What follows belongs to an exercise in optimizing a design on an open flow for small area, a short achievable clock period and few clock cycles; a production flow would make more cautious choices. RTL that was checked went through simulation tests only; none was proved equivalent to the original. Some runs may be left out. An edit can pass the tests and still lose a function that they never use. The RTL of runs 6 to 8 was laid out without a check of its function. Power is estimated from default activity; no workload was simulated.

<file path="run.sh">
#!/bin/bash
# synth_recipe.tcl (not shown) runs the flow's synth.tcl, then flattens the netlist and writes it again
# the make line also repeats each setting of config.mk as NAME=value (left out here)
make -C /OpenROAD-flow-scripts/flow DESIGN_CONFIG=/design/flow/config.mk WORK_HOME=/design/flow/orfs CLKGATE_MAP_FILE= SYNTH_SCRIPT=/design/flow/synth_recipe.tcl finish
</file>
<file path="design.v">
`timescale 1ns/1ps
module alu
#(	parameter[3:0] 	LAND = 4'b0000,
			LOR  = 4'b0001,
			ADD  = 4'b0010,
			SUB  = 4'b0110,
			LESS = 4'b0111,
			LSHR = 4'b1000,
			LSHL = 4'b1001,
			ASHR = 4'b1010,
			LXOR = 4'b1101
)
(
input [31:0] op1,
input [31:0] op2,
input [3:0] alu_op,
output reg zero,
output reg [31:0] result
);
always @(op1, op2, alu_op)
begin
case(alu_op)
LAND:result = op1 & op2;
LOR: result = op1 | op2;
ADD: result = op1 + op2;
SUB: result = op1 - op2;
LESS: result = $signed(op1) < $signed(op2);
LSHR: result = op1 >> op2[4:0];
LSHL: result = op1 << op2[4:0];
ASHR: result = $unsigned($signed(op1) >>> op2[4:0]);
LXOR: result = op1 ^ op2;
default: result=0;
endcase
zero = ~|result ;
end
endmodule
`timescale 1ns/1ps
module regfile(
input clk,
input [4:0] readReg1, readReg2, writeReg,
input [31:0] writeData,
input  write,
output reg [31:0] readData1, readData2
);
integer i;
reg [31:0] Registers [0:31];
always @(posedge clk)
begin
	if (write) 
	begin
		Registers[writeReg] <= writeData;
	end
end
always @(negedge clk)
begin
	readData1 <= Registers[readReg1];
	readData2 <= Registers[readReg2];
end
endmodule
`timescale 1ns/1ps
module datapath
#(	parameter [31:0] INITIAL_PC = 32'h00400000
)
(
input clk, rst,
input [31:0] instr, dReadData,
input PCSrc, ALUSrc, RegWrite, MemToReg,
input [3:0] ALUCtrl,
input loadPC,
output reg [31:0] PC,
output zero,
output [31:0] dAddress, dWriteData, WriteBackData
);
wire [31:0] readData1, readData2, writeData, result, branchOffset;
reg [31:0] op2, dataMemMuxOut, immGenOut;
always @(posedge clk)
begin
if (rst) PC <= INITIAL_PC;
else if(loadPC)
	begin:PC_mux
		case(PCSrc)
		1'b0: PC <= PC + 32'h00000004;
		1'b1: PC <= PC + branchOffset;
		default: PC<=32'bx;  
		endcase
	end
end
regfile regfile1 (.readData1(readData1), .readData2(readData2), .clk(clk),
		  .readReg1(instr[19:15]), .readReg2(instr[24:20]), .writeReg(instr[11:7]),
		  .writeData(dataMemMuxOut), .write(RegWrite));
always @( * )
begin : opcode_case
	case(instr[6:0])
	7'b0010011: immGenOut = { {20{instr[31]}}, instr[31:20]};  
	7'b0000011: immGenOut = { {20{instr[31]}}, instr[31:20]};  
	7'b0100011: immGenOut = { {20{instr[31]}}, instr[31:25], instr[11:7]};  
	7'b1100011: immGenOut = { {20{instr[31]}}, instr[31], instr[7], instr[30:25], instr[11:8]};  
	default: immGenOut = 32'bx;  
	endcase
end
assign branchOffset = immGenOut << 1;
always @( * ) 
begin:ALU_mux
	case(ALUSrc)
		1'b0: op2 = readData2;
		1'b1: op2 = immGenOut;
		default: op2 = 32'bx;
	endcase
end
alu alu1 (.result(result), .zero(zero), .op1(readData1), .op2(op2), .alu_op(ALUCtrl));
assign dAddress = result;
always @( * ) 
begin:DataMemory_mux
	case(MemToReg)
		1'b0: dataMemMuxOut = result;
		1'b1: dataMemMuxOut = dReadData;
		default: dataMemMuxOut = 32'bx;
	endcase
end
assign WriteBackData = dataMemMuxOut;
assign dWriteData = readData2;
endmodule
`timescale 1ns/1ps
module multicycle
#(	parameter [31:0] INITIAL_PC = 32'h00400000
)
(
input clk, rst, 
input [31:0] instr, dReadData,
output reg MemRead, MemWrite,
output [31:0] PC, dAddress, dWriteData
);
localparam[3:0]	LAND = 4'b0000,
		LOR  = 4'b0001,
		ADD  = 4'b0010,
		SUB  = 4'b0110,
		LESS = 4'b0111,
		LSHR = 4'b1000,
		LSHL = 4'b1001,
		ASHR = 4'b1010,
		LXOR = 4'b1101;
wire zero;
reg ALUSrc, RegWrite, MemToReg, PCSrc, loadPC;
reg [3:0] ALUCtrl;
datapath #(INITIAL_PC) datapath1(.PC(PC), .zero(zero), .dAddress(dAddress), .dWriteData(dWriteData), .WriteBackData(),
			       .clk(clk), .rst(rst), .instr(instr), .dReadData(dReadData), .PCSrc(PCSrc),
			       .ALUSrc(ALUSrc), .RegWrite(RegWrite), .MemToReg(MemToReg), .ALUCtrl(ALUCtrl), .loadPC(loadPC));
reg [2:0] state, next_state;
parameter [2:0] IF  = 3'b001,
		ID  = 3'b010,
		EX  = 3'b011,
		MEM = 3'b100,
		WB  = 3'b101;
always @ ( posedge clk )
begin:STATE_MEMORY
	if(rst) 
		state <= IF;
	else 
		state <= next_state;
end
always @ ( state )
begin:NEXT_STATE_LOGIC
	case(state)
	IF: next_state = ID; 
	ID: next_state = EX;
	EX: next_state = MEM;
	MEM: next_state = WB;
	WB: next_state = IF;
	default: next_state=3'bxxx; 
	endcase
end
always @( instr )
begin : ALUCtrl_block
	casex( { instr[31:25] , instr[14:12] , instr[6:0] } )
	17'bxxxxxxx_xxx_0000011: ALUCtrl = ADD; 	 
	17'bxxxxxxx_xxx_0100011: ALUCtrl = ADD; 	 
	17'bxxxxxxx_xxx_1100011: ALUCtrl = SUB; 	 
	17'bxxxxxxx_000_0010011: ALUCtrl = ADD; 	 
	17'bxxxxxxx_010_0010011: ALUCtrl = LESS;	 
	17'bxxxxxxx_100_0010011: ALUCtrl = LXOR; 	 
	17'bxxxxxxx_110_0010011: ALUCtrl = LOR;		 
	17'bxxxxxxx_111_0010011: ALUCtrl = LAND;	 
	17'bxxxxxxx_001_0010011: ALUCtrl = LSHL;	 
	17'b0000000_101_0010011: ALUCtrl = LSHR;	 
	17'b0100000_101_0010011: ALUCtrl = ASHR; 	 
	17'b0000000_000_0110011: ALUCtrl = ADD; 	 
	17'b0100000_000_0110011: ALUCtrl = SUB; 	 
	17'bxxxxxxx_001_0110011: ALUCtrl = LSHL; 	 
	17'bxxxxxxx_010_0110011: ALUCtrl = LESS;	 
	17'bxxxxxxx_100_0110011: ALUCtrl = LXOR;	 
	17'b0000000_101_0110011: ALUCtrl = LSHR;	 
	17'b0100000_101_0110011: ALUCtrl = ASHR; 	 
	17'bxxxxxxx_110_0110011: ALUCtrl = LOR; 	 
	17'bxxxxxxx_111_0110011: ALUCtrl = LAND;	 
	default: ALUCtrl = 4'bx;
	endcase
end
always @( instr )
begin : ALUSrc_block
	case(instr[6:0])  
	7'b0000011: ALUSrc = 1'b1; 	 
	7'b0100011: ALUSrc = 1'b1; 	 
	7'b0010011: ALUSrc = 1'b1; 	 
	default: ALUSrc = 1'b0;
	endcase
end
always @( * )
begin
	if ( state == MEM ) begin
		case(instr[6:0])  
		7'b0000011: begin MemRead = 1'b1; MemWrite = 1'b0; end  
		7'b0100011: begin MemRead = 1'b0; MemWrite = 1'b1; end  
		default:
			begin
				MemRead = 1'b0;  
				MemWrite = 1'b0;  
			end
		endcase
	end else begin
		MemRead = 1'b0;  
		MemWrite = 1'b0;  
	end
end
always @( instr, state )
begin : RegWrite_block
	if( state == WB )begin
		if( instr[6:0] == 7'b1100011 || instr[6:0] == 7'b0100011 ) RegWrite = 1'b0;
		else RegWrite = 1'b1;
		end
	else RegWrite = 1'b0;
end
always @( instr )
begin : MemToReg_block
	if( instr[6:0] == 7'b0000011 ) MemToReg = 1'b1;  
	else MemToReg = 1'b0;
end
always @( state )
begin : loadPC_block
	if( state == WB ) loadPC = 1'b1;  
	else loadPC = 1'b0;
end
always @( instr, zero )
begin : PCSrc_block
	if( (instr[6:0] == 7'b1100011)   && zero) PCSrc = 1'b1;
	else PCSrc = 1'b0;
end
endmodule
</file>
<file path="constraint.sdc">
create_clock -name core_clock -period 20.0 [get_ports {clk}]
set_input_delay 4.0000 -clock core_clock [delete_from_list [all_inputs] [get_ports {clk}]]
set_output_delay 4.0000 -clock core_clock [all_outputs]
set_load 0.01 [all_outputs]
</file>
<file path="config.mk">
export PLATFORM = sky130hd
export DESIGN_NAME = multicycle
export DESIGN_NICKNAME = multicycle
export VERILOG_FILES = /design/flow/design.v
export SDC_FILE = /design/flow/constraint.sdc
export NUM_CORES = 4
export LEC_CHECK = 0
export CAP_MARGIN = 20
export CORE_MARGIN = 2
export CORE_UTILIZATION = 40
export PLACE_DENSITY = 0.6
export SLEW_MARGIN = 20
</file>
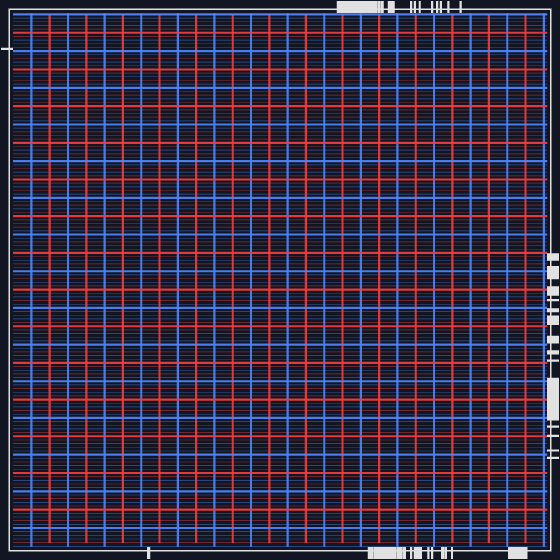
Figure 1: run 1, PDN straps and rails.
Pins as bars on the die edge.
red -> VDD
blue -> VSS
met4 straps = 29
rows = 145
signal pins = 164

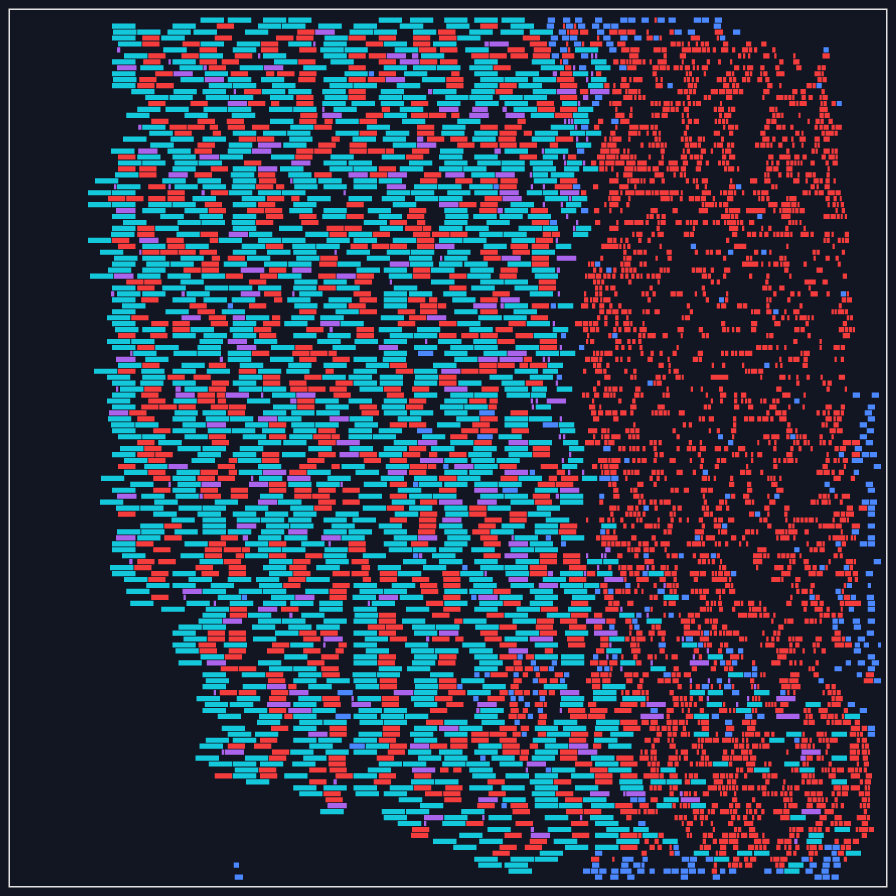
Figure 2: run 1, cell classes on the final placement.
purple -> clock drivers and dummy loads  # cells 280, share of their area 6.2%
cyan -> registers  # cells 1,122, share of their area 47%
red -> remaining logic cells  # cells 2,874, share of their area 42%
blue -> remaining buffers and delay cells  # cells 303, share of their area 4.1%

==> reports/qor.txt, run 1 <==
Reg2reg start = datapath1.regfile1.readData2[0]$_DFF_N_
Met1 GRT Util = 0.389
Clock-net power = 2.31 mW
Clock Power Share = 0.336
RSZ-0062 raised after global routing = false
Crit. End Element = primary output
Register area = 32,700 sq um
Post-DP HPWL = 151 mm
Clock Pin Slew Worst Setup and Hold Paths = 0.06 ns
Worst Max-Slew Pin Slew = 1.07 ns
Final setup viols = 0
Hold depth = 2
Gp weighted congestion = 1.03
Largest area contributor in the netlist = edfxtp_1
M1 wire length = 91.3 mm
FF-to-FF setup slack = 2.73 ns
Initial Util = 0.402
Crit Path Max Fanout = 6
Yosys Warn Count = 4
Met3 usage = 0.0387
Chip Height = 400 um
Nets@finish = 4,669
Tot GR Track Use = 0.290
Pwr/cell area = 96.2 nW/um^2
Lkg Pwr = 23.5 nW
WL met2 = 112 mm
Post-CTS setup buffer count = 1
Max incr delay on CP = 0.63 ns
CORE AREA = 156,000 sq um
Capture point of the critical path = dAddress[31]
Share of total power in sequential cells = 0.423
Post-synthesis adder-cell area fraction = 0.0249
Largest Register = datapath1.regfile1.Registers
Seq cells = 1,122
Post-synthesis mux area share = 0.253
ClkCell Share = 0.0593
CP startpoint = datapath1.regfile1.readData2[1]$_DFF_N_
Worst Hold End = state[2]$_SDFF_PP0_
Critical Path RT = 16.00 ns
Regs by FF count = datapath1.regfile1.Registers (1024), datapath1.regfile1.readData1 (32), datapath1.regfile1.readData2 (32)
Crit path depth = 19
Pwr top = registers
Die width = 400 um
Status = timing/DRC/antenna clean
Starting DRT DRC Count = 5,956
Synth top cells by count = edfxtp_1 (1,024), mux4_2 (642), nor2_1 (256)
Crit-path leading delay family = compound AO/OA/AOI/OAI gates
Cells after synthesis = 4,327
Sequential fraction of the synthesis area = 0.520
Layout area overhead = 13.9%
Metal3 WL = 19.8 mm
VDD IR max = 0.0716 mV
CTS Buffer Depth = 3
Multi-input gate area = 28,800 sq um
Clock Root Buffer = clkbuf_16
Testbench counts for the RTL of run 1, summed over its fixed seeds: cycles 67,622.
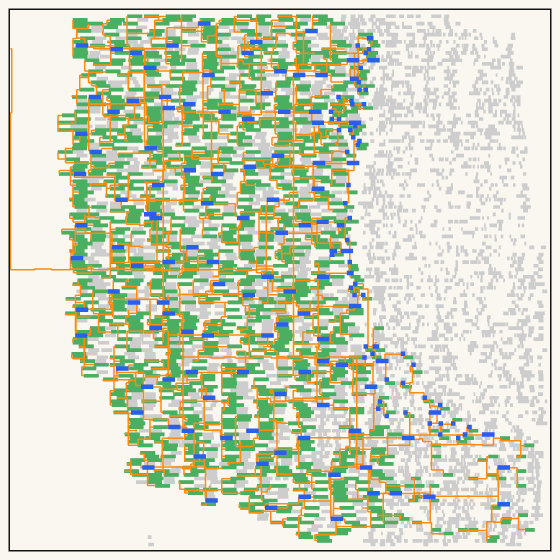
Figure 3: run 1, clock network drawn from the DEF.
blue -> clock-net drivers  # count 178
green -> flip-flops  # count 1,122
orange -> clock wires  # length 13,800 um
routed clock nets = 179

Figure 4. Signal wires by layer (run 1).
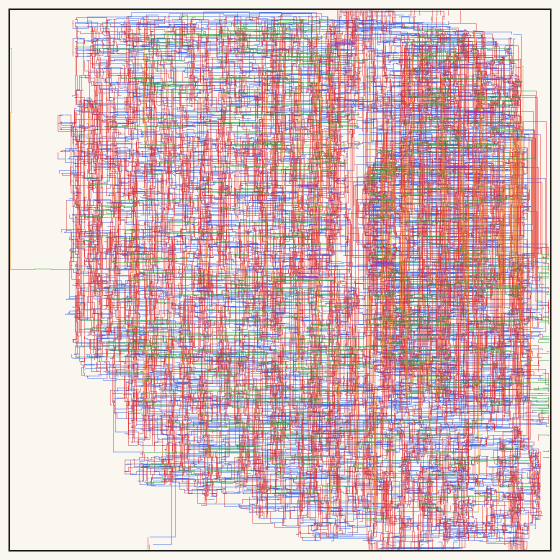

--- run 2 (changed files replaced; the others as in run 1) ---
==> design.v <==
`timescale 1ns/1ps
module alu (
input  [31:0] a,
input  [31:0] b,
input         sub,       
input         sel_add,   
input         sel_slt,
input         sel_xor,
input         sel_or,
input         sel_and,
input         sel_sh,    
input         sh_left,
input         sh_arith,
output [31:0] result,
output        eq         
);
wire [31:0] bx  = sub ? ~b : b;
wire [31:0] sum = a + bx + {31'b0, sub};
wire        lt  = (a[31] ^ b[31]) ? a[31] : sum[31];
wire [31:0] x   = a ^ b;
reg  [31:0] ain, sr, shout;
integer i;
always @(*) begin
	for (i = 0; i < 32; i = i + 1) ain[i] = sh_left ? a[31-i] : a[i];
	sr = $unsigned($signed({sh_arith & a[31], ain}) >>> b[4:0]);
	for (i = 0; i < 32; i = i + 1) shout[i] = sh_left ? sr[31-i] : sr[i];
end
assign result = ({32{sel_add}} & sum)
              | ({32{sel_slt}} & {31'b0, lt})
              | ({32{sel_xor}} & x)
              | ({32{sel_or}}  & (a | b))
              | ({32{sel_and}} & (a & b))
              | ({32{sel_sh}}  & shout);
assign eq = ~|x;
endmodule
`timescale 1ns/1ps
module regfile(
input clk,
input [4:0] readReg1, readReg2, writeReg,
input [31:0] writeData,
input  write,
output [31:0] readData1, readData2
);
reg [31:0] Registers [0:31];
always @(posedge clk)
	if (write) Registers[writeReg] <= writeData;
assign readData1 = Registers[readReg1];
assign readData2 = Registers[readReg2];
endmodule
`timescale 1ns/1ps
module datapath
#(	parameter [31:0] INITIAL_PC = 32'h00400000
)
(
input clk, rst,
input [31:0] instr, dReadData,
output reg [31:0] PC,
output reg MemRead, MemWrite,
output reg [31:0] dAddress, dWriteData
);
reg        iv;           
reg [31:0] ir;
reg        dv;           
reg [31:0] ea, eb;
reg [13:0] eimm;
reg [4:0]  erd;
reg        ewe, eld, est, ebr, euimm;
reg        esub, esel_add, esel_slt, esel_xor, esel_or, esel_and, esel_sh, esh_left, esh_arith;
reg        efa, efb;
reg [4:0]  m1rd, m2rd;
reg        m1we, m1ld, m2we, m2ld;
reg [31:0] m2res;
wire [6:0] op  = ir[6:0];
wire [2:0] f3  = ir[14:12];
wire [4:0] rs1 = ir[19:15];
wire [4:0] rs2 = ir[24:20];
wire [4:0] rd  = ir[11:7];
wire isR  = (op == 7'b0110011);
wire isI  = (op == 7'b0010011);
wire isLW = (op == 7'b0000011);
wire isSW = (op == 7'b0100011);
wire isBR = (op == 7'b1100011);
wire isA  = isR | isI;
wire d_we  = isA | isLW;
wire d_rs2 = isR | isSW | isBR;
wire [12:0] immb = {ir[31], ir[7], ir[30:25], ir[11:8], 1'b0};
wire [13:0] d_imm = isBR ? ({immb[12], immb} - 14'd12)
                  : isSW ? {{2{ir[31]}}, ir[31:25], ir[11:7]}
                  :        {{2{ir[31]}}, ir[31:20]};
wire [31:0] wdata = m2ld ? dReadData : m2res;
wire [31:0] rd1, rd2;
regfile regfile1 (.clk(clk), .readReg1(rs1), .readReg2(rs2), .writeReg(m2rd),
		  .writeData(wdata), .write(m2we), .readData1(rd1), .readData2(rd2));
wire [31:0] d_a = (m1we && m1rd == rs1) ? dAddress : (m2we && m2rd == rs1) ? wdata : rd1;
wire [31:0] d_b = (m1we && m1rd == rs2) ? dAddress : (m2we && m2rd == rs2) ? wdata : rd2;
wire hz = dv & ((eld  & (erd  == rs1 || (d_rs2 && erd  == rs2)))
              | (m1ld & (m1rd == rs1 || (d_rs2 && m1rd == rs2))));
wire [31:0] a   = efa ? dAddress : ea;
wire [31:0] b   = efb ? dAddress : eb;
wire [31:0] op2 = euimm ? {{18{eimm[13]}}, eimm} : b;
wire [31:0] result;
wire        eq;
alu alu1 (.a(a), .b(op2), .sub(esub), .sel_add(esel_add), .sel_slt(esel_slt),
	  .sel_xor(esel_xor), .sel_or(esel_or), .sel_and(esel_and), .sel_sh(esel_sh),
	  .sh_left(esh_left), .sh_arith(esh_arith), .result(result), .eq(eq));
wire taken    = ebr & eq;
wire redirect = taken | hz;
wire d_go     = dv & ~redirect;
wire [31:0] pc_off = taken ? {{18{eimm[13]}}, eimm} : hz ? 32'hfffffff8 : 32'd4;
always @(posedge clk) begin
	if (rst) PC <= INITIAL_PC;
	else     PC <= PC + pc_off;
	iv <= ~rst & ~redirect;
	dv <= ~rst & iv & ~redirect;
	ir <= instr;
	ewe  <= ~rst & d_go & d_we;
	eld  <= ~rst & d_go & isLW;
	est  <= ~rst & d_go & isSW;
	ebr  <= ~rst & d_go & isBR;
	euimm <= isI | isLW | isSW;
	esub     <= isR & ((f3 == 3'b000 & ir[30]) | f3 == 3'b010) | isI & f3 == 3'b010;
	esel_add <= isA & f3 == 3'b000 | isLW | isSW;
	esel_slt <= isA & f3 == 3'b010;
	esel_xor <= isA & f3 == 3'b100;
	esel_or  <= isA & f3 == 3'b110;
	esel_and <= isA & f3 == 3'b111;
	esel_sh  <= isA & f3[1:0] == 2'b01;
	esh_left <= ~f3[2];
	esh_arith <= ir[30];
	eimm <= d_imm;
	erd  <= rd;
	efa  <= ewe && erd == rs1;
	efb  <= ewe && erd == rs2;
	ea   <= d_a;
	eb   <= d_b;
	dAddress   <= result;
	dWriteData <= b;
	MemRead    <= ~rst & eld;
	MemWrite   <= ~rst & est;
	m1we <= ~rst & ewe;
	m1ld <= ~rst & eld;
	m1rd <= erd;
	m2we  <= ~rst & m1we;
	m2ld  <= m1ld;
	m2rd  <= m1rd;
	m2res <= dAddress;
end
endmodule
`timescale 1ns/1ps
module multicycle
#(	parameter [31:0] INITIAL_PC = 32'h00400000
)
(
input clk, rst,
input [31:0] instr, dReadData,
output MemRead, MemWrite,
output [31:0] PC, dAddress, dWriteData
);
datapath #(INITIAL_PC) datapath1 (.clk(clk), .rst(rst), .instr(instr), .dReadData(dReadData),
	.PC(PC), .MemRead(MemRead), .MemWrite(MemWrite), .dAddress(dAddress), .dWriteData(dWriteData));
endmodule
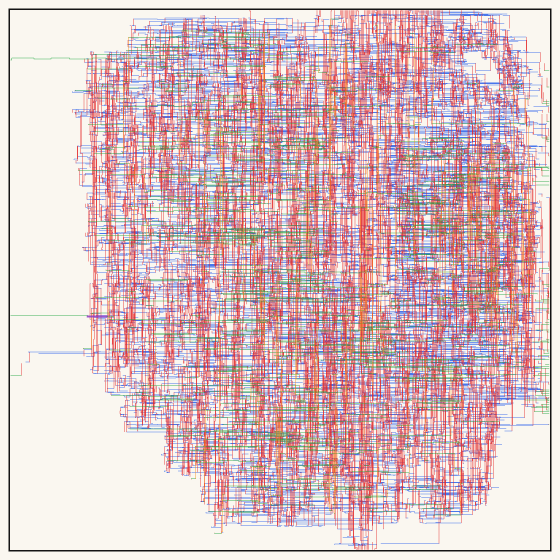
Figure 5: run 2, signal wires by layer.
green -> M3  # wire length 17,300 um
red -> M2  # wire length 99.0 mm
blue -> M1  # wire length 82.1 mm
orange -> M4  # wire length 8,090 um
purple -> M5  # wire length 13.8 um

==> reports/qor.txt, run 2 <==
R2r endpoint = datapath1.PC[28]$_SDFF_PP0_
Wire per inst = 32.4 um
Met2 usage = 0.404
CP max-delay cell = nor4_1
Placed cell area = 68,600 sq um
Post-Route WL = 207 mm
Yosys Warn Count = 3
CORE AREA = 160,000 sq um
Antenna Diode Count = 0
Post-synthesis mux area share = 0.274
Status = timing/DRC/antenna clean
Routed Antenna Nets = 0
Combinational Power Share = 0.117
Gp weighted congestion = 0.954
Slew Viols, Final = 0
Post-synthesis adder-cell area fraction = 0.0251
Hold Buf Count CTS = 0
Clock Pin Slew Worst Setup and Hold Paths = 0.06 ns
Uppermost layer routed = met5
Post-cts resize count = 0
Synth Area in Compound Gates = 0.0564
Row count = 147
Largest area contributor in the netlist = edfxtp_1
Register-to-Register Path Depth = 21
Layout area overhead = 14.4%
Largest net degree at the start of global routing = 106
VDD IR max = 0.0918 mV
Multi-input gate area = 26,800 sq um
Pint = 4.86 mW
Crit-path leading delay family = compound AO/OA/AOI/OAI gates
Max incr delay on CP = 0.75 ns
Crit. End Element = flip-flop
Largest family of logic cells by synthesized area = multiplexers
Fraction of area in multi-input gates = 0.364
Register area = 36,300 sq um
Met1 GRT Util = 0.341
Die Area = 164,000 sq um
Critical Path RT = 20.66 ns
Pwr top = registers
RSZ-0062 raised after global routing = false
Metal3 WL = 17.3 mm
Comb_multi_in = 2,276
Final setup viols = 0
Post-Place Cells = 6,106
Post-Synth Simple-Gate Area = 0.0394
Reg2reg start = datapath1.efb$_DFF_P_
CP startpoint = datapath1.efb$_DFF_P_
Sequential fraction of the synthesis area = 0.564
Worst Max-Slew Pin Slew = 1.09 ns
Slew HR = 0.275
Clock Latency Late Sink = 0.79 ns
Vias = 39,700
Crit path depth = 21
FF-to-FF setup slack = 13.45 ns
Synth top cells by count = edfxtp_1 (1,024), mux4_2 (672), dfxtp_1 (276)
Cells after synthesis = 3,974
Chip Height = 405 um
WL met2 = 99.0 mm
Post-DP HPWL = 123 mm
ClkCell Share = 0.0664
Worst Hold End = datapath1.erd[1]$_DFF_P_
Largest Register = datapath1.regfile1.Registers
Lkg Pwr = 25.3 nW
Commonest non-fill, non-tap cells in the layout = edfxtp_1 (1,024), mux4_2 (672), dfxtp_1 (259)
Hold_ws = 0.385 ns
Wire length of the first global-routing pass = 293 mm
Synthesized area = 64,300 sq um
Pwr/cell area = 88.3 nW/um^2
Starting DRT DRC Count = 4,789
Initial antenna violation count = 4
Tot GR Track Use = 0.251
Layer with the highest usage = met2
CTS tree = built
Crit Path Max Fanout = 32
Clock Root Buffer = clkbuf_16
Max cap viols = 0
CTS sink count = 1,300
CLK BUF = 183
Vias per inst = 6.22
Bufs w/o clock = 258
Clock Power Share = 0.424
Initial Util = 0.401
CTS Buffer Depth = 3
Top class by area = registers
M1 wire length = 82.1 mm
Fin util = 0.459
Seq cells = 1,300
Clock-net power = 2.75 mW
Post-CTS setup buffer count = 0
Die width = 405 um
Min-delay src = datapath1.ir[8]$_DFF_P_
Synth area leaders = edfxtp_1 (48%), mux4_2 (24%), dfxtp_1 (8.6%)
Met3 usage = 0.0426
Nets@finish = 4,294
Share of total power in sequential cells = 0.459
Tap cells = 2,160
Hold depth = 0
Yosys cell types = 81
Capture point of the critical path = datapath1.PC[28]$_SDFF_PP0_
Testbench counts for the RTL of run 2, summed over its fixed seeds: cycles 15,346.
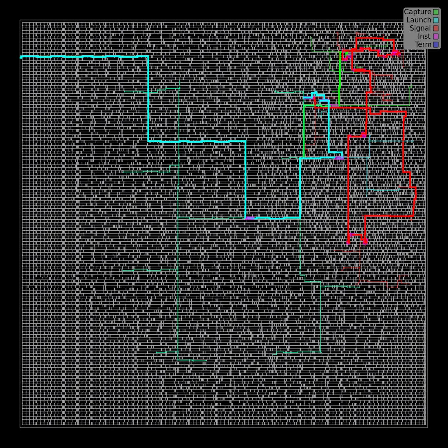
Figure 6: run 2, the worst timing path.
crit path setup slack, layout: 13.45 ns
Tmin final: 6.55 ns
Setup Total Neg Slack: 0 ns
Non-Filler Instances: 6,381

Figure 7. Cell classes on the final placement (run 2).
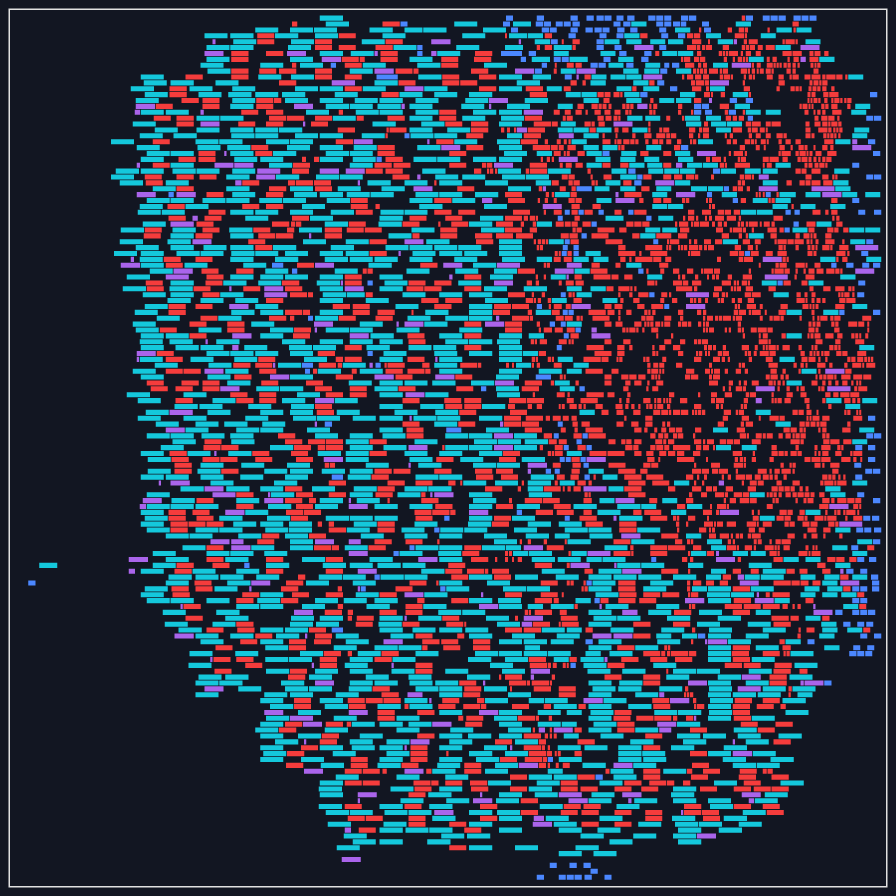

==> run 3: a larger rewrite; changed files in full <==
==> design.v <==
`timescale 1ns/1ps
module alu (
input  [31:0] a,
input  [31:0] b,
input         sub,       
input         sel_add,   
input         sel_slt,
input         sel_xor,
input         sel_or,
input         sel_and,
input         sel_sh,    
input         sh_left,
input         sh_arith,
output [31:0] result,
output        eq_unused
);
wire [31:0] bx  = sub ? ~b : b;
wire [31:0] sum = a + bx + {31'b0, sub};
wire        lt  = (a[31] ^ b[31]) ? a[31] : sum[31];
wire [31:0] x   = a ^ b;
reg  [31:0] ain, sr, shout;
integer i;
always @(*) begin
	for (i = 0; i < 32; i = i + 1) ain[i] = sh_left ? a[31-i] : a[i];
	sr = $unsigned($signed({sh_arith & a[31], ain}) >>> b[4:0]);
	for (i = 0; i < 32; i = i + 1) shout[i] = sh_left ? sr[31-i] : sr[i];
end
assign result = ({32{sel_add}} & sum)
              | ({32{sel_slt}} & {31'b0, lt})
              | ({32{sel_xor}} & x)
              | ({32{sel_or}}  & (a | b))
              | ({32{sel_and}} & (a & b))
              | ({32{sel_sh}}  & shout);
assign eq_unused = ~|x;
endmodule
`timescale 1ns/1ps
module regfile(
input clk,
input [4:0] readReg1, readReg2, writeReg,
input [31:0] writeData,
input  write,
output reg [31:0] readData1, readData2
);
reg [31:0] Registers [0:31];
always @(posedge clk)
	if (write) Registers[writeReg] <= writeData;
reg [31:0] sel1, sel2;
integer r;
always @(*) begin
	readData1 = 32'b0;
	readData2 = 32'b0;
	for (r = 0; r < 32; r = r + 1) begin
		sel1[r] = (readReg1 == r);
		sel2[r] = (readReg2 == r);
		readData1 = readData1 | ({32{sel1[r]}} & Registers[r]);
		readData2 = readData2 | ({32{sel2[r]}} & Registers[r]);
	end
end
endmodule
`timescale 1ns/1ps
module datapath
#(	parameter [31:0] INITIAL_PC = 32'h00400000
)
(
input clk, rst,
input [31:0] instr, dReadData,
output reg [31:0] PC,
output reg MemRead, MemWrite,
output reg [31:0] dAddress, dWriteData
);
reg        iv;           
reg [31:0] ir;
reg        dv;           
reg [31:0] ea, eb;
reg [13:0] eimm;
reg [31:0] etgt;         
reg [4:0]  erd;
reg        ewe, eld, est, ebr, euimm;
reg        esub, esel_add, esel_slt, esel_xor, esel_or, esel_and, esel_sh, esh_left, esh_arith;
reg [31:0] m1res;       
reg [4:0]  m1rd, m2rd;
reg        m1we, m1ld, m2we, m2ld;
reg [31:0] m2res;
wire [6:0] op  = ir[6:0];
wire [2:0] f3  = ir[14:12];
wire [4:0] rs1 = ir[19:15];
wire [4:0] rs2 = ir[24:20];
wire [4:0] rd  = ir[11:7];
wire isR  = (op == 7'b0110011);
wire isI  = (op == 7'b0010011);
wire isLW = (op == 7'b0000011);
wire isSW = (op == 7'b0100011);
wire isBR = (op == 7'b1100011);
wire isA  = isR | isI;
wire d_we  = isA | isLW;
wire d_rs2 = isR | isSW | isBR;
wire [12:0] immb = {ir[31], ir[7], ir[30:25], ir[11:8], 1'b0};
wire [13:0] d_imm = isSW ? {{2{ir[31]}}, ir[31:25], ir[11:7]}
                  :        {{2{ir[31]}}, ir[31:20]};
wire [31:0] wdata = m2ld ? dReadData : m2res;
wire [31:0] rd1, rd2;
regfile regfile1 (.clk(clk), .readReg1(rs1), .readReg2(rs2), .writeReg(m2rd),
		  .writeData(wdata), .write(m2we), .readData1(rd1), .readData2(rd2));
wire [31:0] d_a = (m1we && m1rd == rs1) ? m1res : (m2we && m2rd == rs1) ? wdata : rd1;
wire [31:0] d_b = (m1we && m1rd == rs2) ? m1res : (m2we && m2rd == rs2) ? wdata : rd2;
wire hz = dv & ((eld  & (erd  == rs1 || (d_rs2 && erd  == rs2)))
              | (m1ld & (m1rd == rs1 || (d_rs2 && m1rd == rs2))));
wire [31:0] a   = ea;
wire [31:0] b   = eb;
wire [31:0] op2 = euimm ? {{18{eimm[13]}}, eimm} : b;
wire [31:0] result;
alu alu1 (.a(a), .b(op2), .sub(esub), .sel_add(esel_add), .sel_slt(esel_slt),
	  .sel_xor(esel_xor), .sel_or(esel_or), .sel_and(esel_and), .sel_sh(esel_sh),
	  .sh_left(esh_left), .sh_arith(esh_arith), .result(result), .eq_unused());
wire jmp      = dv & isBR & (rs1 == rs2);
wire [13:0] jmp_off = {immb[12], immb} - 14'd8;
wire taken    = ebr & (a == b);
wire redirect = taken | hz | jmp;
wire d_go     = dv & ~redirect;
wire [31:0] d_tgt   = PC + {{18{jmp_off[13]}}, jmp_off};
wire [31:0] pc_seq  = hz ? PC - 32'd8 : jmp ? d_tgt : PC + 32'd4;
wire fwa = ewe && erd == rs1;
wire fwb = ewe && erd == rs2;
always @(posedge clk) begin
	if (rst) PC <= INITIAL_PC;
	else     PC <= taken ? etgt : pc_seq;
	iv <= ~rst & ~redirect;
	dv <= ~rst & iv & ~redirect;
	ir <= instr;
	ewe  <= ~rst & d_go & d_we;
	eld  <= ~rst & d_go & isLW;
	est  <= ~rst & d_go & isSW;
	ebr  <= ~rst & d_go & isBR;
	euimm <= isI | isLW | isSW;
	esub     <= isR & ((f3 == 3'b000 & ir[30]) | f3 == 3'b010) | isI & f3 == 3'b010;
	esel_add <= isA & f3 == 3'b000 | isLW | isSW;
	esel_slt <= isA & f3 == 3'b010;
	esel_xor <= isA & f3 == 3'b100;
	esel_or  <= isA & f3 == 3'b110;
	esel_and <= isA & f3 == 3'b111;
	esel_sh  <= isA & f3[1:0] == 2'b01;
	esh_left <= ~f3[2];
	esh_arith <= ir[30];
	eimm <= d_imm;
	etgt <= d_tgt;
	erd  <= rd;
	ea   <= fwa ? result : d_a;
	eb   <= fwb ? result : d_b;
	dAddress   <= result;
	m1res      <= result;
	dWriteData <= b;
	MemRead    <= ~rst & eld;
	MemWrite   <= ~rst & est;
	m1we <= ~rst & ewe;
	m1ld <= ~rst & eld;
	m1rd <= erd;
	m2we  <= ~rst & m1we;
	m2ld  <= m1ld;
	m2rd  <= m1rd;
	m2res <= m1res;
end
endmodule
`timescale 1ns/1ps
module multicycle
#(	parameter [31:0] INITIAL_PC = 32'h00400000
)
(
input clk, rst,
input [31:0] instr, dReadData,
output MemRead, MemWrite,
output [31:0] PC, dAddress, dWriteData
);
datapath #(INITIAL_PC) datapath1 (.clk(clk), .rst(rst), .instr(instr), .dReadData(dReadData),
	.PC(PC), .MemRead(MemRead), .MemWrite(MemWrite), .dAddress(dAddress), .dWriteData(dWriteData));
endmodule
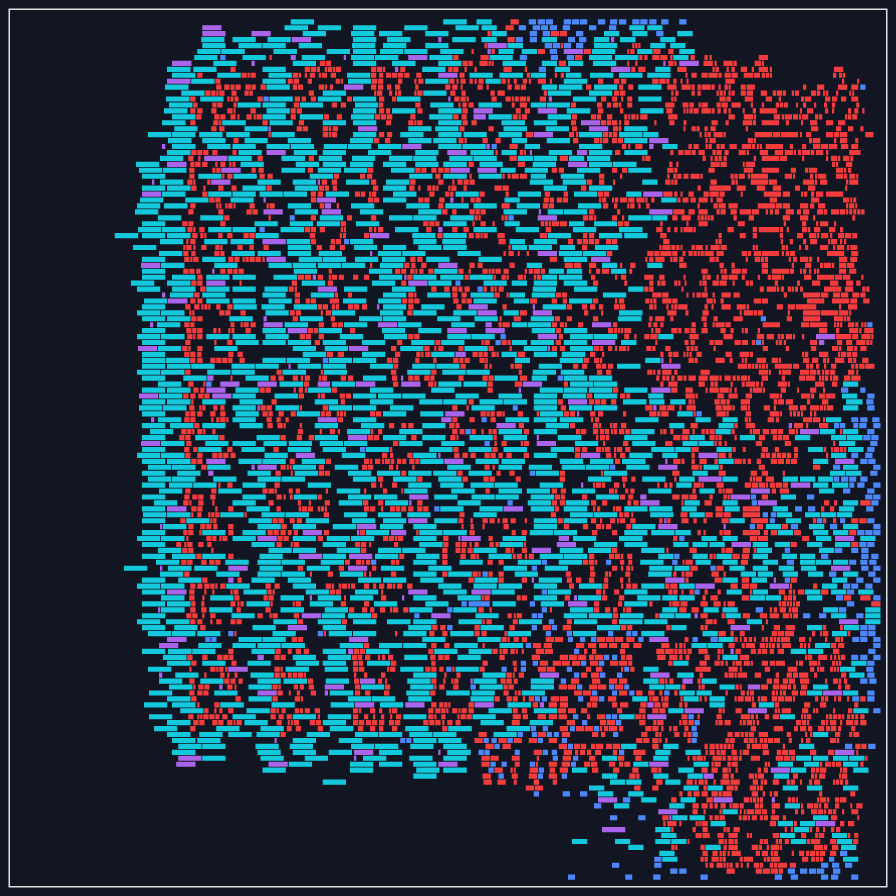
Figure 8: run 3, cell classes on the final placement.
blue -> remaining buffers and delay cells  # cells 320, share of their area 4.1%
red -> remaining logic cells  # cells 3,689, share of their area 37%
purple -> clock drivers and dummy loads  # cells 244, share of their area 6.4%
cyan -> registers  # cells 1,327, share of their area 53%

==> reports/qor.txt, run 3 <==
Crit-path leading delay family = flip-flops
Comb_multi_in = 3,531
Worst Max-Slew Pin Slew = 1.30 ns
Tmin final = 6.05 ns
Hold_ws = 0.370 ns
Nets@finish = 5,671
Clock Latency Late Sink = 0.81 ns
RSZ-0062 raised after global routing = false
Register area = 36,800 sq um
Largest net degree at the start of global routing = 51
Initial Util = 0.403
Metal3 WL = 50.3 mm
CP startpoint = datapath1.PC[16]$_SDFF_PP0_
Starting DRT DRC Count = 10,500
CP max-delay cell = dfxtp_1
Largest family of logic cells by synthesized area = compound AO/OA/AOI/OAI gates
Lkg Pwr = 25.6 nW
Post-Place Cells = 7,393
Uppermost layer routed = met5
Gp weighted congestion = 0.978
Worst Hold End = datapath1.etgt[0]$_DFF_P_
Bufs w/o clock = 320
Clock Power Share = 0.399
Crit. End Element = primary output
Initial antenna violation count = 23
Post-Route WL = 307 mm
CORE AREA = 156,000 sq um
Layer with the highest usage = met2
Hold Buf Count CTS = 0
Largest Register = datapath1.regfile1.Registers
Post-Synth Simple-Gate Area = 0.0998
Routed Antenna Nets = 0
Max cap viols = 0
Met2 usage = 0.529
Sequential fraction of the synthesis area = 0.583
CTS sink count = 1,327
Status = timing/DRC/antenna clean
CLK BUF = 182
Pint = 4.74 mW
Min-delay src = datapath1.PC[0]$_SDFFE_PP0P_
Clock-net power = 2.60 mW
VDD IR max = 0.0835 mV
Capture point of the critical path = PC[16]
Layout area overhead = 14.7%
Post-DP HPWL = 175 mm
Yosys Warn Count = 3
M1 wire length = 103 mm
Synth Area in Compound Gates = 0.188
FF-to-FF setup slack = 15.04 ns
Synth area leaders = edfxtp_1 (49%), a22oi_1 (12%), dfxtp_1 (9.6%)
Commonest non-fill, non-tap cells in the layout = a22oi_1 (1,037), edfxtp_1 (1,024), nand2_1 (461)
R2r endpoint = datapath1.PC[30]$_SDFF_PP0_
CTS Buffer Depth = 3
Yosys cell types = 98
Crit path depth = 1
Non-Filler Instances = 7,653
Crit Path Max Fanout = 11
Register-to-Register Path Depth = 15
Hold depth = 0
Antenna Diode Count = 15
ClkCell Share = 0.0614
Met3 usage = 0.161
Post-synthesis mux area share = 0.0471
Wire per inst = 40.1 um
Pwr top = registers
Top class by area = registers
Post-CTS setup buffer count = 0
Row count = 145
Post-cts resize count = 0
Clock Pin Slew Worst Setup and Hold Paths = 0.05 ns
Vias per inst = 7.19
Final setup viols = 0
Synthesized area = 63,100 sq um
Combinational Power Share = 0.127
Vias = 55,000
Wire length of the first global-routing pass = 415 mm
Die Area = 161,000 sq um
Cells after synthesis = 5,359
Post-synthesis adder-cell area fraction = 0.0260
Tap cells = 2,058
Synth top cells by count = a22oi_1 (1,037), edfxtp_1 (1,024), nand2_1 (463)
CTS tree = built
Max incr delay on CP = 0.63 ns
Setup Total Neg Slack = 0 ns
Testbench counts for the RTL of run 3, summed over its fixed seeds: cycles 14,924.
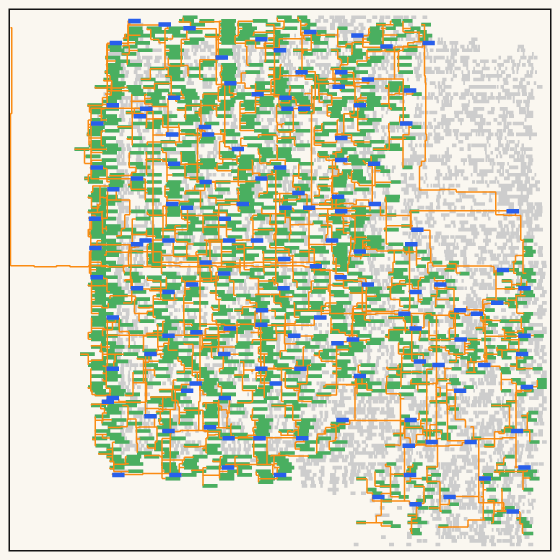
Figure 9: run 3, clock network drawn from the DEF.
blue -> clock-net drivers  # count 137
orange -> clock wires  # length 16,100 um
green -> flip-flops  # count 1,327
flops lie = all over the die
routed clock nets = 138

Figure 10. Signal wires by layer (run 3).
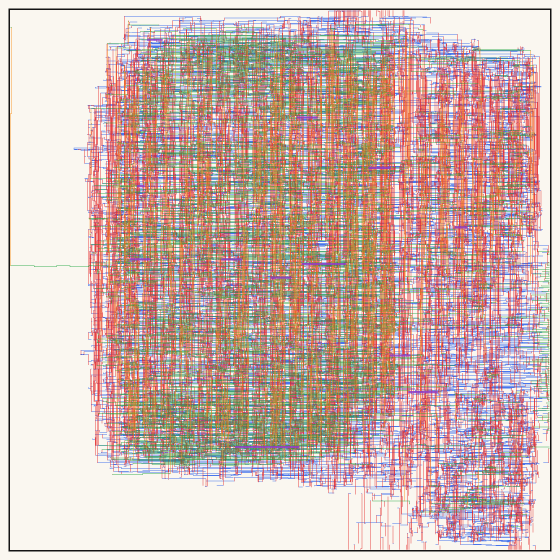

## Run 4: what changed since run 3
==> flow/run.sh (new file) <==
#!/bin/bash
set -euo pipefail
work=$(pwd)
export POST_GLOBAL_PLACE_TCL=$work/flow/io_buffers.tcl
bash standard.sh synth > "$work/flow_synth.log" 2>&1
bash standard.sh finish > "$work/flow_layout.log" 2>&1
==> flow/io_buffers.tcl (new file) <==
# Sourced after global placement (POST_GLOBAL_PLACE_TCL). Swap each port
# buffer for a plain buffer: buf_4 on inputs, buf_2 on outputs.
set nswap 0
foreach inst [[ord::get_db_block] getInsts] {
  if { [[$inst getMaster] getName] ne "sky130_fd_sc_hd__clkdlybuf4s50_1" } { continue }
  set to ""
  foreach it [$inst getITerms] {
    set net [$it getNet]
    if { $net eq "NULL" || [llength [$net getBTerms]] == 0 } { continue }
    if { [$it isInputSignal] } { set to sky130_fd_sc_hd__buf_4 } else { set to sky130_fd_sc_hd__buf_2 }
  }
  if { $to ne "" } {
    replace_cell [$inst getName] $to
    incr nswap
  }
}
puts "io_buffers: swapped $nswap port buffers"
==> standard.sh (new file) <==
#!/bin/bash
# synth_recipe.tcl (not shown) runs the flow's synth.tcl, then flattens the netlist and writes it again
# the make line also repeats each setting of config.mk as NAME=value (left out here)
make -C /OpenROAD-flow-scripts/flow DESIGN_CONFIG=/design/flow/config.mk WORK_HOME=/design/flow/orfs CLKGATE_MAP_FILE= SYNTH_SCRIPT=/design/flow/synth_recipe.tcl "${@:-finish}"
removed: run.sh
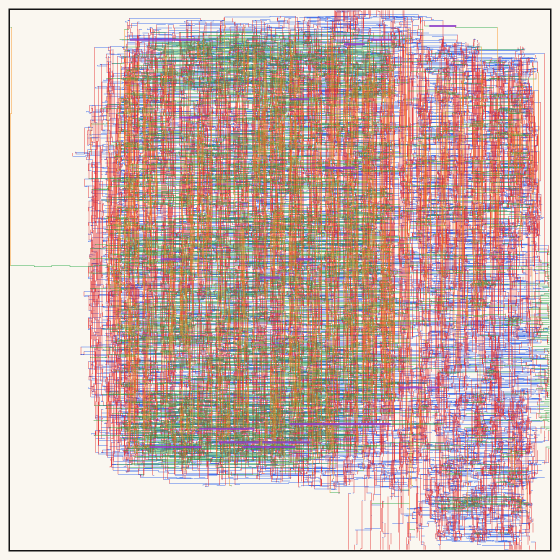
Figure 11: run 4, signal wires by layer.
orange -> M4  # wire length 27.9 mm
red -> M2  # wire length 125 mm
blue -> M1  # wire length 104 mm
purple -> M5  # wire length 455 um
green -> M3  # wire length 50.0 mm

==> reports/qor.txt, run 4 <==
Status = timing/DRC/antenna clean
Wire length of the first global-routing pass = 415 mm
CTS tree = built
Starting DRT DRC Count = 10,100
Met3 usage = 0.156
Top class by area = registers
Fin util = 0.459
R2r endpoint = datapath1.PC[30]$_SDFF_PP0_
Vias per inst = 7.17
Yosys cell types = 98
Clock Latency Late Sink = 0.82 ns
Pwr top = registers
Initial antenna violation count = 20
Synth Area in Compound Gates = 0.188
Post-synthesis adder-cell area fraction = 0.0260
Min-delay src = datapath1.PC[0]$_SDFFE_PP0P_
Worst Hold End = datapath1.etgt[0]$_DFF_P_
Final setup viols = 0
Chip Height = 401 um
CLK BUF = 181
Met1 GRT Util = 0.445
Register-to-Register Path Depth = 15
Post-Route WL = 307 mm
Yosys Warn Count = 3
Fraction of area in multi-input gates = 0.349
Clock Pin Slew Worst Setup and Hold Paths = 0.05 ns
Post-DP HPWL = 175 mm
Lkg Pwr = 25.8 nW
CP startpoint = datapath1.PC[16]$_SDFF_PP0_
Multi-input gate area = 25,100 sq um
WL met2 = 125 mm
Die Area = 161,000 sq um
Hold depth = 0
Capture point of the critical path = PC[16]
Seq cells = 1,327
Sequential fraction of the synthesis area = 0.583
M1 wire length = 104 mm
Tmin final = 5.63 ns
Antenna Diode Count = 17
Reg2reg start = datapath1.ir[10]$_DFF_P_
Largest net degree at the start of global routing = 51
Post-cts resize count = 0
Placed cell area = 67,200 sq um
Clock-net power = 2.61 mW
CTS sink count = 1,327
Die width = 401 um
Wire per inst = 40.1 um
RSZ-0062 raised after global routing = false
Bufs w/o clock = 321
Setup Total Neg Slack = 0 ns
Hold Buf Count CTS = 0
Crit path setup slack, layout = 14.37 ns
Slew Viols, Final = 0
ClkCell Share = 0.0625
Post-Synth Simple-Gate Area = 0.0998
Met2 usage = 0.528
Layer with the highest usage = met2
Commonest non-fill, non-tap cells in the layout = a22oi_1 (1,037), edfxtp_1 (1,024), nand2_1 (461)
Max cap viols = 0
Hold_ws = 0.370 ns
Largest family of logic cells by synthesized area = compound AO/OA/AOI/OAI gates
CORE AREA = 156,000 sq um
VDD IR max = 0.0980 mV
Metal3 WL = 50.0 mm
Routed Antenna Nets = 0
Clock Power Share = 0.402
Pint = 4.73 mW
Synth top cells by count = a22oi_1 (1,037), edfxtp_1 (1,024), nand2_1 (463)
Layout area overhead = 13.8%
Critical Path RT = 16.00 ns
Worst Max-Slew Pin Slew = 1.30 ns
Crit Path Max Fanout = 11
Initial Util = 0.403
Non-Filler Instances = 7,662
Vias = 54,900
Combinational Power Share = 0.124
Post-Place Cells = 7,393
Tot GR Track Use = 0.368
Crit-path leading delay family = flip-flops
Comb_multi_in = 3,531
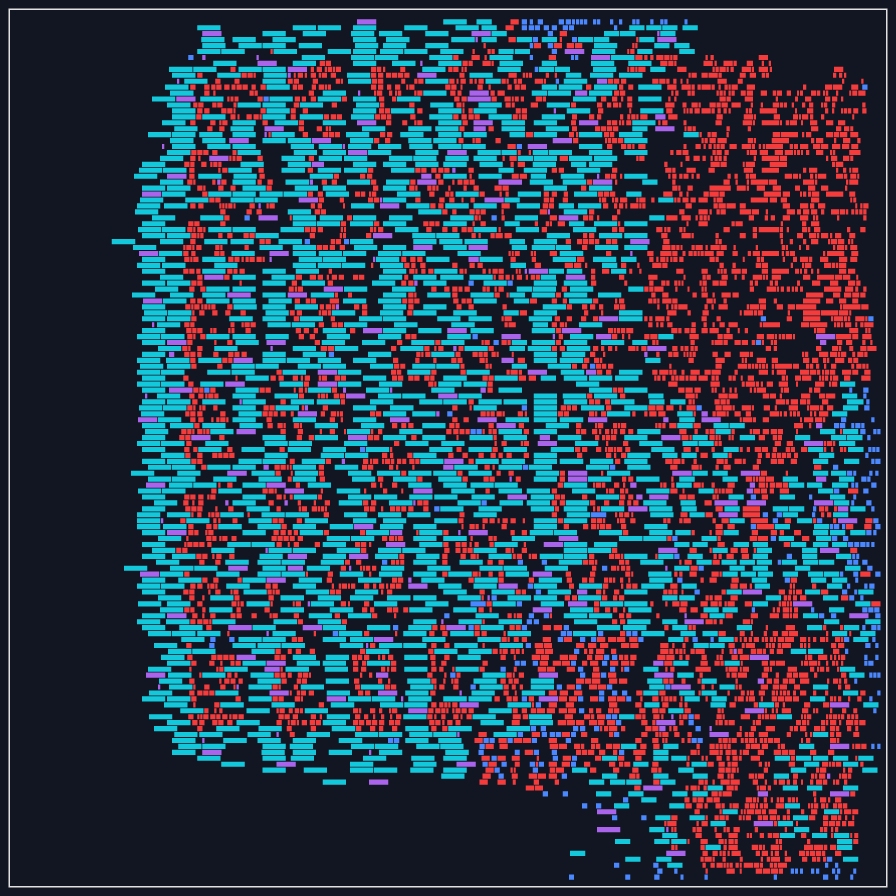
Figure 12: run 4, cell classes on the final placement.
red -> remaining logic cells  # cells 3,689, share of their area 37%
purple -> clock drivers and dummy loads  # cells 250, share of their area 6.5%
cyan -> registers  # cells 1,327, share of their area 53%
blue -> remaining buffers and delay cells  # cells 321, share of their area 3.2%

Figure 13. Clock network drawn from the DEF (run 4).
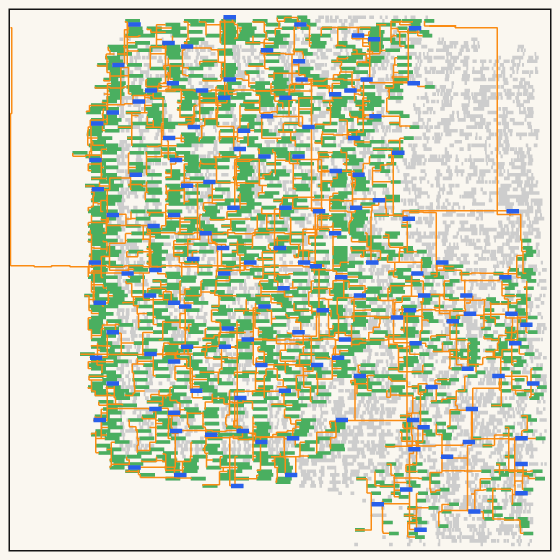

## Run 5: what changed since run 4
--- a/design.v
+++ b/design.v
@@ -15,7 +15,8 @@
 output        eq_unused
 );
 wire [31:0] bx  = sub ? ~b : b;
-wire [31:0] sum = a + bx + {31'b0, sub};
+wire [31:0] sum;
+add32 add (.a(a), .b(bx), .cin(sub), .s(sum));
 wire        lt  = (a[31] ^ b[31]) ? a[31] : sum[31];
 wire [31:0] x   = a ^ b;
 reg  [31:0] ain, sr, shout;
@@ -32,6 +33,35 @@
               | ({32{sel_and}} & (a & b))
               | ({32{sel_sh}}  & shout);
 assign eq_unused = ~|x;
+endmodule
+module add32 (
+input  [31:0] a,
+input  [31:0] b,
+input         cin,
+output [31:0] s
+);
+wire [31:0] g0 = a & b;
+wire [31:0] p0 = a ^ b;
+reg  [31:0] g, p;
+reg  [31:0] c;		 
+integer i, d;
+always @(*) begin
+	g = g0;
+	p = p0;
+	for (d = 1; d < 32; d = d * 2)
+		for (i = 2*d-1; i < 32; i = i + 2*d) begin
+			g[i] = g[i] | (p[i] & g[i-d]);
+			p[i] = p[i] & p[i-d];
+		end
+	for (d = 8; d >= 1; d = d / 2)
+		for (i = 3*d-1; i < 32; i = i + 2*d) begin
+			g[i] = g[i] | (p[i] & g[i-d]);
+			p[i] = p[i] & p[i-d];
+		end
+	c[0] = cin;
+	for (i = 1; i < 32; i = i + 1) c[i] = g[i-1] | (p[i-1] & cin);
+end
+assign s = p0 ^ c;
 endmodule
 `timescale 1ns/1ps
 module regfile(
@@ -73,7 +103,7 @@
 reg        dv;           
 reg [31:0] ea, eb;
 reg [13:0] eimm;
-reg [31:0] etgt;         
+reg        brp;          
 reg [4:0]  erd;
 reg        ewe, eld, est, ebr, euimm;
 reg        esub, esel_add, esel_slt, esel_xor, esel_or, esel_and, esel_sh, esh_left, esh_arith;
@@ -95,7 +125,8 @@
 wire d_we  = isA | isLW;
 wire d_rs2 = isR | isSW | isBR;
 wire [12:0] immb = {ir[31], ir[7], ir[30:25], ir[11:8], 1'b0};
-wire [13:0] d_imm = isSW ? {{2{ir[31]}}, ir[31:25], ir[11:7]}
+wire [13:0] d_imm = isBR ? ({immb[12], immb} - 14'd12)
+                  : isSW ? {{2{ir[31]}}, ir[31:25], ir[11:7]}
                   :        {{2{ir[31]}}, ir[31:20]};
 wire [31:0] wdata = m2ld ? dReadData : m2res;
 wire [31:0] rd1, rd2;
@@ -115,15 +146,16 @@
 wire jmp      = dv & isBR & (rs1 == rs2);
 wire [13:0] jmp_off = {immb[12], immb} - 14'd8;
 wire taken    = ebr & (a == b);
-wire redirect = taken | hz | jmp;
+wire redirect = taken | brp | hz | jmp;
 wire d_go     = dv & ~redirect;
-wire [31:0] d_tgt   = PC + {{18{jmp_off[13]}}, jmp_off};
-wire [31:0] pc_seq  = hz ? PC - 32'd8 : jmp ? d_tgt : PC + 32'd4;
+wire [13:0] pc_off = brp ? eimm : hz ? -14'd8 : jmp ? jmp_off : 14'd4;
+wire [31:0] pc_nx  = PC + {{18{pc_off[13]}}, pc_off};
 wire fwa = ewe && erd == rs1;
 wire fwb = ewe && erd == rs2;
 always @(posedge clk) begin
 	if (rst) PC <= INITIAL_PC;
-	else     PC <= taken ? etgt : pc_seq;
+	else if (!taken) PC <= pc_nx;
+	brp <= ~rst & taken;
 	iv <= ~rst & ~redirect;
 	dv <= ~rst & iv & ~redirect;
 	ir <= instr;
@@ -141,8 +173,7 @@
 	esel_sh  <= isA & f3[1:0] == 2'b01;
 	esh_left <= ~f3[2];
 	esh_arith <= ir[30];
-	eimm <= d_imm;
-	etgt <= d_tgt;
+	if (!taken) eimm <= d_imm;
 	erd  <= rd;
 	ea   <= fwa ? result : d_a;
 	eb   <= fwb ? result : d_b;
==> flow/run.sh (replaced) <==
#!/bin/bash
set -euo pipefail
work=$(pwd)
export POST_GLOBAL_PLACE_TCL=$work/flow/io_buffers.tcl
export SETUP_SLACK_MARGIN=14.6
bash standard.sh synth > "$work/flow_synth.log" 2>&1
bash standard.sh finish > "$work/flow_layout.log" 2>&1
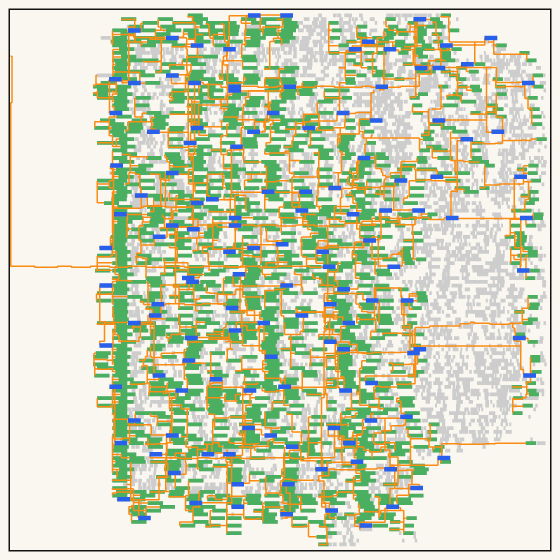
Figure 14: run 5, clock network drawn from the DEF.
blue -> clock-net drivers  # count 134
green -> flip-flops  # count 1,299
orange -> clock wires  # length 15,800 um
routed clock nets = 135

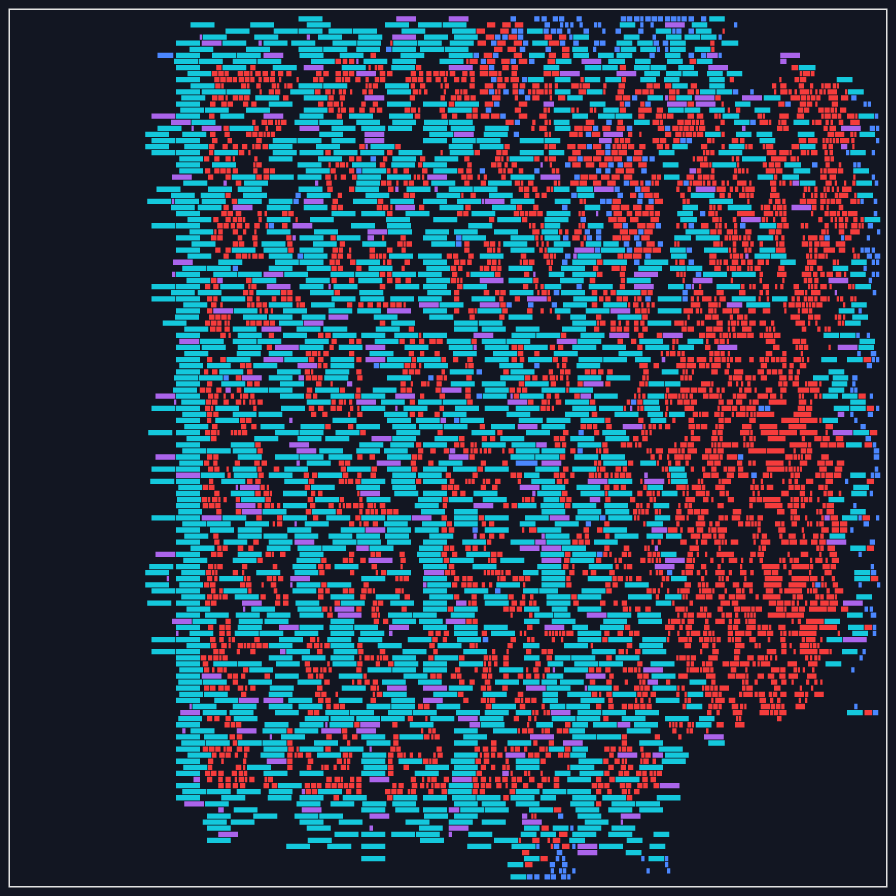
Figure 15: run 5, cell classes on the final placement.
blue -> remaining buffers and delay cells  # cells 302, share of their area 3.1%
cyan -> registers  # cells 1,299, share of their area 55%
purple -> clock drivers and dummy loads  # cells 248, share of their area 7.0%
red -> remaining logic cells  # cells 3,342, share of their area 35%

==> reports/qor.txt, run 5 <==
Worst Max-Slew Pin Slew = 1.28 ns
Hold depth = 0
Die width = 392 um
Slew HR = 0.148
Metal3 WL = 51.2 mm
CORE AREA = 149,000 sq um
Crit Path Max Fanout = 4
Top class by area = registers
CTS sink count = 1,299
Capture point of the critical path = dAddress[29]
M1 wire length = 93.8 mm
Nets@finish = 5,275
Hold Buf Count CTS = 0
Layer with the highest usage = met2
Register-to-Register Path Depth = 15
Post-Synth Simple-Gate Area = 0.0883
Sequential fraction of the synthesis area = 0.606
Crit path setup slack, layout = 14.62 ns
Routed Antenna Nets = 0
Synthesized area = 60,100 sq um
Pwr top = registers
Post-Place Cells = 6,953
Synth area leaders = edfxtp_1 (52%), a22oi_1 (13%), dfxtp_1 (8.7%)
Die Area = 153,000 sq um
Antenna Diode Count = 12
Share of total power in sequential cells = 0.473
ClkCell Share = 0.0676
Largest family of logic cells by synthesized area = compound AO/OA/AOI/OAI gates
Fin util = 0.461
Clock-net power = 2.67 mW
Critical Path RT = 16.00 ns
Vias = 52,200
Post-synthesis mux area share = 0.0358
Pwr/cell area = 92.9 nW/um^2
Wire length of the first global-routing pass = 391 mm
Largest area contributor in the netlist = edfxtp_1
Crit path depth = 1
Commonest non-fill, non-tap cells in the layout = edfxtp_1 (1,038), a22oi_1 (1,033), nand2_1 (329)
Hold_ws = 0.373 ns
Combinational Power Share = 0.110
Clock Pin Slew Worst Setup and Hold Paths = 0.06 ns
Starting DRT DRC Count = 11,100
R2r endpoint = datapath1.ea[0]$_DFF_P_
Slew Viols, Final = 0
Comb_multi_in = 3,172
Clock Root Buffer = clkbuf_16
Seq cells = 1,299
Final setup viols = 0
Clock Power Share = 0.417
Lkg Pwr = 24.0 nW
Setup Total Neg Slack = 0 ns
Chip Height = 392 um
Tot GR Track Use = 0.370
Initial Util = 0.402
Tap cells = 2,016
Max cap viols = 0
Synth Area in Compound Gates = 0.187
Yosys cell types = 72
Pint = 4.74 mW
Post-Route WL = 291 mm
RSZ-0062 raised after global routing = true
Wire per inst = 40.4 um
Reg2reg start = datapath1.euimm$_DFF_P_
Post-synthesis adder-cell area fraction = 0.0272
Layout area overhead = 14.8%
Max incr delay on CP = 0.43 ns
Met3 usage = 0.171
Yosys Warn Count = 4
Status = timing/DRC/antenna clean
Synth top cells by count = edfxtp_1 (1,038), a22oi_1 (1,033), nand2_1 (333)
Met2 usage = 0.527
Multi-input gate area = 22,600 sq um
WL met2 = 117 mm
Uppermost layer routed = met5
Clock Latency Late Sink = 0.81 ns
Largest net degree at the start of global routing = 63
Testbench counts for the RTL of run 5, summed over its fixed seeds: cycles 14,956.
Figure 16. The worst timing path (run 5).
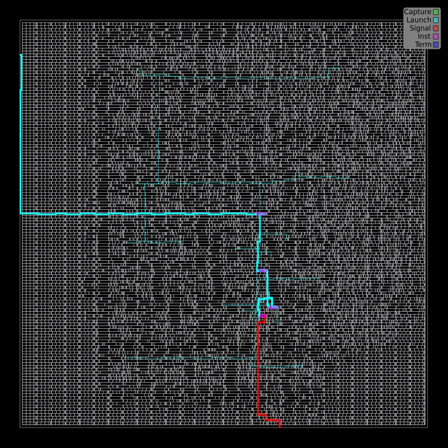

## Run 6: what changed since run 5
--- a/design.v
+++ b/design.v
@@ -1,67 +1,25 @@
 `timescale 1ns/1ps
-module alu (
-input  [31:0] a,
-input  [31:0] b,
-input         sub,       
-input         sel_add,   
-input         sel_slt,
-input         sel_xor,
-input         sel_or,
-input         sel_and,
-input         sel_sh,    
-input         sh_left,
-input         sh_arith,
-output [31:0] result,
-output        eq_unused
-);
-wire [31:0] bx  = sub ? ~b : b;
-wire [31:0] sum;
-add32 add (.a(a), .b(bx), .cin(sub), .s(sum));
-wire        lt  = (a[31] ^ b[31]) ? a[31] : sum[31];
-wire [31:0] x   = a ^ b;
-reg  [31:0] ain, sr, shout;
-integer i;
-always @(*) begin
-	for (i = 0; i < 32; i = i + 1) ain[i] = sh_left ? a[31-i] : a[i];
-	sr = $unsigned($signed({sh_arith & a[31], ain}) >>> b[4:0]);
-	for (i = 0; i < 32; i = i + 1) shout[i] = sh_left ? sr[31-i] : sr[i];
-end
-assign result = ({32{sel_add}} & sum)
-              | ({32{sel_slt}} & {31'b0, lt})
-              | ({32{sel_xor}} & x)
-              | ({32{sel_or}}  & (a | b))
-              | ({32{sel_and}} & (a & b))
-              | ({32{sel_sh}}  & shout);
-assign eq_unused = ~|x;
-endmodule
-module add32 (
-input  [31:0] a,
-input  [31:0] b,
-input         cin,
-output [31:0] s
-);
-wire [31:0] g0 = a & b;
-wire [31:0] p0 = a ^ b;
-reg  [31:0] g, p;
-reg  [31:0] c;		 
-integer i, d;
-always @(*) begin
-	g = g0;
-	p = p0;
-	for (d = 1; d < 32; d = d * 2)
-		for (i = 2*d-1; i < 32; i = i + 2*d) begin
-			g[i] = g[i] | (p[i] & g[i-d]);
-			p[i] = p[i] & p[i-d];
-		end
-	for (d = 8; d >= 1; d = d / 2)
-		for (i = 3*d-1; i < 32; i = i + 2*d) begin
-			g[i] = g[i] | (p[i] & g[i-d]);
-			p[i] = p[i] & p[i-d];
-		end
-	c[0] = cin;
-	for (i = 1; i < 32; i = i + 1) c[i] = g[i-1] | (p[i-1] & cin);
-end
-assign s = p0 ^ c;
+module rf_read32 (
+input  [31:0] sel,
+input  [31:0] d,
+output        y
+);
+wire [10:0] n;
+genvar g;
+generate
+	for (g = 0; g < 10; g = g + 1) begin : grp
+		rf_aoi3 u (.s(sel[3*g+2:3*g]), .d(d[3*g+2:3*g]), .y(n[g]));
+	end
+endgenerate
+rf_aoi3 u10 (.s({1'b0, sel[31:30]}), .d({1'b0, d[31:30]}), .y(n[10]));
+assign y = ~&n;
+endmodule
+module rf_aoi3 (
+input  [2:0] s,
+input  [2:0] d,
+output       y
+);
+assign y = ~|(s & d);
 endmodule
 `timescale 1ns/1ps
 module regfile(
@@ -69,23 +27,30 @@
 input [4:0] readReg1, readReg2, writeReg,
 input [31:0] writeData,
 input  write,
-output reg [31:0] readData1, readData2
+output [31:0] readData1, readData2
 );
 reg [31:0] Registers [0:31];
 always @(posedge clk)
 	if (write) Registers[writeReg] <= writeData;
 reg [31:0] sel1, sel2;
-integer r;
+reg [31:0] col [0:31];		 
+integer r, b;
 always @(*) begin
-	readData1 = 32'b0;
-	readData2 = 32'b0;
 	for (r = 0; r < 32; r = r + 1) begin
 		sel1[r] = (readReg1 == r);
 		sel2[r] = (readReg2 == r);
-		readData1 = readData1 | ({32{sel1[r]}} & Registers[r]);
-		readData2 = readData2 | ({32{sel2[r]}} & Registers[r]);
 	end
-end
+	for (b = 0; b < 32; b = b + 1)
+		for (r = 0; r < 32; r = r + 1)
+			col[b][r] = Registers[r][b];
+end
+genvar gb;
+generate
+	for (gb = 0; gb < 32; gb = gb + 1) begin : bit_
+		rf_read32 p1 (.sel(sel1), .d(col[gb]), .y(readData1[gb]));
+		rf_read32 p2 (.sel(sel2), .d(col[gb]), .y(readData2[gb]));
+	end
+endgenerate
 endmodule
 `timescale 1ns/1ps
 module datapath
@@ -140,9 +105,42 @@
 wire [31:0] b   = eb;
 wire [31:0] op2 = euimm ? {{18{eimm[13]}}, eimm} : b;
 wire [31:0] result;
-alu alu1 (.a(a), .b(op2), .sub(esub), .sel_add(esel_add), .sel_slt(esel_slt),
-	  .sel_xor(esel_xor), .sel_or(esel_or), .sel_and(esel_and), .sel_sh(esel_sh),
-	  .sh_left(esh_left), .sh_arith(esh_arith), .result(result), .eq_unused());
+wire [31:0] bx  = esub ? ~op2 : op2;
+wire [31:0] sum = p0 ^ cy;
+wire        lt  = (a[31] ^ op2[31]) ? a[31] : sum[31];
+wire [31:0] x   = a ^ op2;
+wire [31:0] g0 = a & bx;
+wire [31:0] p0 = a ^ bx;
+reg  [31:0] g, p, cy;
+integer i, d;
+always @(*) begin
+	g = g0;
+	p = p0;
+	for (d = 1; d < 32; d = d * 2)
+		for (i = 2*d-1; i < 32; i = i + 2*d) begin
+			g[i] = g[i] | (p[i] & g[i-d]);
+			p[i] = p[i] & p[i-d];
+		end
+	for (d = 8; d >= 1; d = d / 2)
+		for (i = 3*d-1; i < 32; i = i + 2*d) begin
+			g[i] = g[i] | (p[i] & g[i-d]);
+			p[i] = p[i] & p[i-d];
+		end
+	cy[0] = esub;
+	for (i = 1; i < 32; i = i + 1) cy[i] = g[i-1] | (p[i-1] & esub);
+end
+reg  [31:0] ain, sr, shout;
+always @(*) begin
+	for (i = 0; i < 32; i = i + 1) ain[i] = esh_left ? a[31-i] : a[i];
+	sr = $unsigned($signed({esh_arith & a[31], ain}) >>> op2[4:0]);
+	for (i = 0; i < 32; i = i + 1) shout[i] = esh_left ? sr[31-i] : sr[i];
+end
+assign result = ({32{esel_add}} & sum)
+              | ({32{esel_slt}} & {31'b0, lt})
+              | ({32{esel_xor}} & x)
+              | ({32{esel_or}}  & (a | op2))
+              | ({32{esel_and}} & (a & op2))
+              | ({32{esel_sh}}  & shout);
 wire jmp      = dv & isBR & (rs1 == rs2);
 wire [13:0] jmp_off = {immb[12], immb} - 14'd8;
 wire taken    = ebr & (a == b);
--- a/config.mk
+++ b/config.mk
@@ -10,3 +10,4 @@
 export CORE_UTILIZATION = 40
 export PLACE_DENSITY = 0.6
 export SLEW_MARGIN = 20
+export SYNTH_HIERARCHICAL = 1
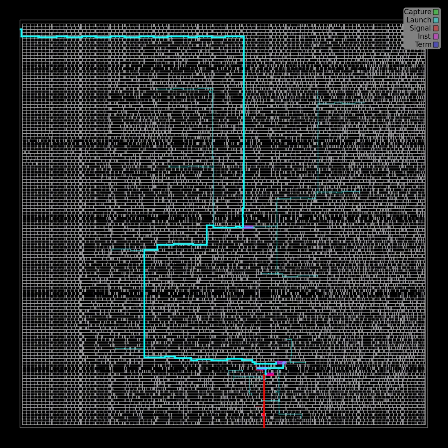
Figure 17: run 6, the worst timing path.
crit path setup slack, layout: 14.62 ns
Non-Filler Instances: 6,625

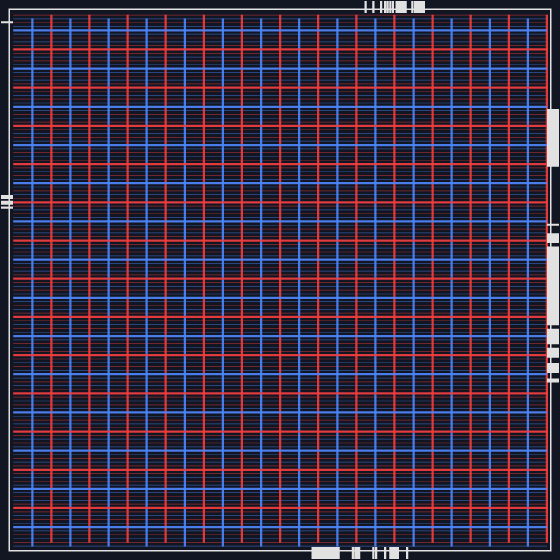
Figure 18: run 6, PDN straps and rails.
Pins as bars on the die edge.
red -> VDD
blue -> VSS
rows = 139
met5 straps = 27

==> reports/qor.txt, run 6 <==
CTS sink count = 1,299
Die Area = 148,000 sq um
VDD IR max = 0.0731 mV
Fin util = 0.467
Min-delay src = datapath1.dAddress[18]$_DFF_P_
Initial Util = 0.403
Vias = 47,700
Seq cells = 1,299
Hold depth = 0
Clock Pin Slew Worst Setup and Hold Paths = 0.07 ns
CP startpoint = datapath1.dAddress[27]$_DFF_P_
Post-CTS setup buffer count = 0
Hold Buf Count CTS = 0
Layout area overhead = 15.9%
WL met2 = 110 mm
Slew Viols, Final = 0
Starting DRT DRC Count = 10,000
Pwr/cell area = 93.1 nW/um^2
RSZ-0062 raised after global routing = true
Synth Area in Compound Gates = 0.188
Crit-path leading delay family = flip-flops
ClkCell Share = 0.0653
Comb_multi_in = 2,729
CLK BUF = 181
Register area = 36,400 sq um
Pwr top = registers
CORE AREA = 144,000 sq um
Clock Power Share = 0.404
Commonest non-fill, non-tap cells in the layout = edfxtp_1 (1,038), a222oi_1 (704), dfxtp_1 (226)
Largest family of logic cells by synthesized area = compound AO/OA/AOI/OAI gates
Vias per inst = 7.19
Status = timing/DRC/antenna clean
Tot GR Track Use = 0.332
Synthesized area = 57,900 sq um
Yosys Warn Count = 10
Critical Path RT = 16.00 ns
Nets@finish = 4,807
CP max-delay cell = dfxtp_1
Reg2reg start = datapath1.ir[20]$_DFF_P_
Post-cts resize count = 34
Figure 19. Signal wires by layer (run 6).
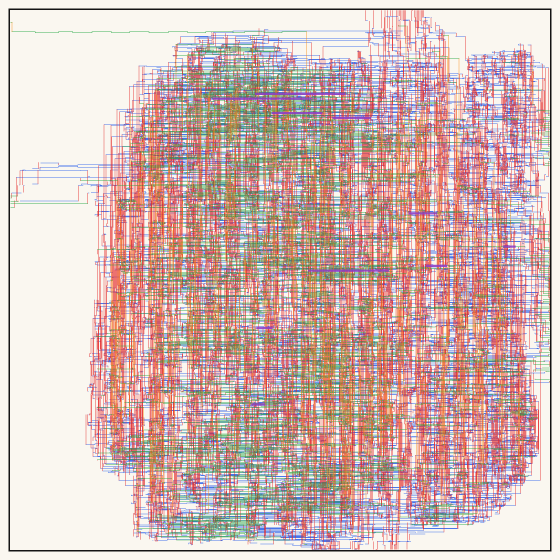

## Run 7: what changed since run 6
--- a/design.v
+++ b/design.v
@@ -64,6 +64,7 @@
 output reg [31:0] dAddress, dWriteData
 );
 reg        iv;           
+reg [12:0] fa;           
 reg [31:0] ir;
 reg        dv;           
 reg [31:0] ea, eb;
@@ -143,16 +144,21 @@
               | ({32{esel_sh}}  & shout);
 wire jmp      = dv & isBR & (rs1 == rs2);
 wire [13:0] jmp_off = {immb[12], immb} - 14'd8;
+wire        ijmp;
+wire [31:0] pc_next;
 wire taken    = ebr & (a == b);
-wire redirect = taken | brp | hz | jmp;
-wire d_go     = dv & ~redirect;
+wire redirect = taken | brp | hz | jmp | ijmp;
+wire d_go     = dv & ~(taken | brp | hz | jmp);
 wire [13:0] pc_off = brp ? eimm : hz ? -14'd8 : jmp ? jmp_off : 14'd4;
 wire [31:0] pc_nx  = PC + {{18{pc_off[13]}}, pc_off};
+fetch_jmp fj (.instr(instr), .fa(fa), .pc_hi(PC[31:13]), .pc_mid(PC[12:2]),
+	.live(iv & ~brp & ~hz & ~jmp), .pc_nx(pc_nx), .ijmp(ijmp), .pc_next(pc_next));
 wire fwa = ewe && erd == rs1;
 wire fwb = ewe && erd == rs2;
 always @(posedge clk) begin
 	if (rst) PC <= INITIAL_PC;
-	else if (!taken) PC <= pc_nx;
+	else if (!taken) PC <= pc_next;
+	fa <= PC[12:0];
 	brp <= ~rst & taken;
 	iv <= ~rst & ~redirect;
 	dv <= ~rst & iv & ~redirect;
@@ -189,6 +195,22 @@
 	m2res <= m1res;
 end
 endmodule
+module fetch_jmp (
+input  [31:0] instr,
+input  [12:0] fa,	 
+input  [31:13] pc_hi,
+input  [12:2] pc_mid,
+input         live,	 
+input  [31:0] pc_nx,
+output        ijmp,
+output [31:0] pc_next
+);
+wire [12:0] iimm = {instr[31], instr[7], instr[30:25], instr[11:8], 1'b0};
+wire [12:0] ilo  = fa + iimm;
+assign ijmp = live & (instr[6:0] == 7'b1100011) & (instr[19:15] == instr[24:20])
+            & (fa[12] == instr[31]) & (|pc_mid);
+assign pc_next = ijmp ? {pc_hi, ilo} : pc_nx;
+endmodule
 `timescale 1ns/1ps
 module multicycle
 #(	parameter [31:0] INITIAL_PC = 32'h00400000
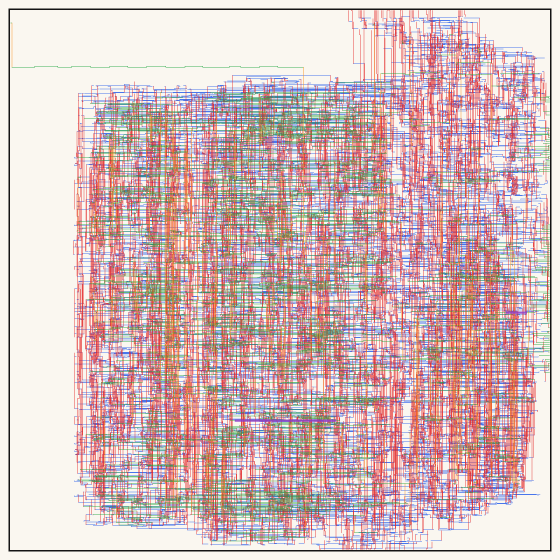
Figure 20: run 7, signal wires by layer.
purple -> M5  # wire length 85.6 um
blue -> M1  # wire length 83.2 mm
orange -> M4  # wire length 11,000 um
red -> M2  # wire length 103 mm
green -> M3  # wire length 29.6 mm

==> reports/qor.txt, run 7 <==
Status = timing/DRC/antenna clean
CP max-delay cell = dfxtp_2
M1 wire length = 83.2 mm
Chip Height = 391 um
Die width = 391 um
Yosys cell types = 87
Capture point of the critical path = dAddress[17]
Crit. End Element = primary output
Post-Route WL = 227 mm
Clock Root Buffer = clkbuf_16
Wire per inst = 33.4 um
Clock-net power = 2.55 mW
Met1 GRT Util = 0.365
Max cap viols = 0
Uppermost layer routed = met5
Hold depth = 0
Pwr top = registers
Combinational Power Share = 0.118
Bufs w/o clock = 292
Antenna Diode Count = 6
Worst Max-Slew Pin Slew = 1.17 ns
Seq cells = 1,312
Slew HR = 0.213
CORE AREA = 148,000 sq um
Largest net degree at the start of global routing = 65
Crit Path Max Fanout = 4
ClkCell Share = 0.0644
Top class by area = registers
Starting DRT DRC Count = 8,588
Setup Total Neg Slack = 0 ns
Lkg Pwr = 24.5 nW
Synth top cells by count = edfxtp_1 (1,038), a222oi_1 (704), dfxtp_1 (274)
Synthesized area = 59,800 sq um
Hold_ws = 0.392 ns
Max incr delay on CP = 0.41 ns
Sequential fraction of the synthesis area = 0.613
RSZ-0062 raised after global routing = true
Tot GR Track Use = 0.288
Post-cts resize count = 77
Post-Place Cells = 6,539
Post-synthesis mux area share = 0.0500
Layer with the highest usage = met2
Worst Hold End = datapath1.m2ld$_DFF_P_
FF-to-FF setup slack = 14.83 ns
Multi-input gate area = 23,100 sq um
Clock Power Share = 0.401
CP startpoint = datapath1.dAddress[17]$_DFF_P_
Metal3 WL = 29.6 mm
Tap cells = 1,930
Pwr/cell area = 91.8 nW/um^2
VDD IR max = 0.0736 mV
Fin util = 0.467
Crit-path leading delay family = flip-flops
CTS tree = built
Routed Antenna Nets = 0
Yosys Warn Count = 10
Reg2reg start = datapath1.ir[3]$_DFF_P_
Commonest non-fill, non-tap cells in the layout = edfxtp_1 (1,038), a222oi_1 (704), dfxtp_1 (216)
Pint = 4.66 mW
Wire length of the first global-routing pass = 319 mm
Async set-reset flop share out of synthesis = 0
Row count = 141
Largest Register = datapath1.regfile1.Registers
Fraction of area in multi-input gates = 0.334
Nets@finish = 4,959
Share of total power in sequential cells = 0.480
Initial antenna violation count = 9
Post-synthesis adder-cell area fraction = 0.0300
Non-Filler Instances = 6,791
R2r endpoint = datapath1.PC[30]$_SDFFE_PP0N_
Post-DP HPWL = 140 mm
Initial Util = 0.404
Placed cell area = 64,500 sq um
Vias = 46,600
Critical path cell sequence = buf_2
WL met2 = 103 mm
Register area = 36,800 sq um
Slew Viols, Final = 0
Crit path depth = 1
Vias per inst = 6.86
Clock Latency Late Sink = 0.79 ns
Tmin final = 5.36 ns
Die Area = 152,000 sq um
Synth Area in Compound Gates = 0.182
Clock Pin Slew Worst Setup and Hold Paths = 0.06 ns
Comb_multi_in = 2,890
Largest area contributor in the netlist = edfxtp_1
Met2 usage = 0.453
Final setup viols = 0
Synth area leaders = edfxtp_1 (52%), a222oi_1 (12%), dfxtp_1 (9.2%)
CTS Buffer Depth = 3
Critical Path RT = 16.00 ns
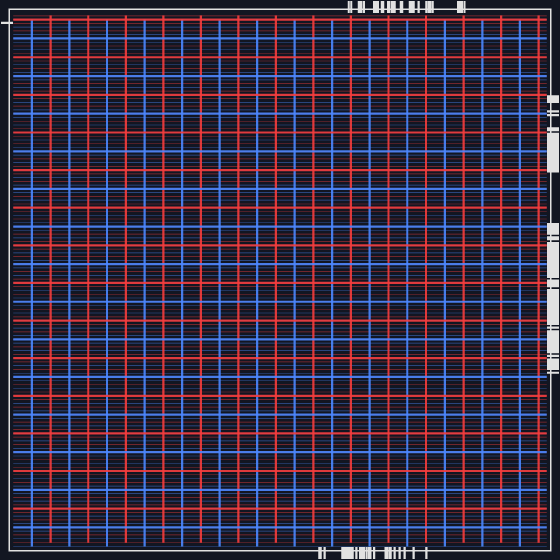
Figure 21: run 7, PDN straps and rails.
Pins as bars on the die edge.
blue -> VSS
red -> VDD
met1 rails = 142
met4 straps = 28
signal pins = 164
rows = 141
met5 straps = 28

Figure 22. The worst timing path (run 7).
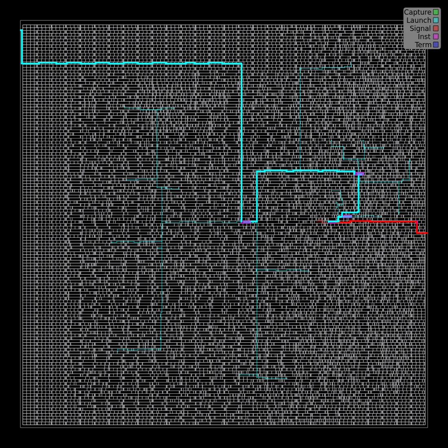

## Run 8: what changed since run 7
--- a/design.v
+++ b/design.v
@@ -145,19 +145,22 @@
 wire jmp      = dv & isBR & (rs1 == rs2);
 wire [13:0] jmp_off = {immb[12], immb} - 14'd8;
 wire        ijmp;
-wire [31:0] pc_next;
+wire [12:0] pc_next;
 wire taken    = ebr & (a == b);
 wire redirect = taken | brp | hz | jmp | ijmp;
 wire d_go     = dv & ~(taken | brp | hz | jmp);
 wire [13:0] pc_off = brp ? eimm : hz ? -14'd8 : jmp ? jmp_off : 14'd4;
 wire [31:0] pc_nx  = PC + {{18{pc_off[13]}}, pc_off};
-fetch_jmp fj (.instr(instr), .fa(fa), .pc_hi(PC[31:13]), .pc_mid(PC[12:2]),
-	.live(iv & ~brp & ~hz & ~jmp), .pc_nx(pc_nx), .ijmp(ijmp), .pc_next(pc_next));
+fetch_jmp fj (.instr(instr), .fa(fa), .pc_mid(PC[12:2]),
+	.live(iv & ~brp & ~hz & ~jmp), .pc_nx(pc_nx[12:0]), .ijmp(ijmp), .pc_next(pc_next));
 wire fwa = ewe && erd == rs1;
 wire fwb = ewe && erd == rs2;
 always @(posedge clk) begin
 	if (rst) PC <= INITIAL_PC;
-	else if (!taken) PC <= pc_next;
+	else if (!taken) begin
+		PC[12:0] <= pc_next;
+		if (!ijmp) PC[31:13] <= pc_nx[31:13];	 
+	end
 	fa <= PC[12:0];
 	brp <= ~rst & taken;
 	iv <= ~rst & ~redirect;
@@ -198,18 +201,17 @@
 module fetch_jmp (
 input  [31:0] instr,
 input  [12:0] fa,	 
-input  [31:13] pc_hi,
 input  [12:2] pc_mid,
 input         live,	 
-input  [31:0] pc_nx,
+input  [12:0] pc_nx,
 output        ijmp,
-output [31:0] pc_next
+output [12:0] pc_next
 );
 wire [12:0] iimm = {instr[31], instr[7], instr[30:25], instr[11:8], 1'b0};
 wire [12:0] ilo  = fa + iimm;
 assign ijmp = live & (instr[6:0] == 7'b1100011) & (instr[19:15] == instr[24:20])
             & (fa[12] == instr[31]) & (|pc_mid);
-assign pc_next = ijmp ? {pc_hi, ilo} : pc_nx;
+assign pc_next = ijmp ? ilo : pc_nx;
 endmodule
 `timescale 1ns/1ps
 module multicycle
--- a/config.mk
+++ b/config.mk
@@ -8,6 +8,8 @@
 export CAP_MARGIN = 20
 export CORE_MARGIN = 2
 export CORE_UTILIZATION = 40
+export CTS_CLUSTER_DIAMETER = 100
+export CTS_CLUSTER_SIZE = 30
 export PLACE_DENSITY = 0.6
 export SLEW_MARGIN = 20
 export SYNTH_HIERARCHICAL = 1
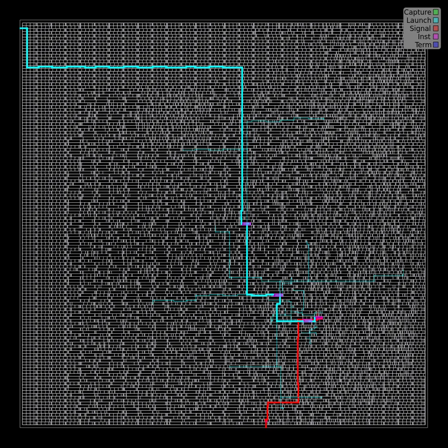
Figure 23: run 8, the worst timing path.
Tmin final: 5.35 ns
Non-Filler Instances: 6,614
crit path setup slack, layout: 14.65 ns

==> reports/qor.txt, run 8 <==
Worst Max-Slew Pin Slew = 1.13 ns
Combinational Power Share = 0.142
Clock Power Share = 0.269
Register area = 36,700 sq um
Slew Viols, Final = 0
Clock Root Buffer = clkbuf_16
Fraction of area in multi-input gates = 0.343
Synth top cells by count = edfxtp_1 (1,038), a222oi_1 (704), dfxtp_1 (274)
Routed Antenna Nets = 0
Tap cells = 1,930
CP max-delay cell = dfxtp_2
Post-CTS setup buffer count = 0
RSZ-0062 raised after global routing = true
Post-Place Cells = 6,533
Clock Pin Slew Worst Setup and Hold Paths = 0.12 ns
Crit. End Element = primary output
Layer with the highest usage = met2
Comb_multi_in = 2,872
Hold_ws = 0.390 ns
Share of total power in sequential cells = 0.589
Antenna Diode Count = 4
Metal3 WL = 27.9 mm
CLK BUF = 64
Placed cell area = 64,000 sq um
Nets@finish = 4,866
Largest Register = datapath1.regfile1.Registers
Fin util = 0.445
WL met2 = 101 mm
Row count = 141
Status = timing/DRC/antenna clean
Wire per inst = 33.8 um
Reg2reg start = datapath1.euimm$_DFF_P_
Seq cells = 1,312
Vias per inst = 6.91
Cells after synthesis = 4,384
Met1 GRT Util = 0.373
CTS Buffer Depth = 3
FF-to-FF setup slack = 14.89 ns
Top class by area = registers
Met2 usage = 0.446
Multi-input gate area = 22,500 sq um
Final setup viols = 0
Bufs w/o clock = 291
Synth area leaders = edfxtp_1 (53%), a222oi_1 (12%), dfxtp_1 (9.2%)
Layout area overhead = 10.8%
Post-synthesis mux area share = 0.0411
Slew HR = 0.246
Hold depth = 0
Chip Height = 389 um
R2r endpoint = datapath1.eb[0]$_DFF_P_
Tot GR Track Use = 0.284
Largest net degree at the start of global routing = 65
Sequential fraction of the synthesis area = 0.618
M1 wire length = 84.2 mm
Crit-path leading delay family = flip-flops
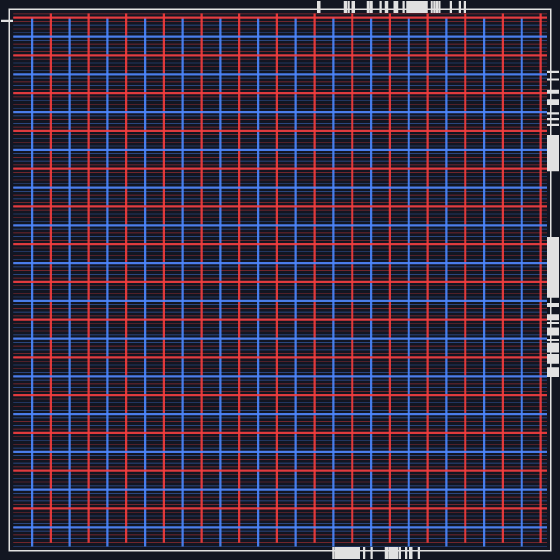
Figure 24: run 8, PDN straps and rails.
Pins as bars on the die edge.
blue -> VSS
red -> VDD
signal pins = 164
met1 rails = 142
met4 straps = 28
met5 straps = 28
rows = 141

Figure 25. Signal wires by layer (run 8).
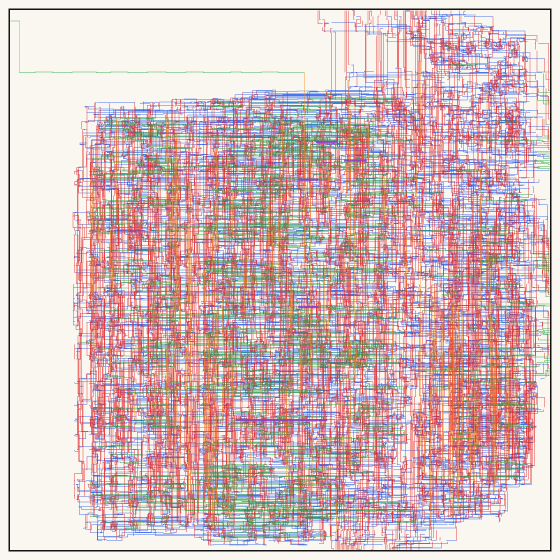

## Run 9: what changed since run 8
--- a/design.v
+++ b/design.v
@@ -11,12 +11,19 @@
 		rf_aoi3 u (.s(sel[3*g+2:3*g]), .d(d[3*g+2:3*g]), .y(n[g]));
 	end
 endgenerate
-rf_aoi3 u10 (.s({1'b0, sel[31:30]}), .d({1'b0, d[31:30]}), .y(n[10]));
+rf_aoi2 u10 (.s(sel[31:30]), .d(d[31:30]), .y(n[10]));
 assign y = ~&n;
 endmodule
 module rf_aoi3 (
 input  [2:0] s,
 input  [2:0] d,
+output       y
+);
+assign y = ~|(s & d);
+endmodule
+module rf_aoi2 (
+input  [1:0] s,
+input  [1:0] d,
 output       y
 );
 assign y = ~|(s & d);
@@ -152,7 +159,7 @@
 wire [13:0] pc_off = brp ? eimm : hz ? -14'd8 : jmp ? jmp_off : 14'd4;
 wire [31:0] pc_nx  = PC + {{18{pc_off[13]}}, pc_off};
 fetch_jmp fj (.instr(instr), .fa(fa), .pc_mid(PC[12:2]),
-	.live(iv & ~brp & ~hz & ~jmp), .pc_nx(pc_nx[12:0]), .ijmp(ijmp), .pc_next(pc_next));
+	.live(iv & ~brp & ~hz & ~(dv & isBR)), .pc_nx(pc_nx[12:0]), .ijmp(ijmp), .pc_next(pc_next));
 wire fwa = ewe && erd == rs1;
 wire fwb = ewe && erd == rs2;
 always @(posedge clk) begin
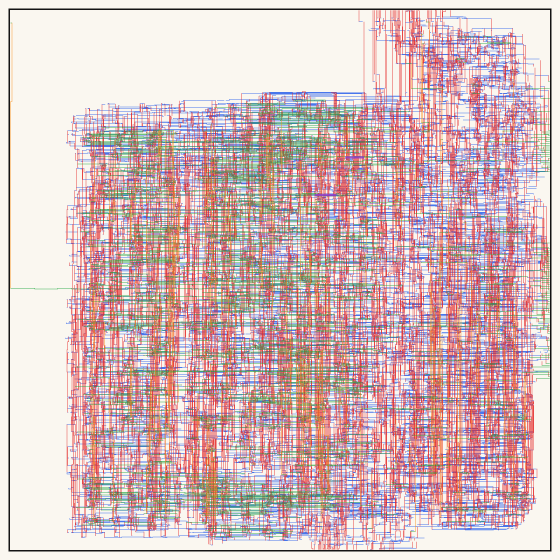
Figure 26: run 9, signal wires by layer.
red -> M2  # wire length 103 mm
green -> M3  # wire length 27.0 mm
orange -> M4  # wire length 10,400 um
purple -> M5  # wire length 25.8 um
blue -> M1  # wire length 84.7 mm

==> reports/qor.txt, run 9 <==
Post-synthesis mux area share = 0.0448
Clock Root Buffer = clkbuf_16
Max incr delay on CP = 0.40 ns
WL met2 = 103 mm
Vias = 45,600
Clock Pin Slew Worst Setup and Hold Paths = 0.11 ns
RSZ-0062 raised after global routing = true
Vias per inst = 6.99
Met3 usage = 0.0660
Die width = 391 um
Post-Synth Simple-Gate Area = 0.0793
Synth area leaders = edfxtp_1 (52%), a222oi_1 (11%), dfxtp_1 (9.2%)
Crit path setup slack, layout = 14.64 ns
Critical Path RT = 20.62 ns
Worst Hold End = datapath1.m2ld$_DFF_P_
Met2 usage = 0.456
CP max-delay cell = nor4_4
Yosys cell types = 94
Comb_multi_in = 2,775
Slew HR = 0.274
Non-Filler Instances = 6,525
Pwr top = registers
CP startpoint = instr[24]
Tot GR Track Use = 0.285
Multi-input gate area = 22,700 sq um
Sequential fraction of the synthesis area = 0.613
Cells after synthesis = 4,372
Initial Util = 0.404
Min-delay src = datapath1.MemRead$_DFF_P_
Largest area contributor in the netlist = edfxtp_1
Setup Total Neg Slack = 0 ns
Bufs w/o clock = 293
Post-DP HPWL = 141 mm
Wire length of the first global-routing pass = 316 mm
Metal3 WL = 27.0 mm
Hold Buf Count CTS = 0
Synthesized area = 59,800 sq um
Clock-net power = 1.35 mW
Pint = 3.76 mW
Combinational Power Share = 0.153
Capture point of the critical path = datapath1.PC[31]$_SDFFE_PP0P_
Register area = 36,700 sq um
Hold_ws = 0.391 ns
M1 wire length = 84.7 mm
Row count = 141
Top class by area = registers
Tmin final = 5.36 ns
Initial antenna violation count = 12
Uppermost layer routed = met5
Met1 GRT Util = 0.372
Share of total power in sequential cells = 0.588
Die Area = 153,000 sq um
Slew Viols, Final = 0
Yosys Warn Count = 10
Starting DRT DRC Count = 9,085
CLK BUF = 64
Crit path depth = 10
Placed cell area = 64,200 sq um
Lkg Pwr = 23.2 nW
R2r endpoint = datapath1.PC[31]$_SDFFE_PP0P_
Status = timing/DRC/antenna clean
Pwr/cell area = 79.1 nW/um^2
Hold depth = 0
Post-CTS setup buffer count = 0
Wire per inst = 34.5 um
CORE AREA = 148,000 sq um
Crit. End Element = flip-flop
CTS tree = built
Commonest non-fill, non-tap cells in the layout = edfxtp_1 (1,038), a222oi_1 (640), dfxtp_1 (233)
Tap cells = 1,930
Chip Height = 391 um
Nets@finish = 4,776
Max cap viols = 0
ClkCell Share = 0.0231
Final setup viols = 0
CTS Buffer Depth = 3
Testbench counts for the RTL of run 9, summed over its fixed seeds: cycles 14,546.
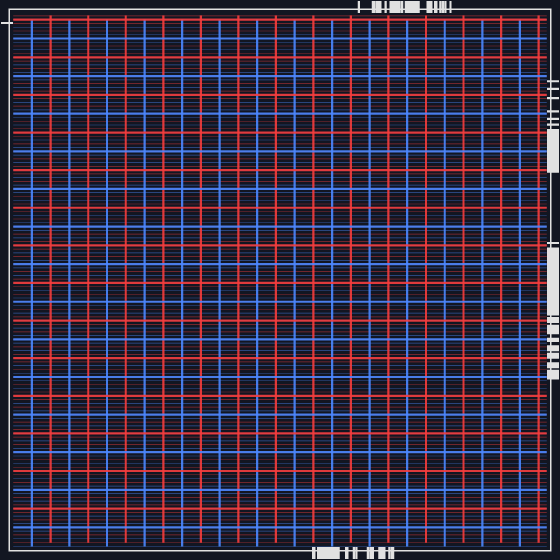
Figure 27: run 9, PDN straps and rails.
Pins as bars on the die edge.
red -> VDD
blue -> VSS
met4 straps = 28
met1 rails = 142
met5 straps = 28
rows = 141
signal pins = 164

Figure 28. The worst timing path (run 9).
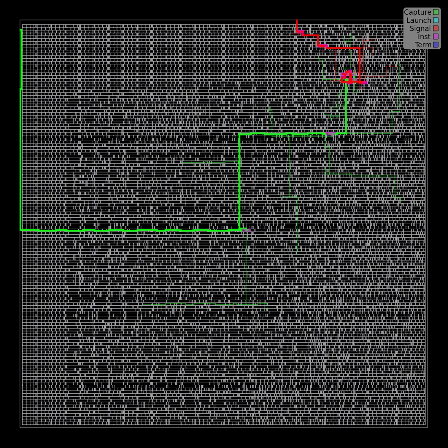

## Run 10: what changed since run 9
==> flow/run.sh (replaced) <==
#!/bin/bash
set -euo pipefail
work=$(pwd)
export POST_GLOBAL_PLACE_TCL=$work/flow/io_buffers.tcl
export SETUP_SLACK_MARGIN=14.75
bash standard.sh synth > "$work/flow_synth.log" 2>&1
bash standard.sh finish > "$work/flow_layout.log" 2>&1
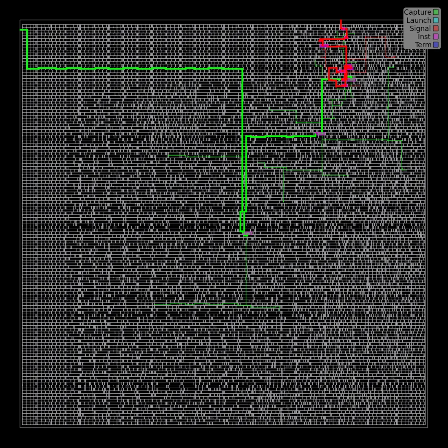
Figure 29: run 10, the worst timing path.
Non-Filler Instances: 6,585
Tmin final: 5.38 ns

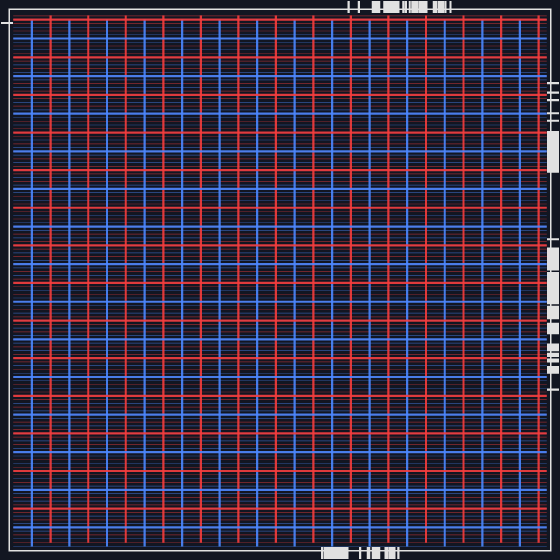
Figure 30: run 10, PDN straps and rails.
Pins as bars on the die edge.
red -> VDD
blue -> VSS
met4 straps = 28
met1 rails = 142
met5 straps = 28
signal pins = 164
rows = 141

==> reports/qor.txt, run 10 <==
Chip Height = 391 um
Initial Util = 0.404
Status = timing/DRC/antenna clean
Fin util = 0.450
Async set-reset flop share out of synthesis = 0
Tot GR Track Use = 0.287
Die Area = 153,000 sq um
Die width = 391 um
Crit. End Element = flip-flop
Slew HR = 0.212
Synth Area in Compound Gates = 0.188
Vias per inst = 6.98
Clock-net power = 1.38 mW
Clock Pin Slew Worst Setup and Hold Paths = 0.12 ns
Layout area overhead = 11.6%
Met1 GRT Util = 0.367
Post-synthesis mux area share = 0.0448
Largest net degree at the start of global routing = 65
Post-Route WL = 228 mm
CP max-delay cell = nor4_4
Max cap viols = 0
Synth top cells by count = edfxtp_1 (1,038), a222oi_1 (640), dfxtp_1 (274)
Critical path cell sequence = buf_4, xnor2_1, nand2_1, nor4_4, nand2b_4, or4_1, mux2_4, nand3_2, mux2_4
M1 wire length = 84.0 mm
Reg2reg start = datapath1.ir[18]$_DFF_P_
Yosys cell types = 94
Synthesized area = 59,800 sq um
Crit path depth = 9
Tap cells = 1,930
CTS tree = built
CLK BUF = 61
RSZ-0062 raised after global routing = true
Fraction of area in multi-input gates = 0.340
Cells after synthesis = 4,372
Sequential fraction of the synthesis area = 0.613
Post-CTS setup buffer count = 48
Hold_ws = 0.409 ns
Routed Antenna Nets = 0
FF-to-FF setup slack = 14.98 ns
Layer with the highest usage = met2
Metal3 WL = 27.8 mm
Critical Path RT = 20.61 ns
Initial antenna violation count = 9
Min-delay src = datapath1.eb[25]$_DFF_P_
Largest family of logic cells by synthesized area = compound AO/OA/AOI/OAI gates
Post-DP HPWL = 140 mm
Vias = 46,000
Placed cell area = 64,200 sq um
Capture point of the critical path = datapath1.PC[31]$_SDFFE_PP0P_
Register area = 36,800 sq um
Pwr top = registers
Final setup viols = 0
Combinational Power Share = 0.155
Crit path setup slack, layout = 14.62 ns
Worst Max-Slew Pin Slew = 1.18 ns
Clock Power Share = 0.263
Lkg Pwr = 23.6 nW
Clock Latency Late Sink = 0.75 ns
Met2 usage = 0.461
CTS sink count = 1,312
Figure 31. Clock network drawn from the DEF (run 10).
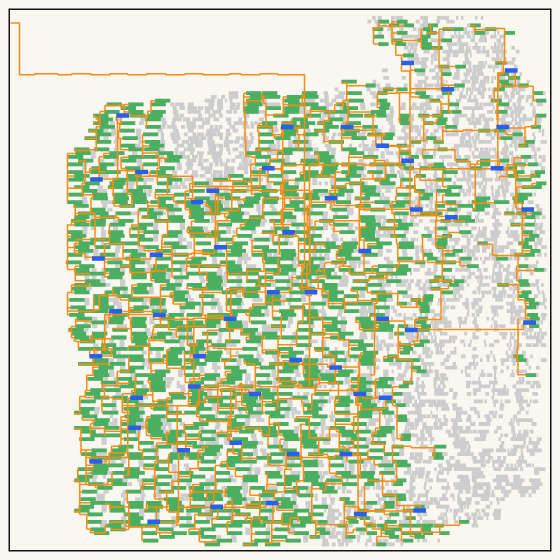

## Run 11: what changed since run 10
--- a/design.v
+++ b/design.v
@@ -164,10 +164,7 @@
 wire fwb = ewe && erd == rs2;
 always @(posedge clk) begin
 	if (rst) PC <= INITIAL_PC;
-	else if (!taken) begin
-		PC[12:0] <= pc_next;
-		if (!ijmp) PC[31:13] <= pc_nx[31:13];	 
-	end
+	else if (!taken) PC <= {pc_nx[31:13], pc_next};	 
 	fa <= PC[12:0];
 	brp <= ~rst & taken;
 	iv <= ~rst & ~redirect;
@@ -217,7 +214,7 @@
 wire [12:0] iimm = {instr[31], instr[7], instr[30:25], instr[11:8], 1'b0};
 wire [12:0] ilo  = fa + iimm;
 assign ijmp = live & (instr[6:0] == 7'b1100011) & (instr[19:15] == instr[24:20])
-            & (fa[12] == instr[31]) & (|pc_mid);
+            & (fa[12] == instr[31]) & (|pc_mid) & ~(&pc_mid);
 assign pc_next = ijmp ? ilo : pc_nx;
 endmodule
 `timescale 1ns/1ps
==> flow/run.sh (replaced) <==
#!/bin/bash
set -euo pipefail
work=$(pwd)
export POST_GLOBAL_PLACE_TCL=$work/flow/io_buffers.tcl
export SETUP_SLACK_MARGIN=14.6
bash standard.sh synth > "$work/flow_synth.log" 2>&1
bash standard.sh finish > "$work/flow_layout.log" 2>&1
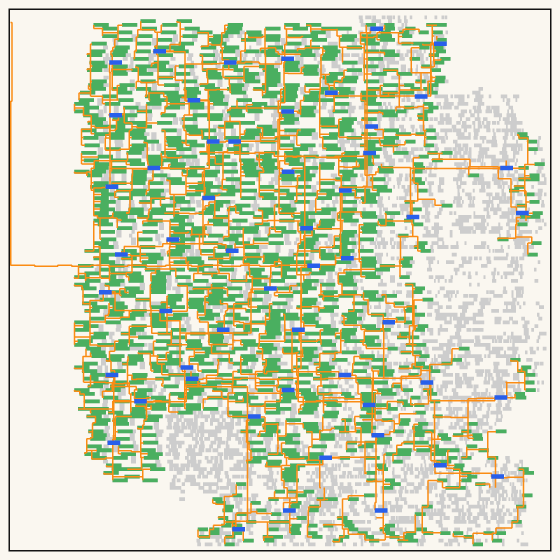
Figure 32: run 11, clock network drawn from the DEF.
orange -> clock wires  # length 13,700 um
green -> flip-flops  # count 1,312
blue -> clock-net drivers  # count 53
routed clock nets = 54

==> reports/qor.txt, run 11 <==
Clock Latency Late Sink = 0.75 ns
Comb_multi_in = 2,717
Status = timing/DRC/antenna clean
Clock Pin Slew Worst Setup and Hold Paths = 0.12 ns
Die Area = 152,000 sq um
Largest area contributor in the netlist = edfxtp_1
R2r endpoint = datapath1.PC[28]$_SDFFE_PP0N_
Fraction of area in multi-input gates = 0.345
Die width = 390 um
Routed Antenna Nets = 0
Vias = 45,800
Lkg Pwr = 23.5 nW
Bufs w/o clock = 298
Post-Synth Simple-Gate Area = 0.0739
Max cap viols = 0
Crit. End Element = primary output
Placed cell area = 64,400 sq um
Uppermost layer routed = met5
CTS Buffer Depth = 3
Crit path setup slack, layout = 14.63 ns
Tap cells = 1,930
Initial Util = 0.404
Met2 usage = 0.458
Hold depth = 0
Yosys cell types = 97
Seq cells = 1,312
Layout area overhead = 10.7%
Metal3 WL = 30.7 mm
Post-synthesis adder-cell area fraction = 0.0300
Min-delay src = datapath1.m1ld$_DFF_P_
Worst Hold End = datapath1.m2ld$_DFF_P_
M1 wire length = 83.9 mm
Slew HR = 0.256
ClkCell Share = 0.0238
Critical Path RT = 16.00 ns
Multi-input gate area = 22,800 sq um
Post-CTS setup buffer count = 0
Critical path cell sequence = buf_2
VDD IR max = 0.0888 mV
Layer with the highest usage = met2
Post-synthesis mux area share = 0.0509
Worst Max-Slew Pin Slew = 1.12 ns
Commonest non-fill, non-tap cells in the layout = edfxtp_1 (1,038), a222oi_1 (640), dfxtp_1 (232)
Clock Root Buffer = clkbuf_16
Crit path depth = 1
Largest net degree at the start of global routing = 65
Post-Place Cells = 6,408
Met3 usage = 0.0738
Top class by area = registers
Largest family of logic cells by synthesized area = compound AO/OA/AOI/OAI gates
Cells after synthesis = 4,319
Hold_ws = 0.356 ns
Pwr/cell area = 79.9 nW/um^2
Vias per inst = 7.06
CORE AREA = 148,000 sq um
Synth area leaders = edfxtp_1 (52%), a222oi_1 (11%), dfxtp_1 (9.2%)
Post-DP HPWL = 141 mm
Register-to-Register Path Depth = 18
Register area = 36,700 sq um
Testbench counts for the RTL of run 11, summed over its fixed seeds: cycles 14,546.
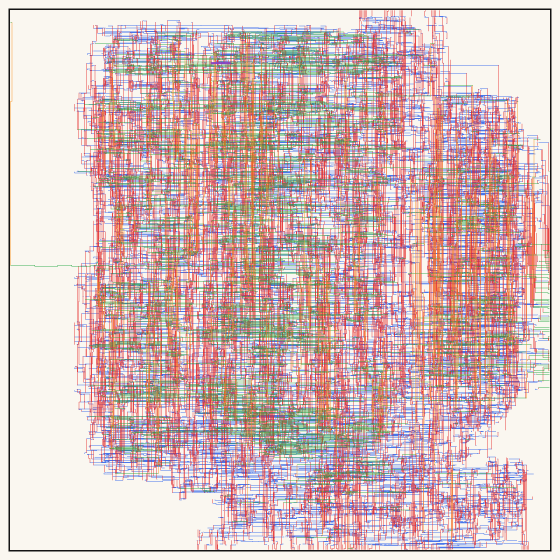
Figure 33: run 11, signal wires by layer.
green -> M3  # wire length 30.7 mm
purple -> M5  # wire length 12.9 um
blue -> M1  # wire length 83.9 mm
red -> M2  # wire length 103 mm
orange -> M4  # wire length 14,500 um

Figure 34. Cell classes on the final placement (run 11).
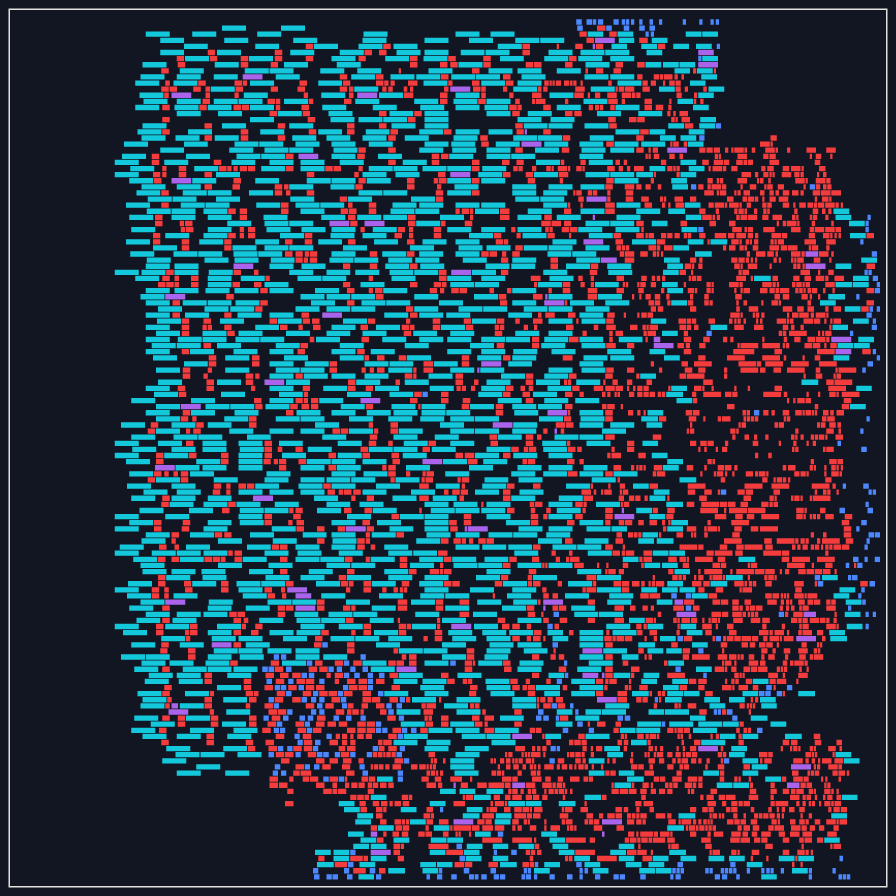

## Run 12: what changed since run 11
--- a/config.mk
+++ b/config.mk
@@ -8,7 +8,7 @@
 export CAP_MARGIN = 20
 export CORE_MARGIN = 2
 export CORE_UTILIZATION = 40
-export CTS_CLUSTER_DIAMETER = 100
+export CTS_CLUSTER_DIAMETER = 60
 export CTS_CLUSTER_SIZE = 30
 export PLACE_DENSITY = 0.6
 export SLEW_MARGIN = 20
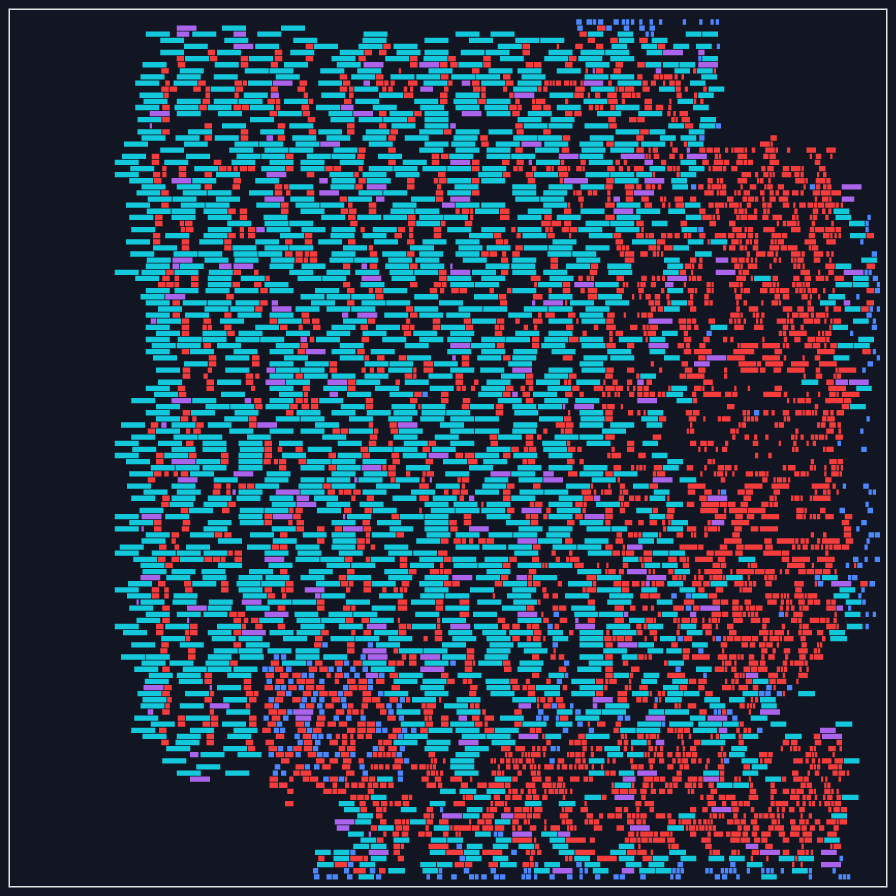
Figure 35: run 12, cell classes on the final placement.
blue -> remaining buffers and delay cells  # cells 298, share of their area 3.0%
cyan -> registers  # cells 1,312, share of their area 56%
purple -> clock drivers and dummy loads  # cells 201, share of their area 5.8%
red -> remaining logic cells  # cells 2,868, share of their area 35%

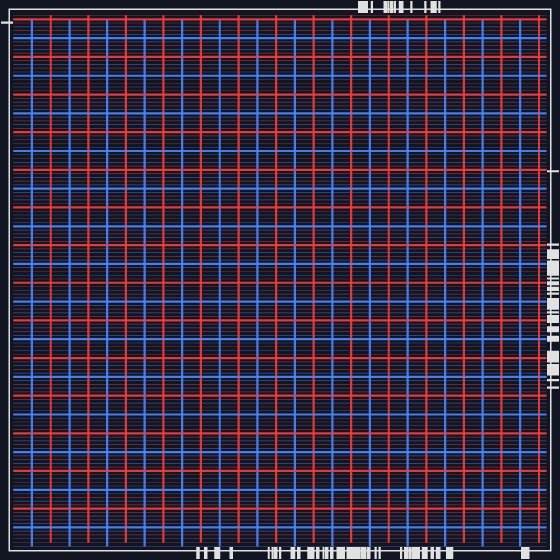
Figure 36: run 12, PDN straps and rails.
Pins as bars on the die edge.
blue -> VSS
red -> VDD
signal pins = 164
rows = 141
met1 rails = 142
met5 straps = 28

==> reports/qor.txt, run 12 <==
Status = timing/DRC/antenna clean
Row count = 141
Clock Pin Slew Worst Setup and Hold Paths = 0.09 ns
Chip Height = 390 um
VDD IR max = 0.0655 mV
Wire length of the first global-routing pass = 325 mm
Comb_multi_in = 2,717
Cells after synthesis = 4,319
Wire per inst = 35.5 um
Combinational Power Share = 0.135
Clock Power Share = 0.372
Clock-net power = 2.31 mW
Capture point of the critical path = dAddress[10]
Seq cells = 1,312
Grt ovf = 0
FF-to-FF setup slack = 14.87 ns
Multi-input gate area = 22,800 sq um
Slew HR = 0.275
CTS tree = built
Crit Path Max Fanout = 4
Nets@finish = 4,794
Post-synthesis mux area share = 0.0509
Pint = 4.42 mW
Share of total power in sequential cells = 0.492
Hold_ws = 0.364 ns
Vias = 46,400
Vias per inst = 7.01
WL met2 = 105 mm
ClkCell Share = 0.0564
Commonest non-fill, non-tap cells in the layout = edfxtp_1 (1,038), a222oi_1 (640), dfxtp_1 (231)
Antenna Diode Count = 3
Post-Place Cells = 6,408
Clock Root Buffer = clkbuf_16
Fill count = 13,100
CP startpoint = datapath1.dAddress[10]$_DFF_P_
Fin util = 0.462
Pwr top = registers
Met3 usage = 0.0742
Tap cells = 1,930
Yosys Warn Count = 10
Uppermost layer routed = met5
Synthesized area = 59,700 sq um
Final setup viols = 0
Largest net degree at the start of global routing = 65
Tot GR Track Use = 0.297
Pwr/cell area = 90.8 nW/um^2
Placed cell area = 64,400 sq um
Met1 GRT Util = 0.377
Non-Filler Instances = 6,612
Metal3 WL = 30.1 mm
Hold Buf Count CTS = 0
Worst Max-Slew Pin Slew = 1.06 ns
Largest area contributor in the netlist = edfxtp_1
R2r endpoint = datapath1.PC[28]$_SDFFE_PP0N_
Worst Hold End = datapath1.m2ld$_DFF_P_
Fraction of area in multi-input gates = 0.333
CORE AREA = 148,000 sq um
Post-CTS setup buffer count = 0
Slew Viols, Final = 0
Met2 usage = 0.463
Tmin final = 5.36 ns
Post-route cell area = 68,300 sq um
Register area = 36,700 sq um
Routed Antenna Nets = 0
Post-Route WL = 234 mm
Crit-path leading delay family = flip-flops
CLK BUF = 115
Clock Latency Late Sink = 0.76 ns
Largest family of logic cells by synthesized area = compound AO/OA/AOI/OAI gates
Async set-reset flop share out of synthesis = 0
M1 wire length = 84.9 mm
Layer with the highest usage = met2
Crit. End Element = primary output
CTS Buffer Depth = 3
Post-DP HPWL = 141 mm
Min-delay src = datapath1.m1ld$_DFF_P_
Critical path cell sequence = buf_4
Post-Synth Simple-Gate Area = 0.0739
Synth area leaders = edfxtp_1 (52%), a222oi_1 (11%), dfxtp_1 (9.2%)
Switching Fraction = 0.287
Initial antenna violation count = 10
Bufs w/o clock = 298
CTS sink count = 1,312
Sequential fraction of the synthesis area = 0.614
Die width = 390 um
Initial Util = 0.404
Synth top cells by count = edfxtp_1 (1,038), a222oi_1 (640), dfxtp_1 (274)
Top class by area = registers
Setup Total Neg Slack = 0 ns
Die Area = 152,000 sq um
Crit path depth = 1
Largest Register = datapath1.regfile1.Registers
Synth Area in Compound Gates = 0.185
Post-synthesis adder-cell area fraction = 0.0300
Max cap viols = 0
Yosys cell types = 97
Figure 37. Signal wires by layer (run 12).
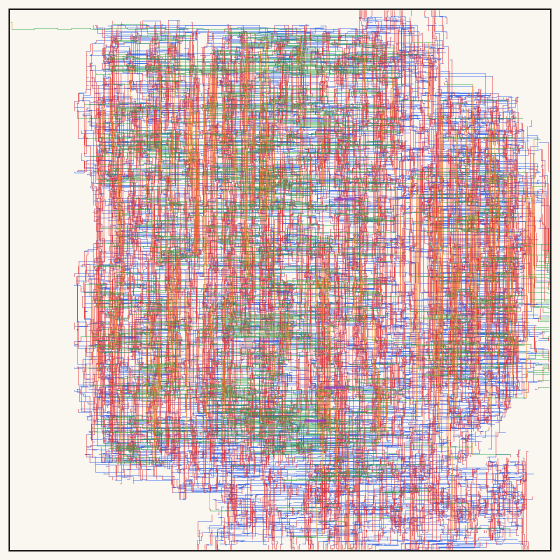

## Run 13: what changed since run 12
--- a/config.mk
+++ b/config.mk
@@ -7,9 +7,9 @@
 export LEC_CHECK = 0
 export CAP_MARGIN = 20
 export CORE_MARGIN = 2
-export CORE_UTILIZATION = 40
-export CTS_CLUSTER_DIAMETER = 60
+export CORE_UTILIZATION = 45
+export CTS_CLUSTER_DIAMETER = 100
 export CTS_CLUSTER_SIZE = 30
-export PLACE_DENSITY = 0.6
+export PLACE_DENSITY = 0.65
 export SLEW_MARGIN = 20
 export SYNTH_HIERARCHICAL = 1
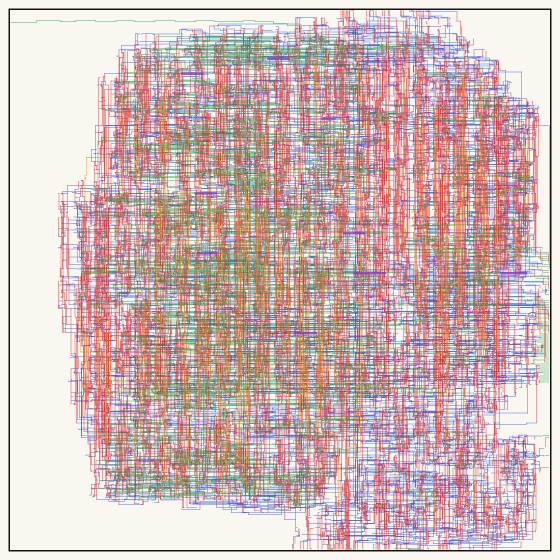
Figure 38: run 13, signal wires by layer.
purple -> M5  # wire length 126 um
red -> M2  # wire length 102 mm
green -> M3  # wire length 33.0 mm
orange -> M4  # wire length 16,500 um
blue -> M1  # wire length 81.7 mm

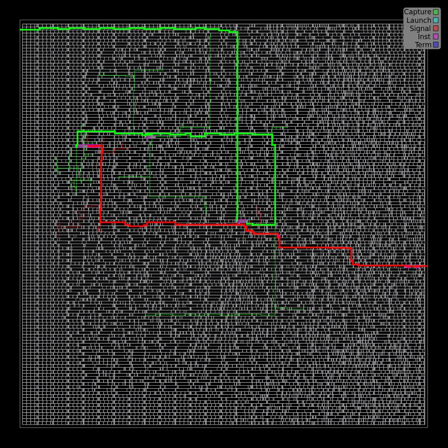
Figure 39: run 13, the worst timing path.
Non-Filler Instances: 6,326
crit path setup slack, layout: 14.50 ns
Tmin final: 5.50 ns
fin util: 0.501

==> reports/qor.txt, run 13 <==
Slew Viols, Final = 0
Metal3 WL = 33.0 mm
Wire length of the first global-routing pass = 326 mm
Critical Path RT = 20.24 ns
M1 wire length = 81.7 mm
CLK BUF = 64
Clock Root Buffer = clkbuf_16
Die width = 368 um
Clock Latency Late Sink = 0.73 ns
Vias = 46,500
Post-synthesis adder-cell area fraction = 0.0300
Post-Synth Simple-Gate Area = 0.0739
VDD IR max = 0.0694 mV
CP max-delay cell = clkinvlp_4
Final setup viols = 0
CP startpoint = dReadData[10]
Die Area = 136,000 sq um
Status = timing/DRC/antenna clean
WL met2 = 102 mm
Switching Fraction = 0.282
Synth Area in Compound Gates = 0.185
Combinational Power Share = 0.157
Lkg Pwr = 23.5 nW
Capture point of the critical path = datapath1.regfile1.Registers[7][10]$_DFFE_PP_
Yosys cell types = 97
Sequential fraction of the synthesis area = 0.614
Post-route cell area = 65,800 sq um
Register area = 36,700 sq um
Met2 usage = 0.507
Post-DP HPWL = 148 mm
Largest Register = datapath1.regfile1.Registers
CTS sink count = 1,312
Reg2reg start = datapath1.euimm$_DFF_P_
Tot GR Track Use = 0.333
Largest area contributor in the netlist = edfxtp_1
Clock-net power = 1.38 mW
CTS tree = built
Largest net degree at the start of global routing = 65
Cells after synthesis = 4,319
Share of total power in sequential cells = 0.580
Layer with the highest usage = met2
Crit Path Max Fanout = 32
Row count = 133
Wire per inst = 36.9 um
Initial Util = 0.454
Hold_ws = 0.363 ns
Synth top cells by count = edfxtp_1 (1,038), a222oi_1 (640), dfxtp_1 (274)
FF-to-FF setup slack = 14.74 ns
Post-Route WL = 234 mm
Pint = 3.79 mW
Vias per inst = 7.36
Clock Pin Slew Worst Setup and Hold Paths = 0.12 ns
Fraction of area in multi-input gates = 0.344
Met1 GRT Util = 0.420
Synth area leaders = edfxtp_1 (52%), a222oi_1 (11%), dfxtp_1 (9.2%)
Max incr delay on CP = 0.89 ns
Register-to-Register Path Depth = 14
Layout area overhead = 10.3%
Crit path depth = 3

-- what the ideal ports hide --
Ports are ideal in the flow. The routed layouts listed here were re-timed in OpenROAD. Step 1, drivers: a clkbuf_16 drives clk and a buf_2 each remaining input, both assumed. Step 2, shift: input delay + t, output delay - t, t = (earliest + latest rising clock arrival at the registers) / 2. This alone moves slack from input paths to output paths. a / b / c = no drivers / after step 1 / after step 2; a / b = the first two.
run | shift t [ns] | slack for setup (ns) | cell pins on the clock port's net
run 2 | 0.873 | 13.451 / 13.451 / 13.451 | 1
run 3 | 0.881 | 13.946 / 13.865 / 13.272 | 1
run 4 | 0.883 | 14.367 / 14.285 / 13.574 | 1
run 5 | 0.869 | 14.619 / 14.540 / 13.845 | 1
run 6 | 0.863 | 14.625 / 14.540 / 13.852 | 1
run 7 | 0.860 | 14.637 / 14.557 / 13.903 | 1
run 8 | 0.813 | 14.647 / 14.566 / 14.034 | 1
run 9 | 0.785 | 14.637 / 14.575 / 13.904 | 1
run 10 | 0.805 | 14.617 / 14.634 / 13.870 | 1
run 11 | 0.801 | 14.631 / 14.552 / 14.026 | 1
run 12 | 0.834 | 14.640 / 14.548 / 14.039 | 1
run 13 | 0.795 | 14.496 / 14.520 / 13.755 | 1
After both steps every run listed still meets setup and hold. The setup slack of run 4, which loses most, moves by -0.082 ns with the drivers and by -0.793 ns with both steps.
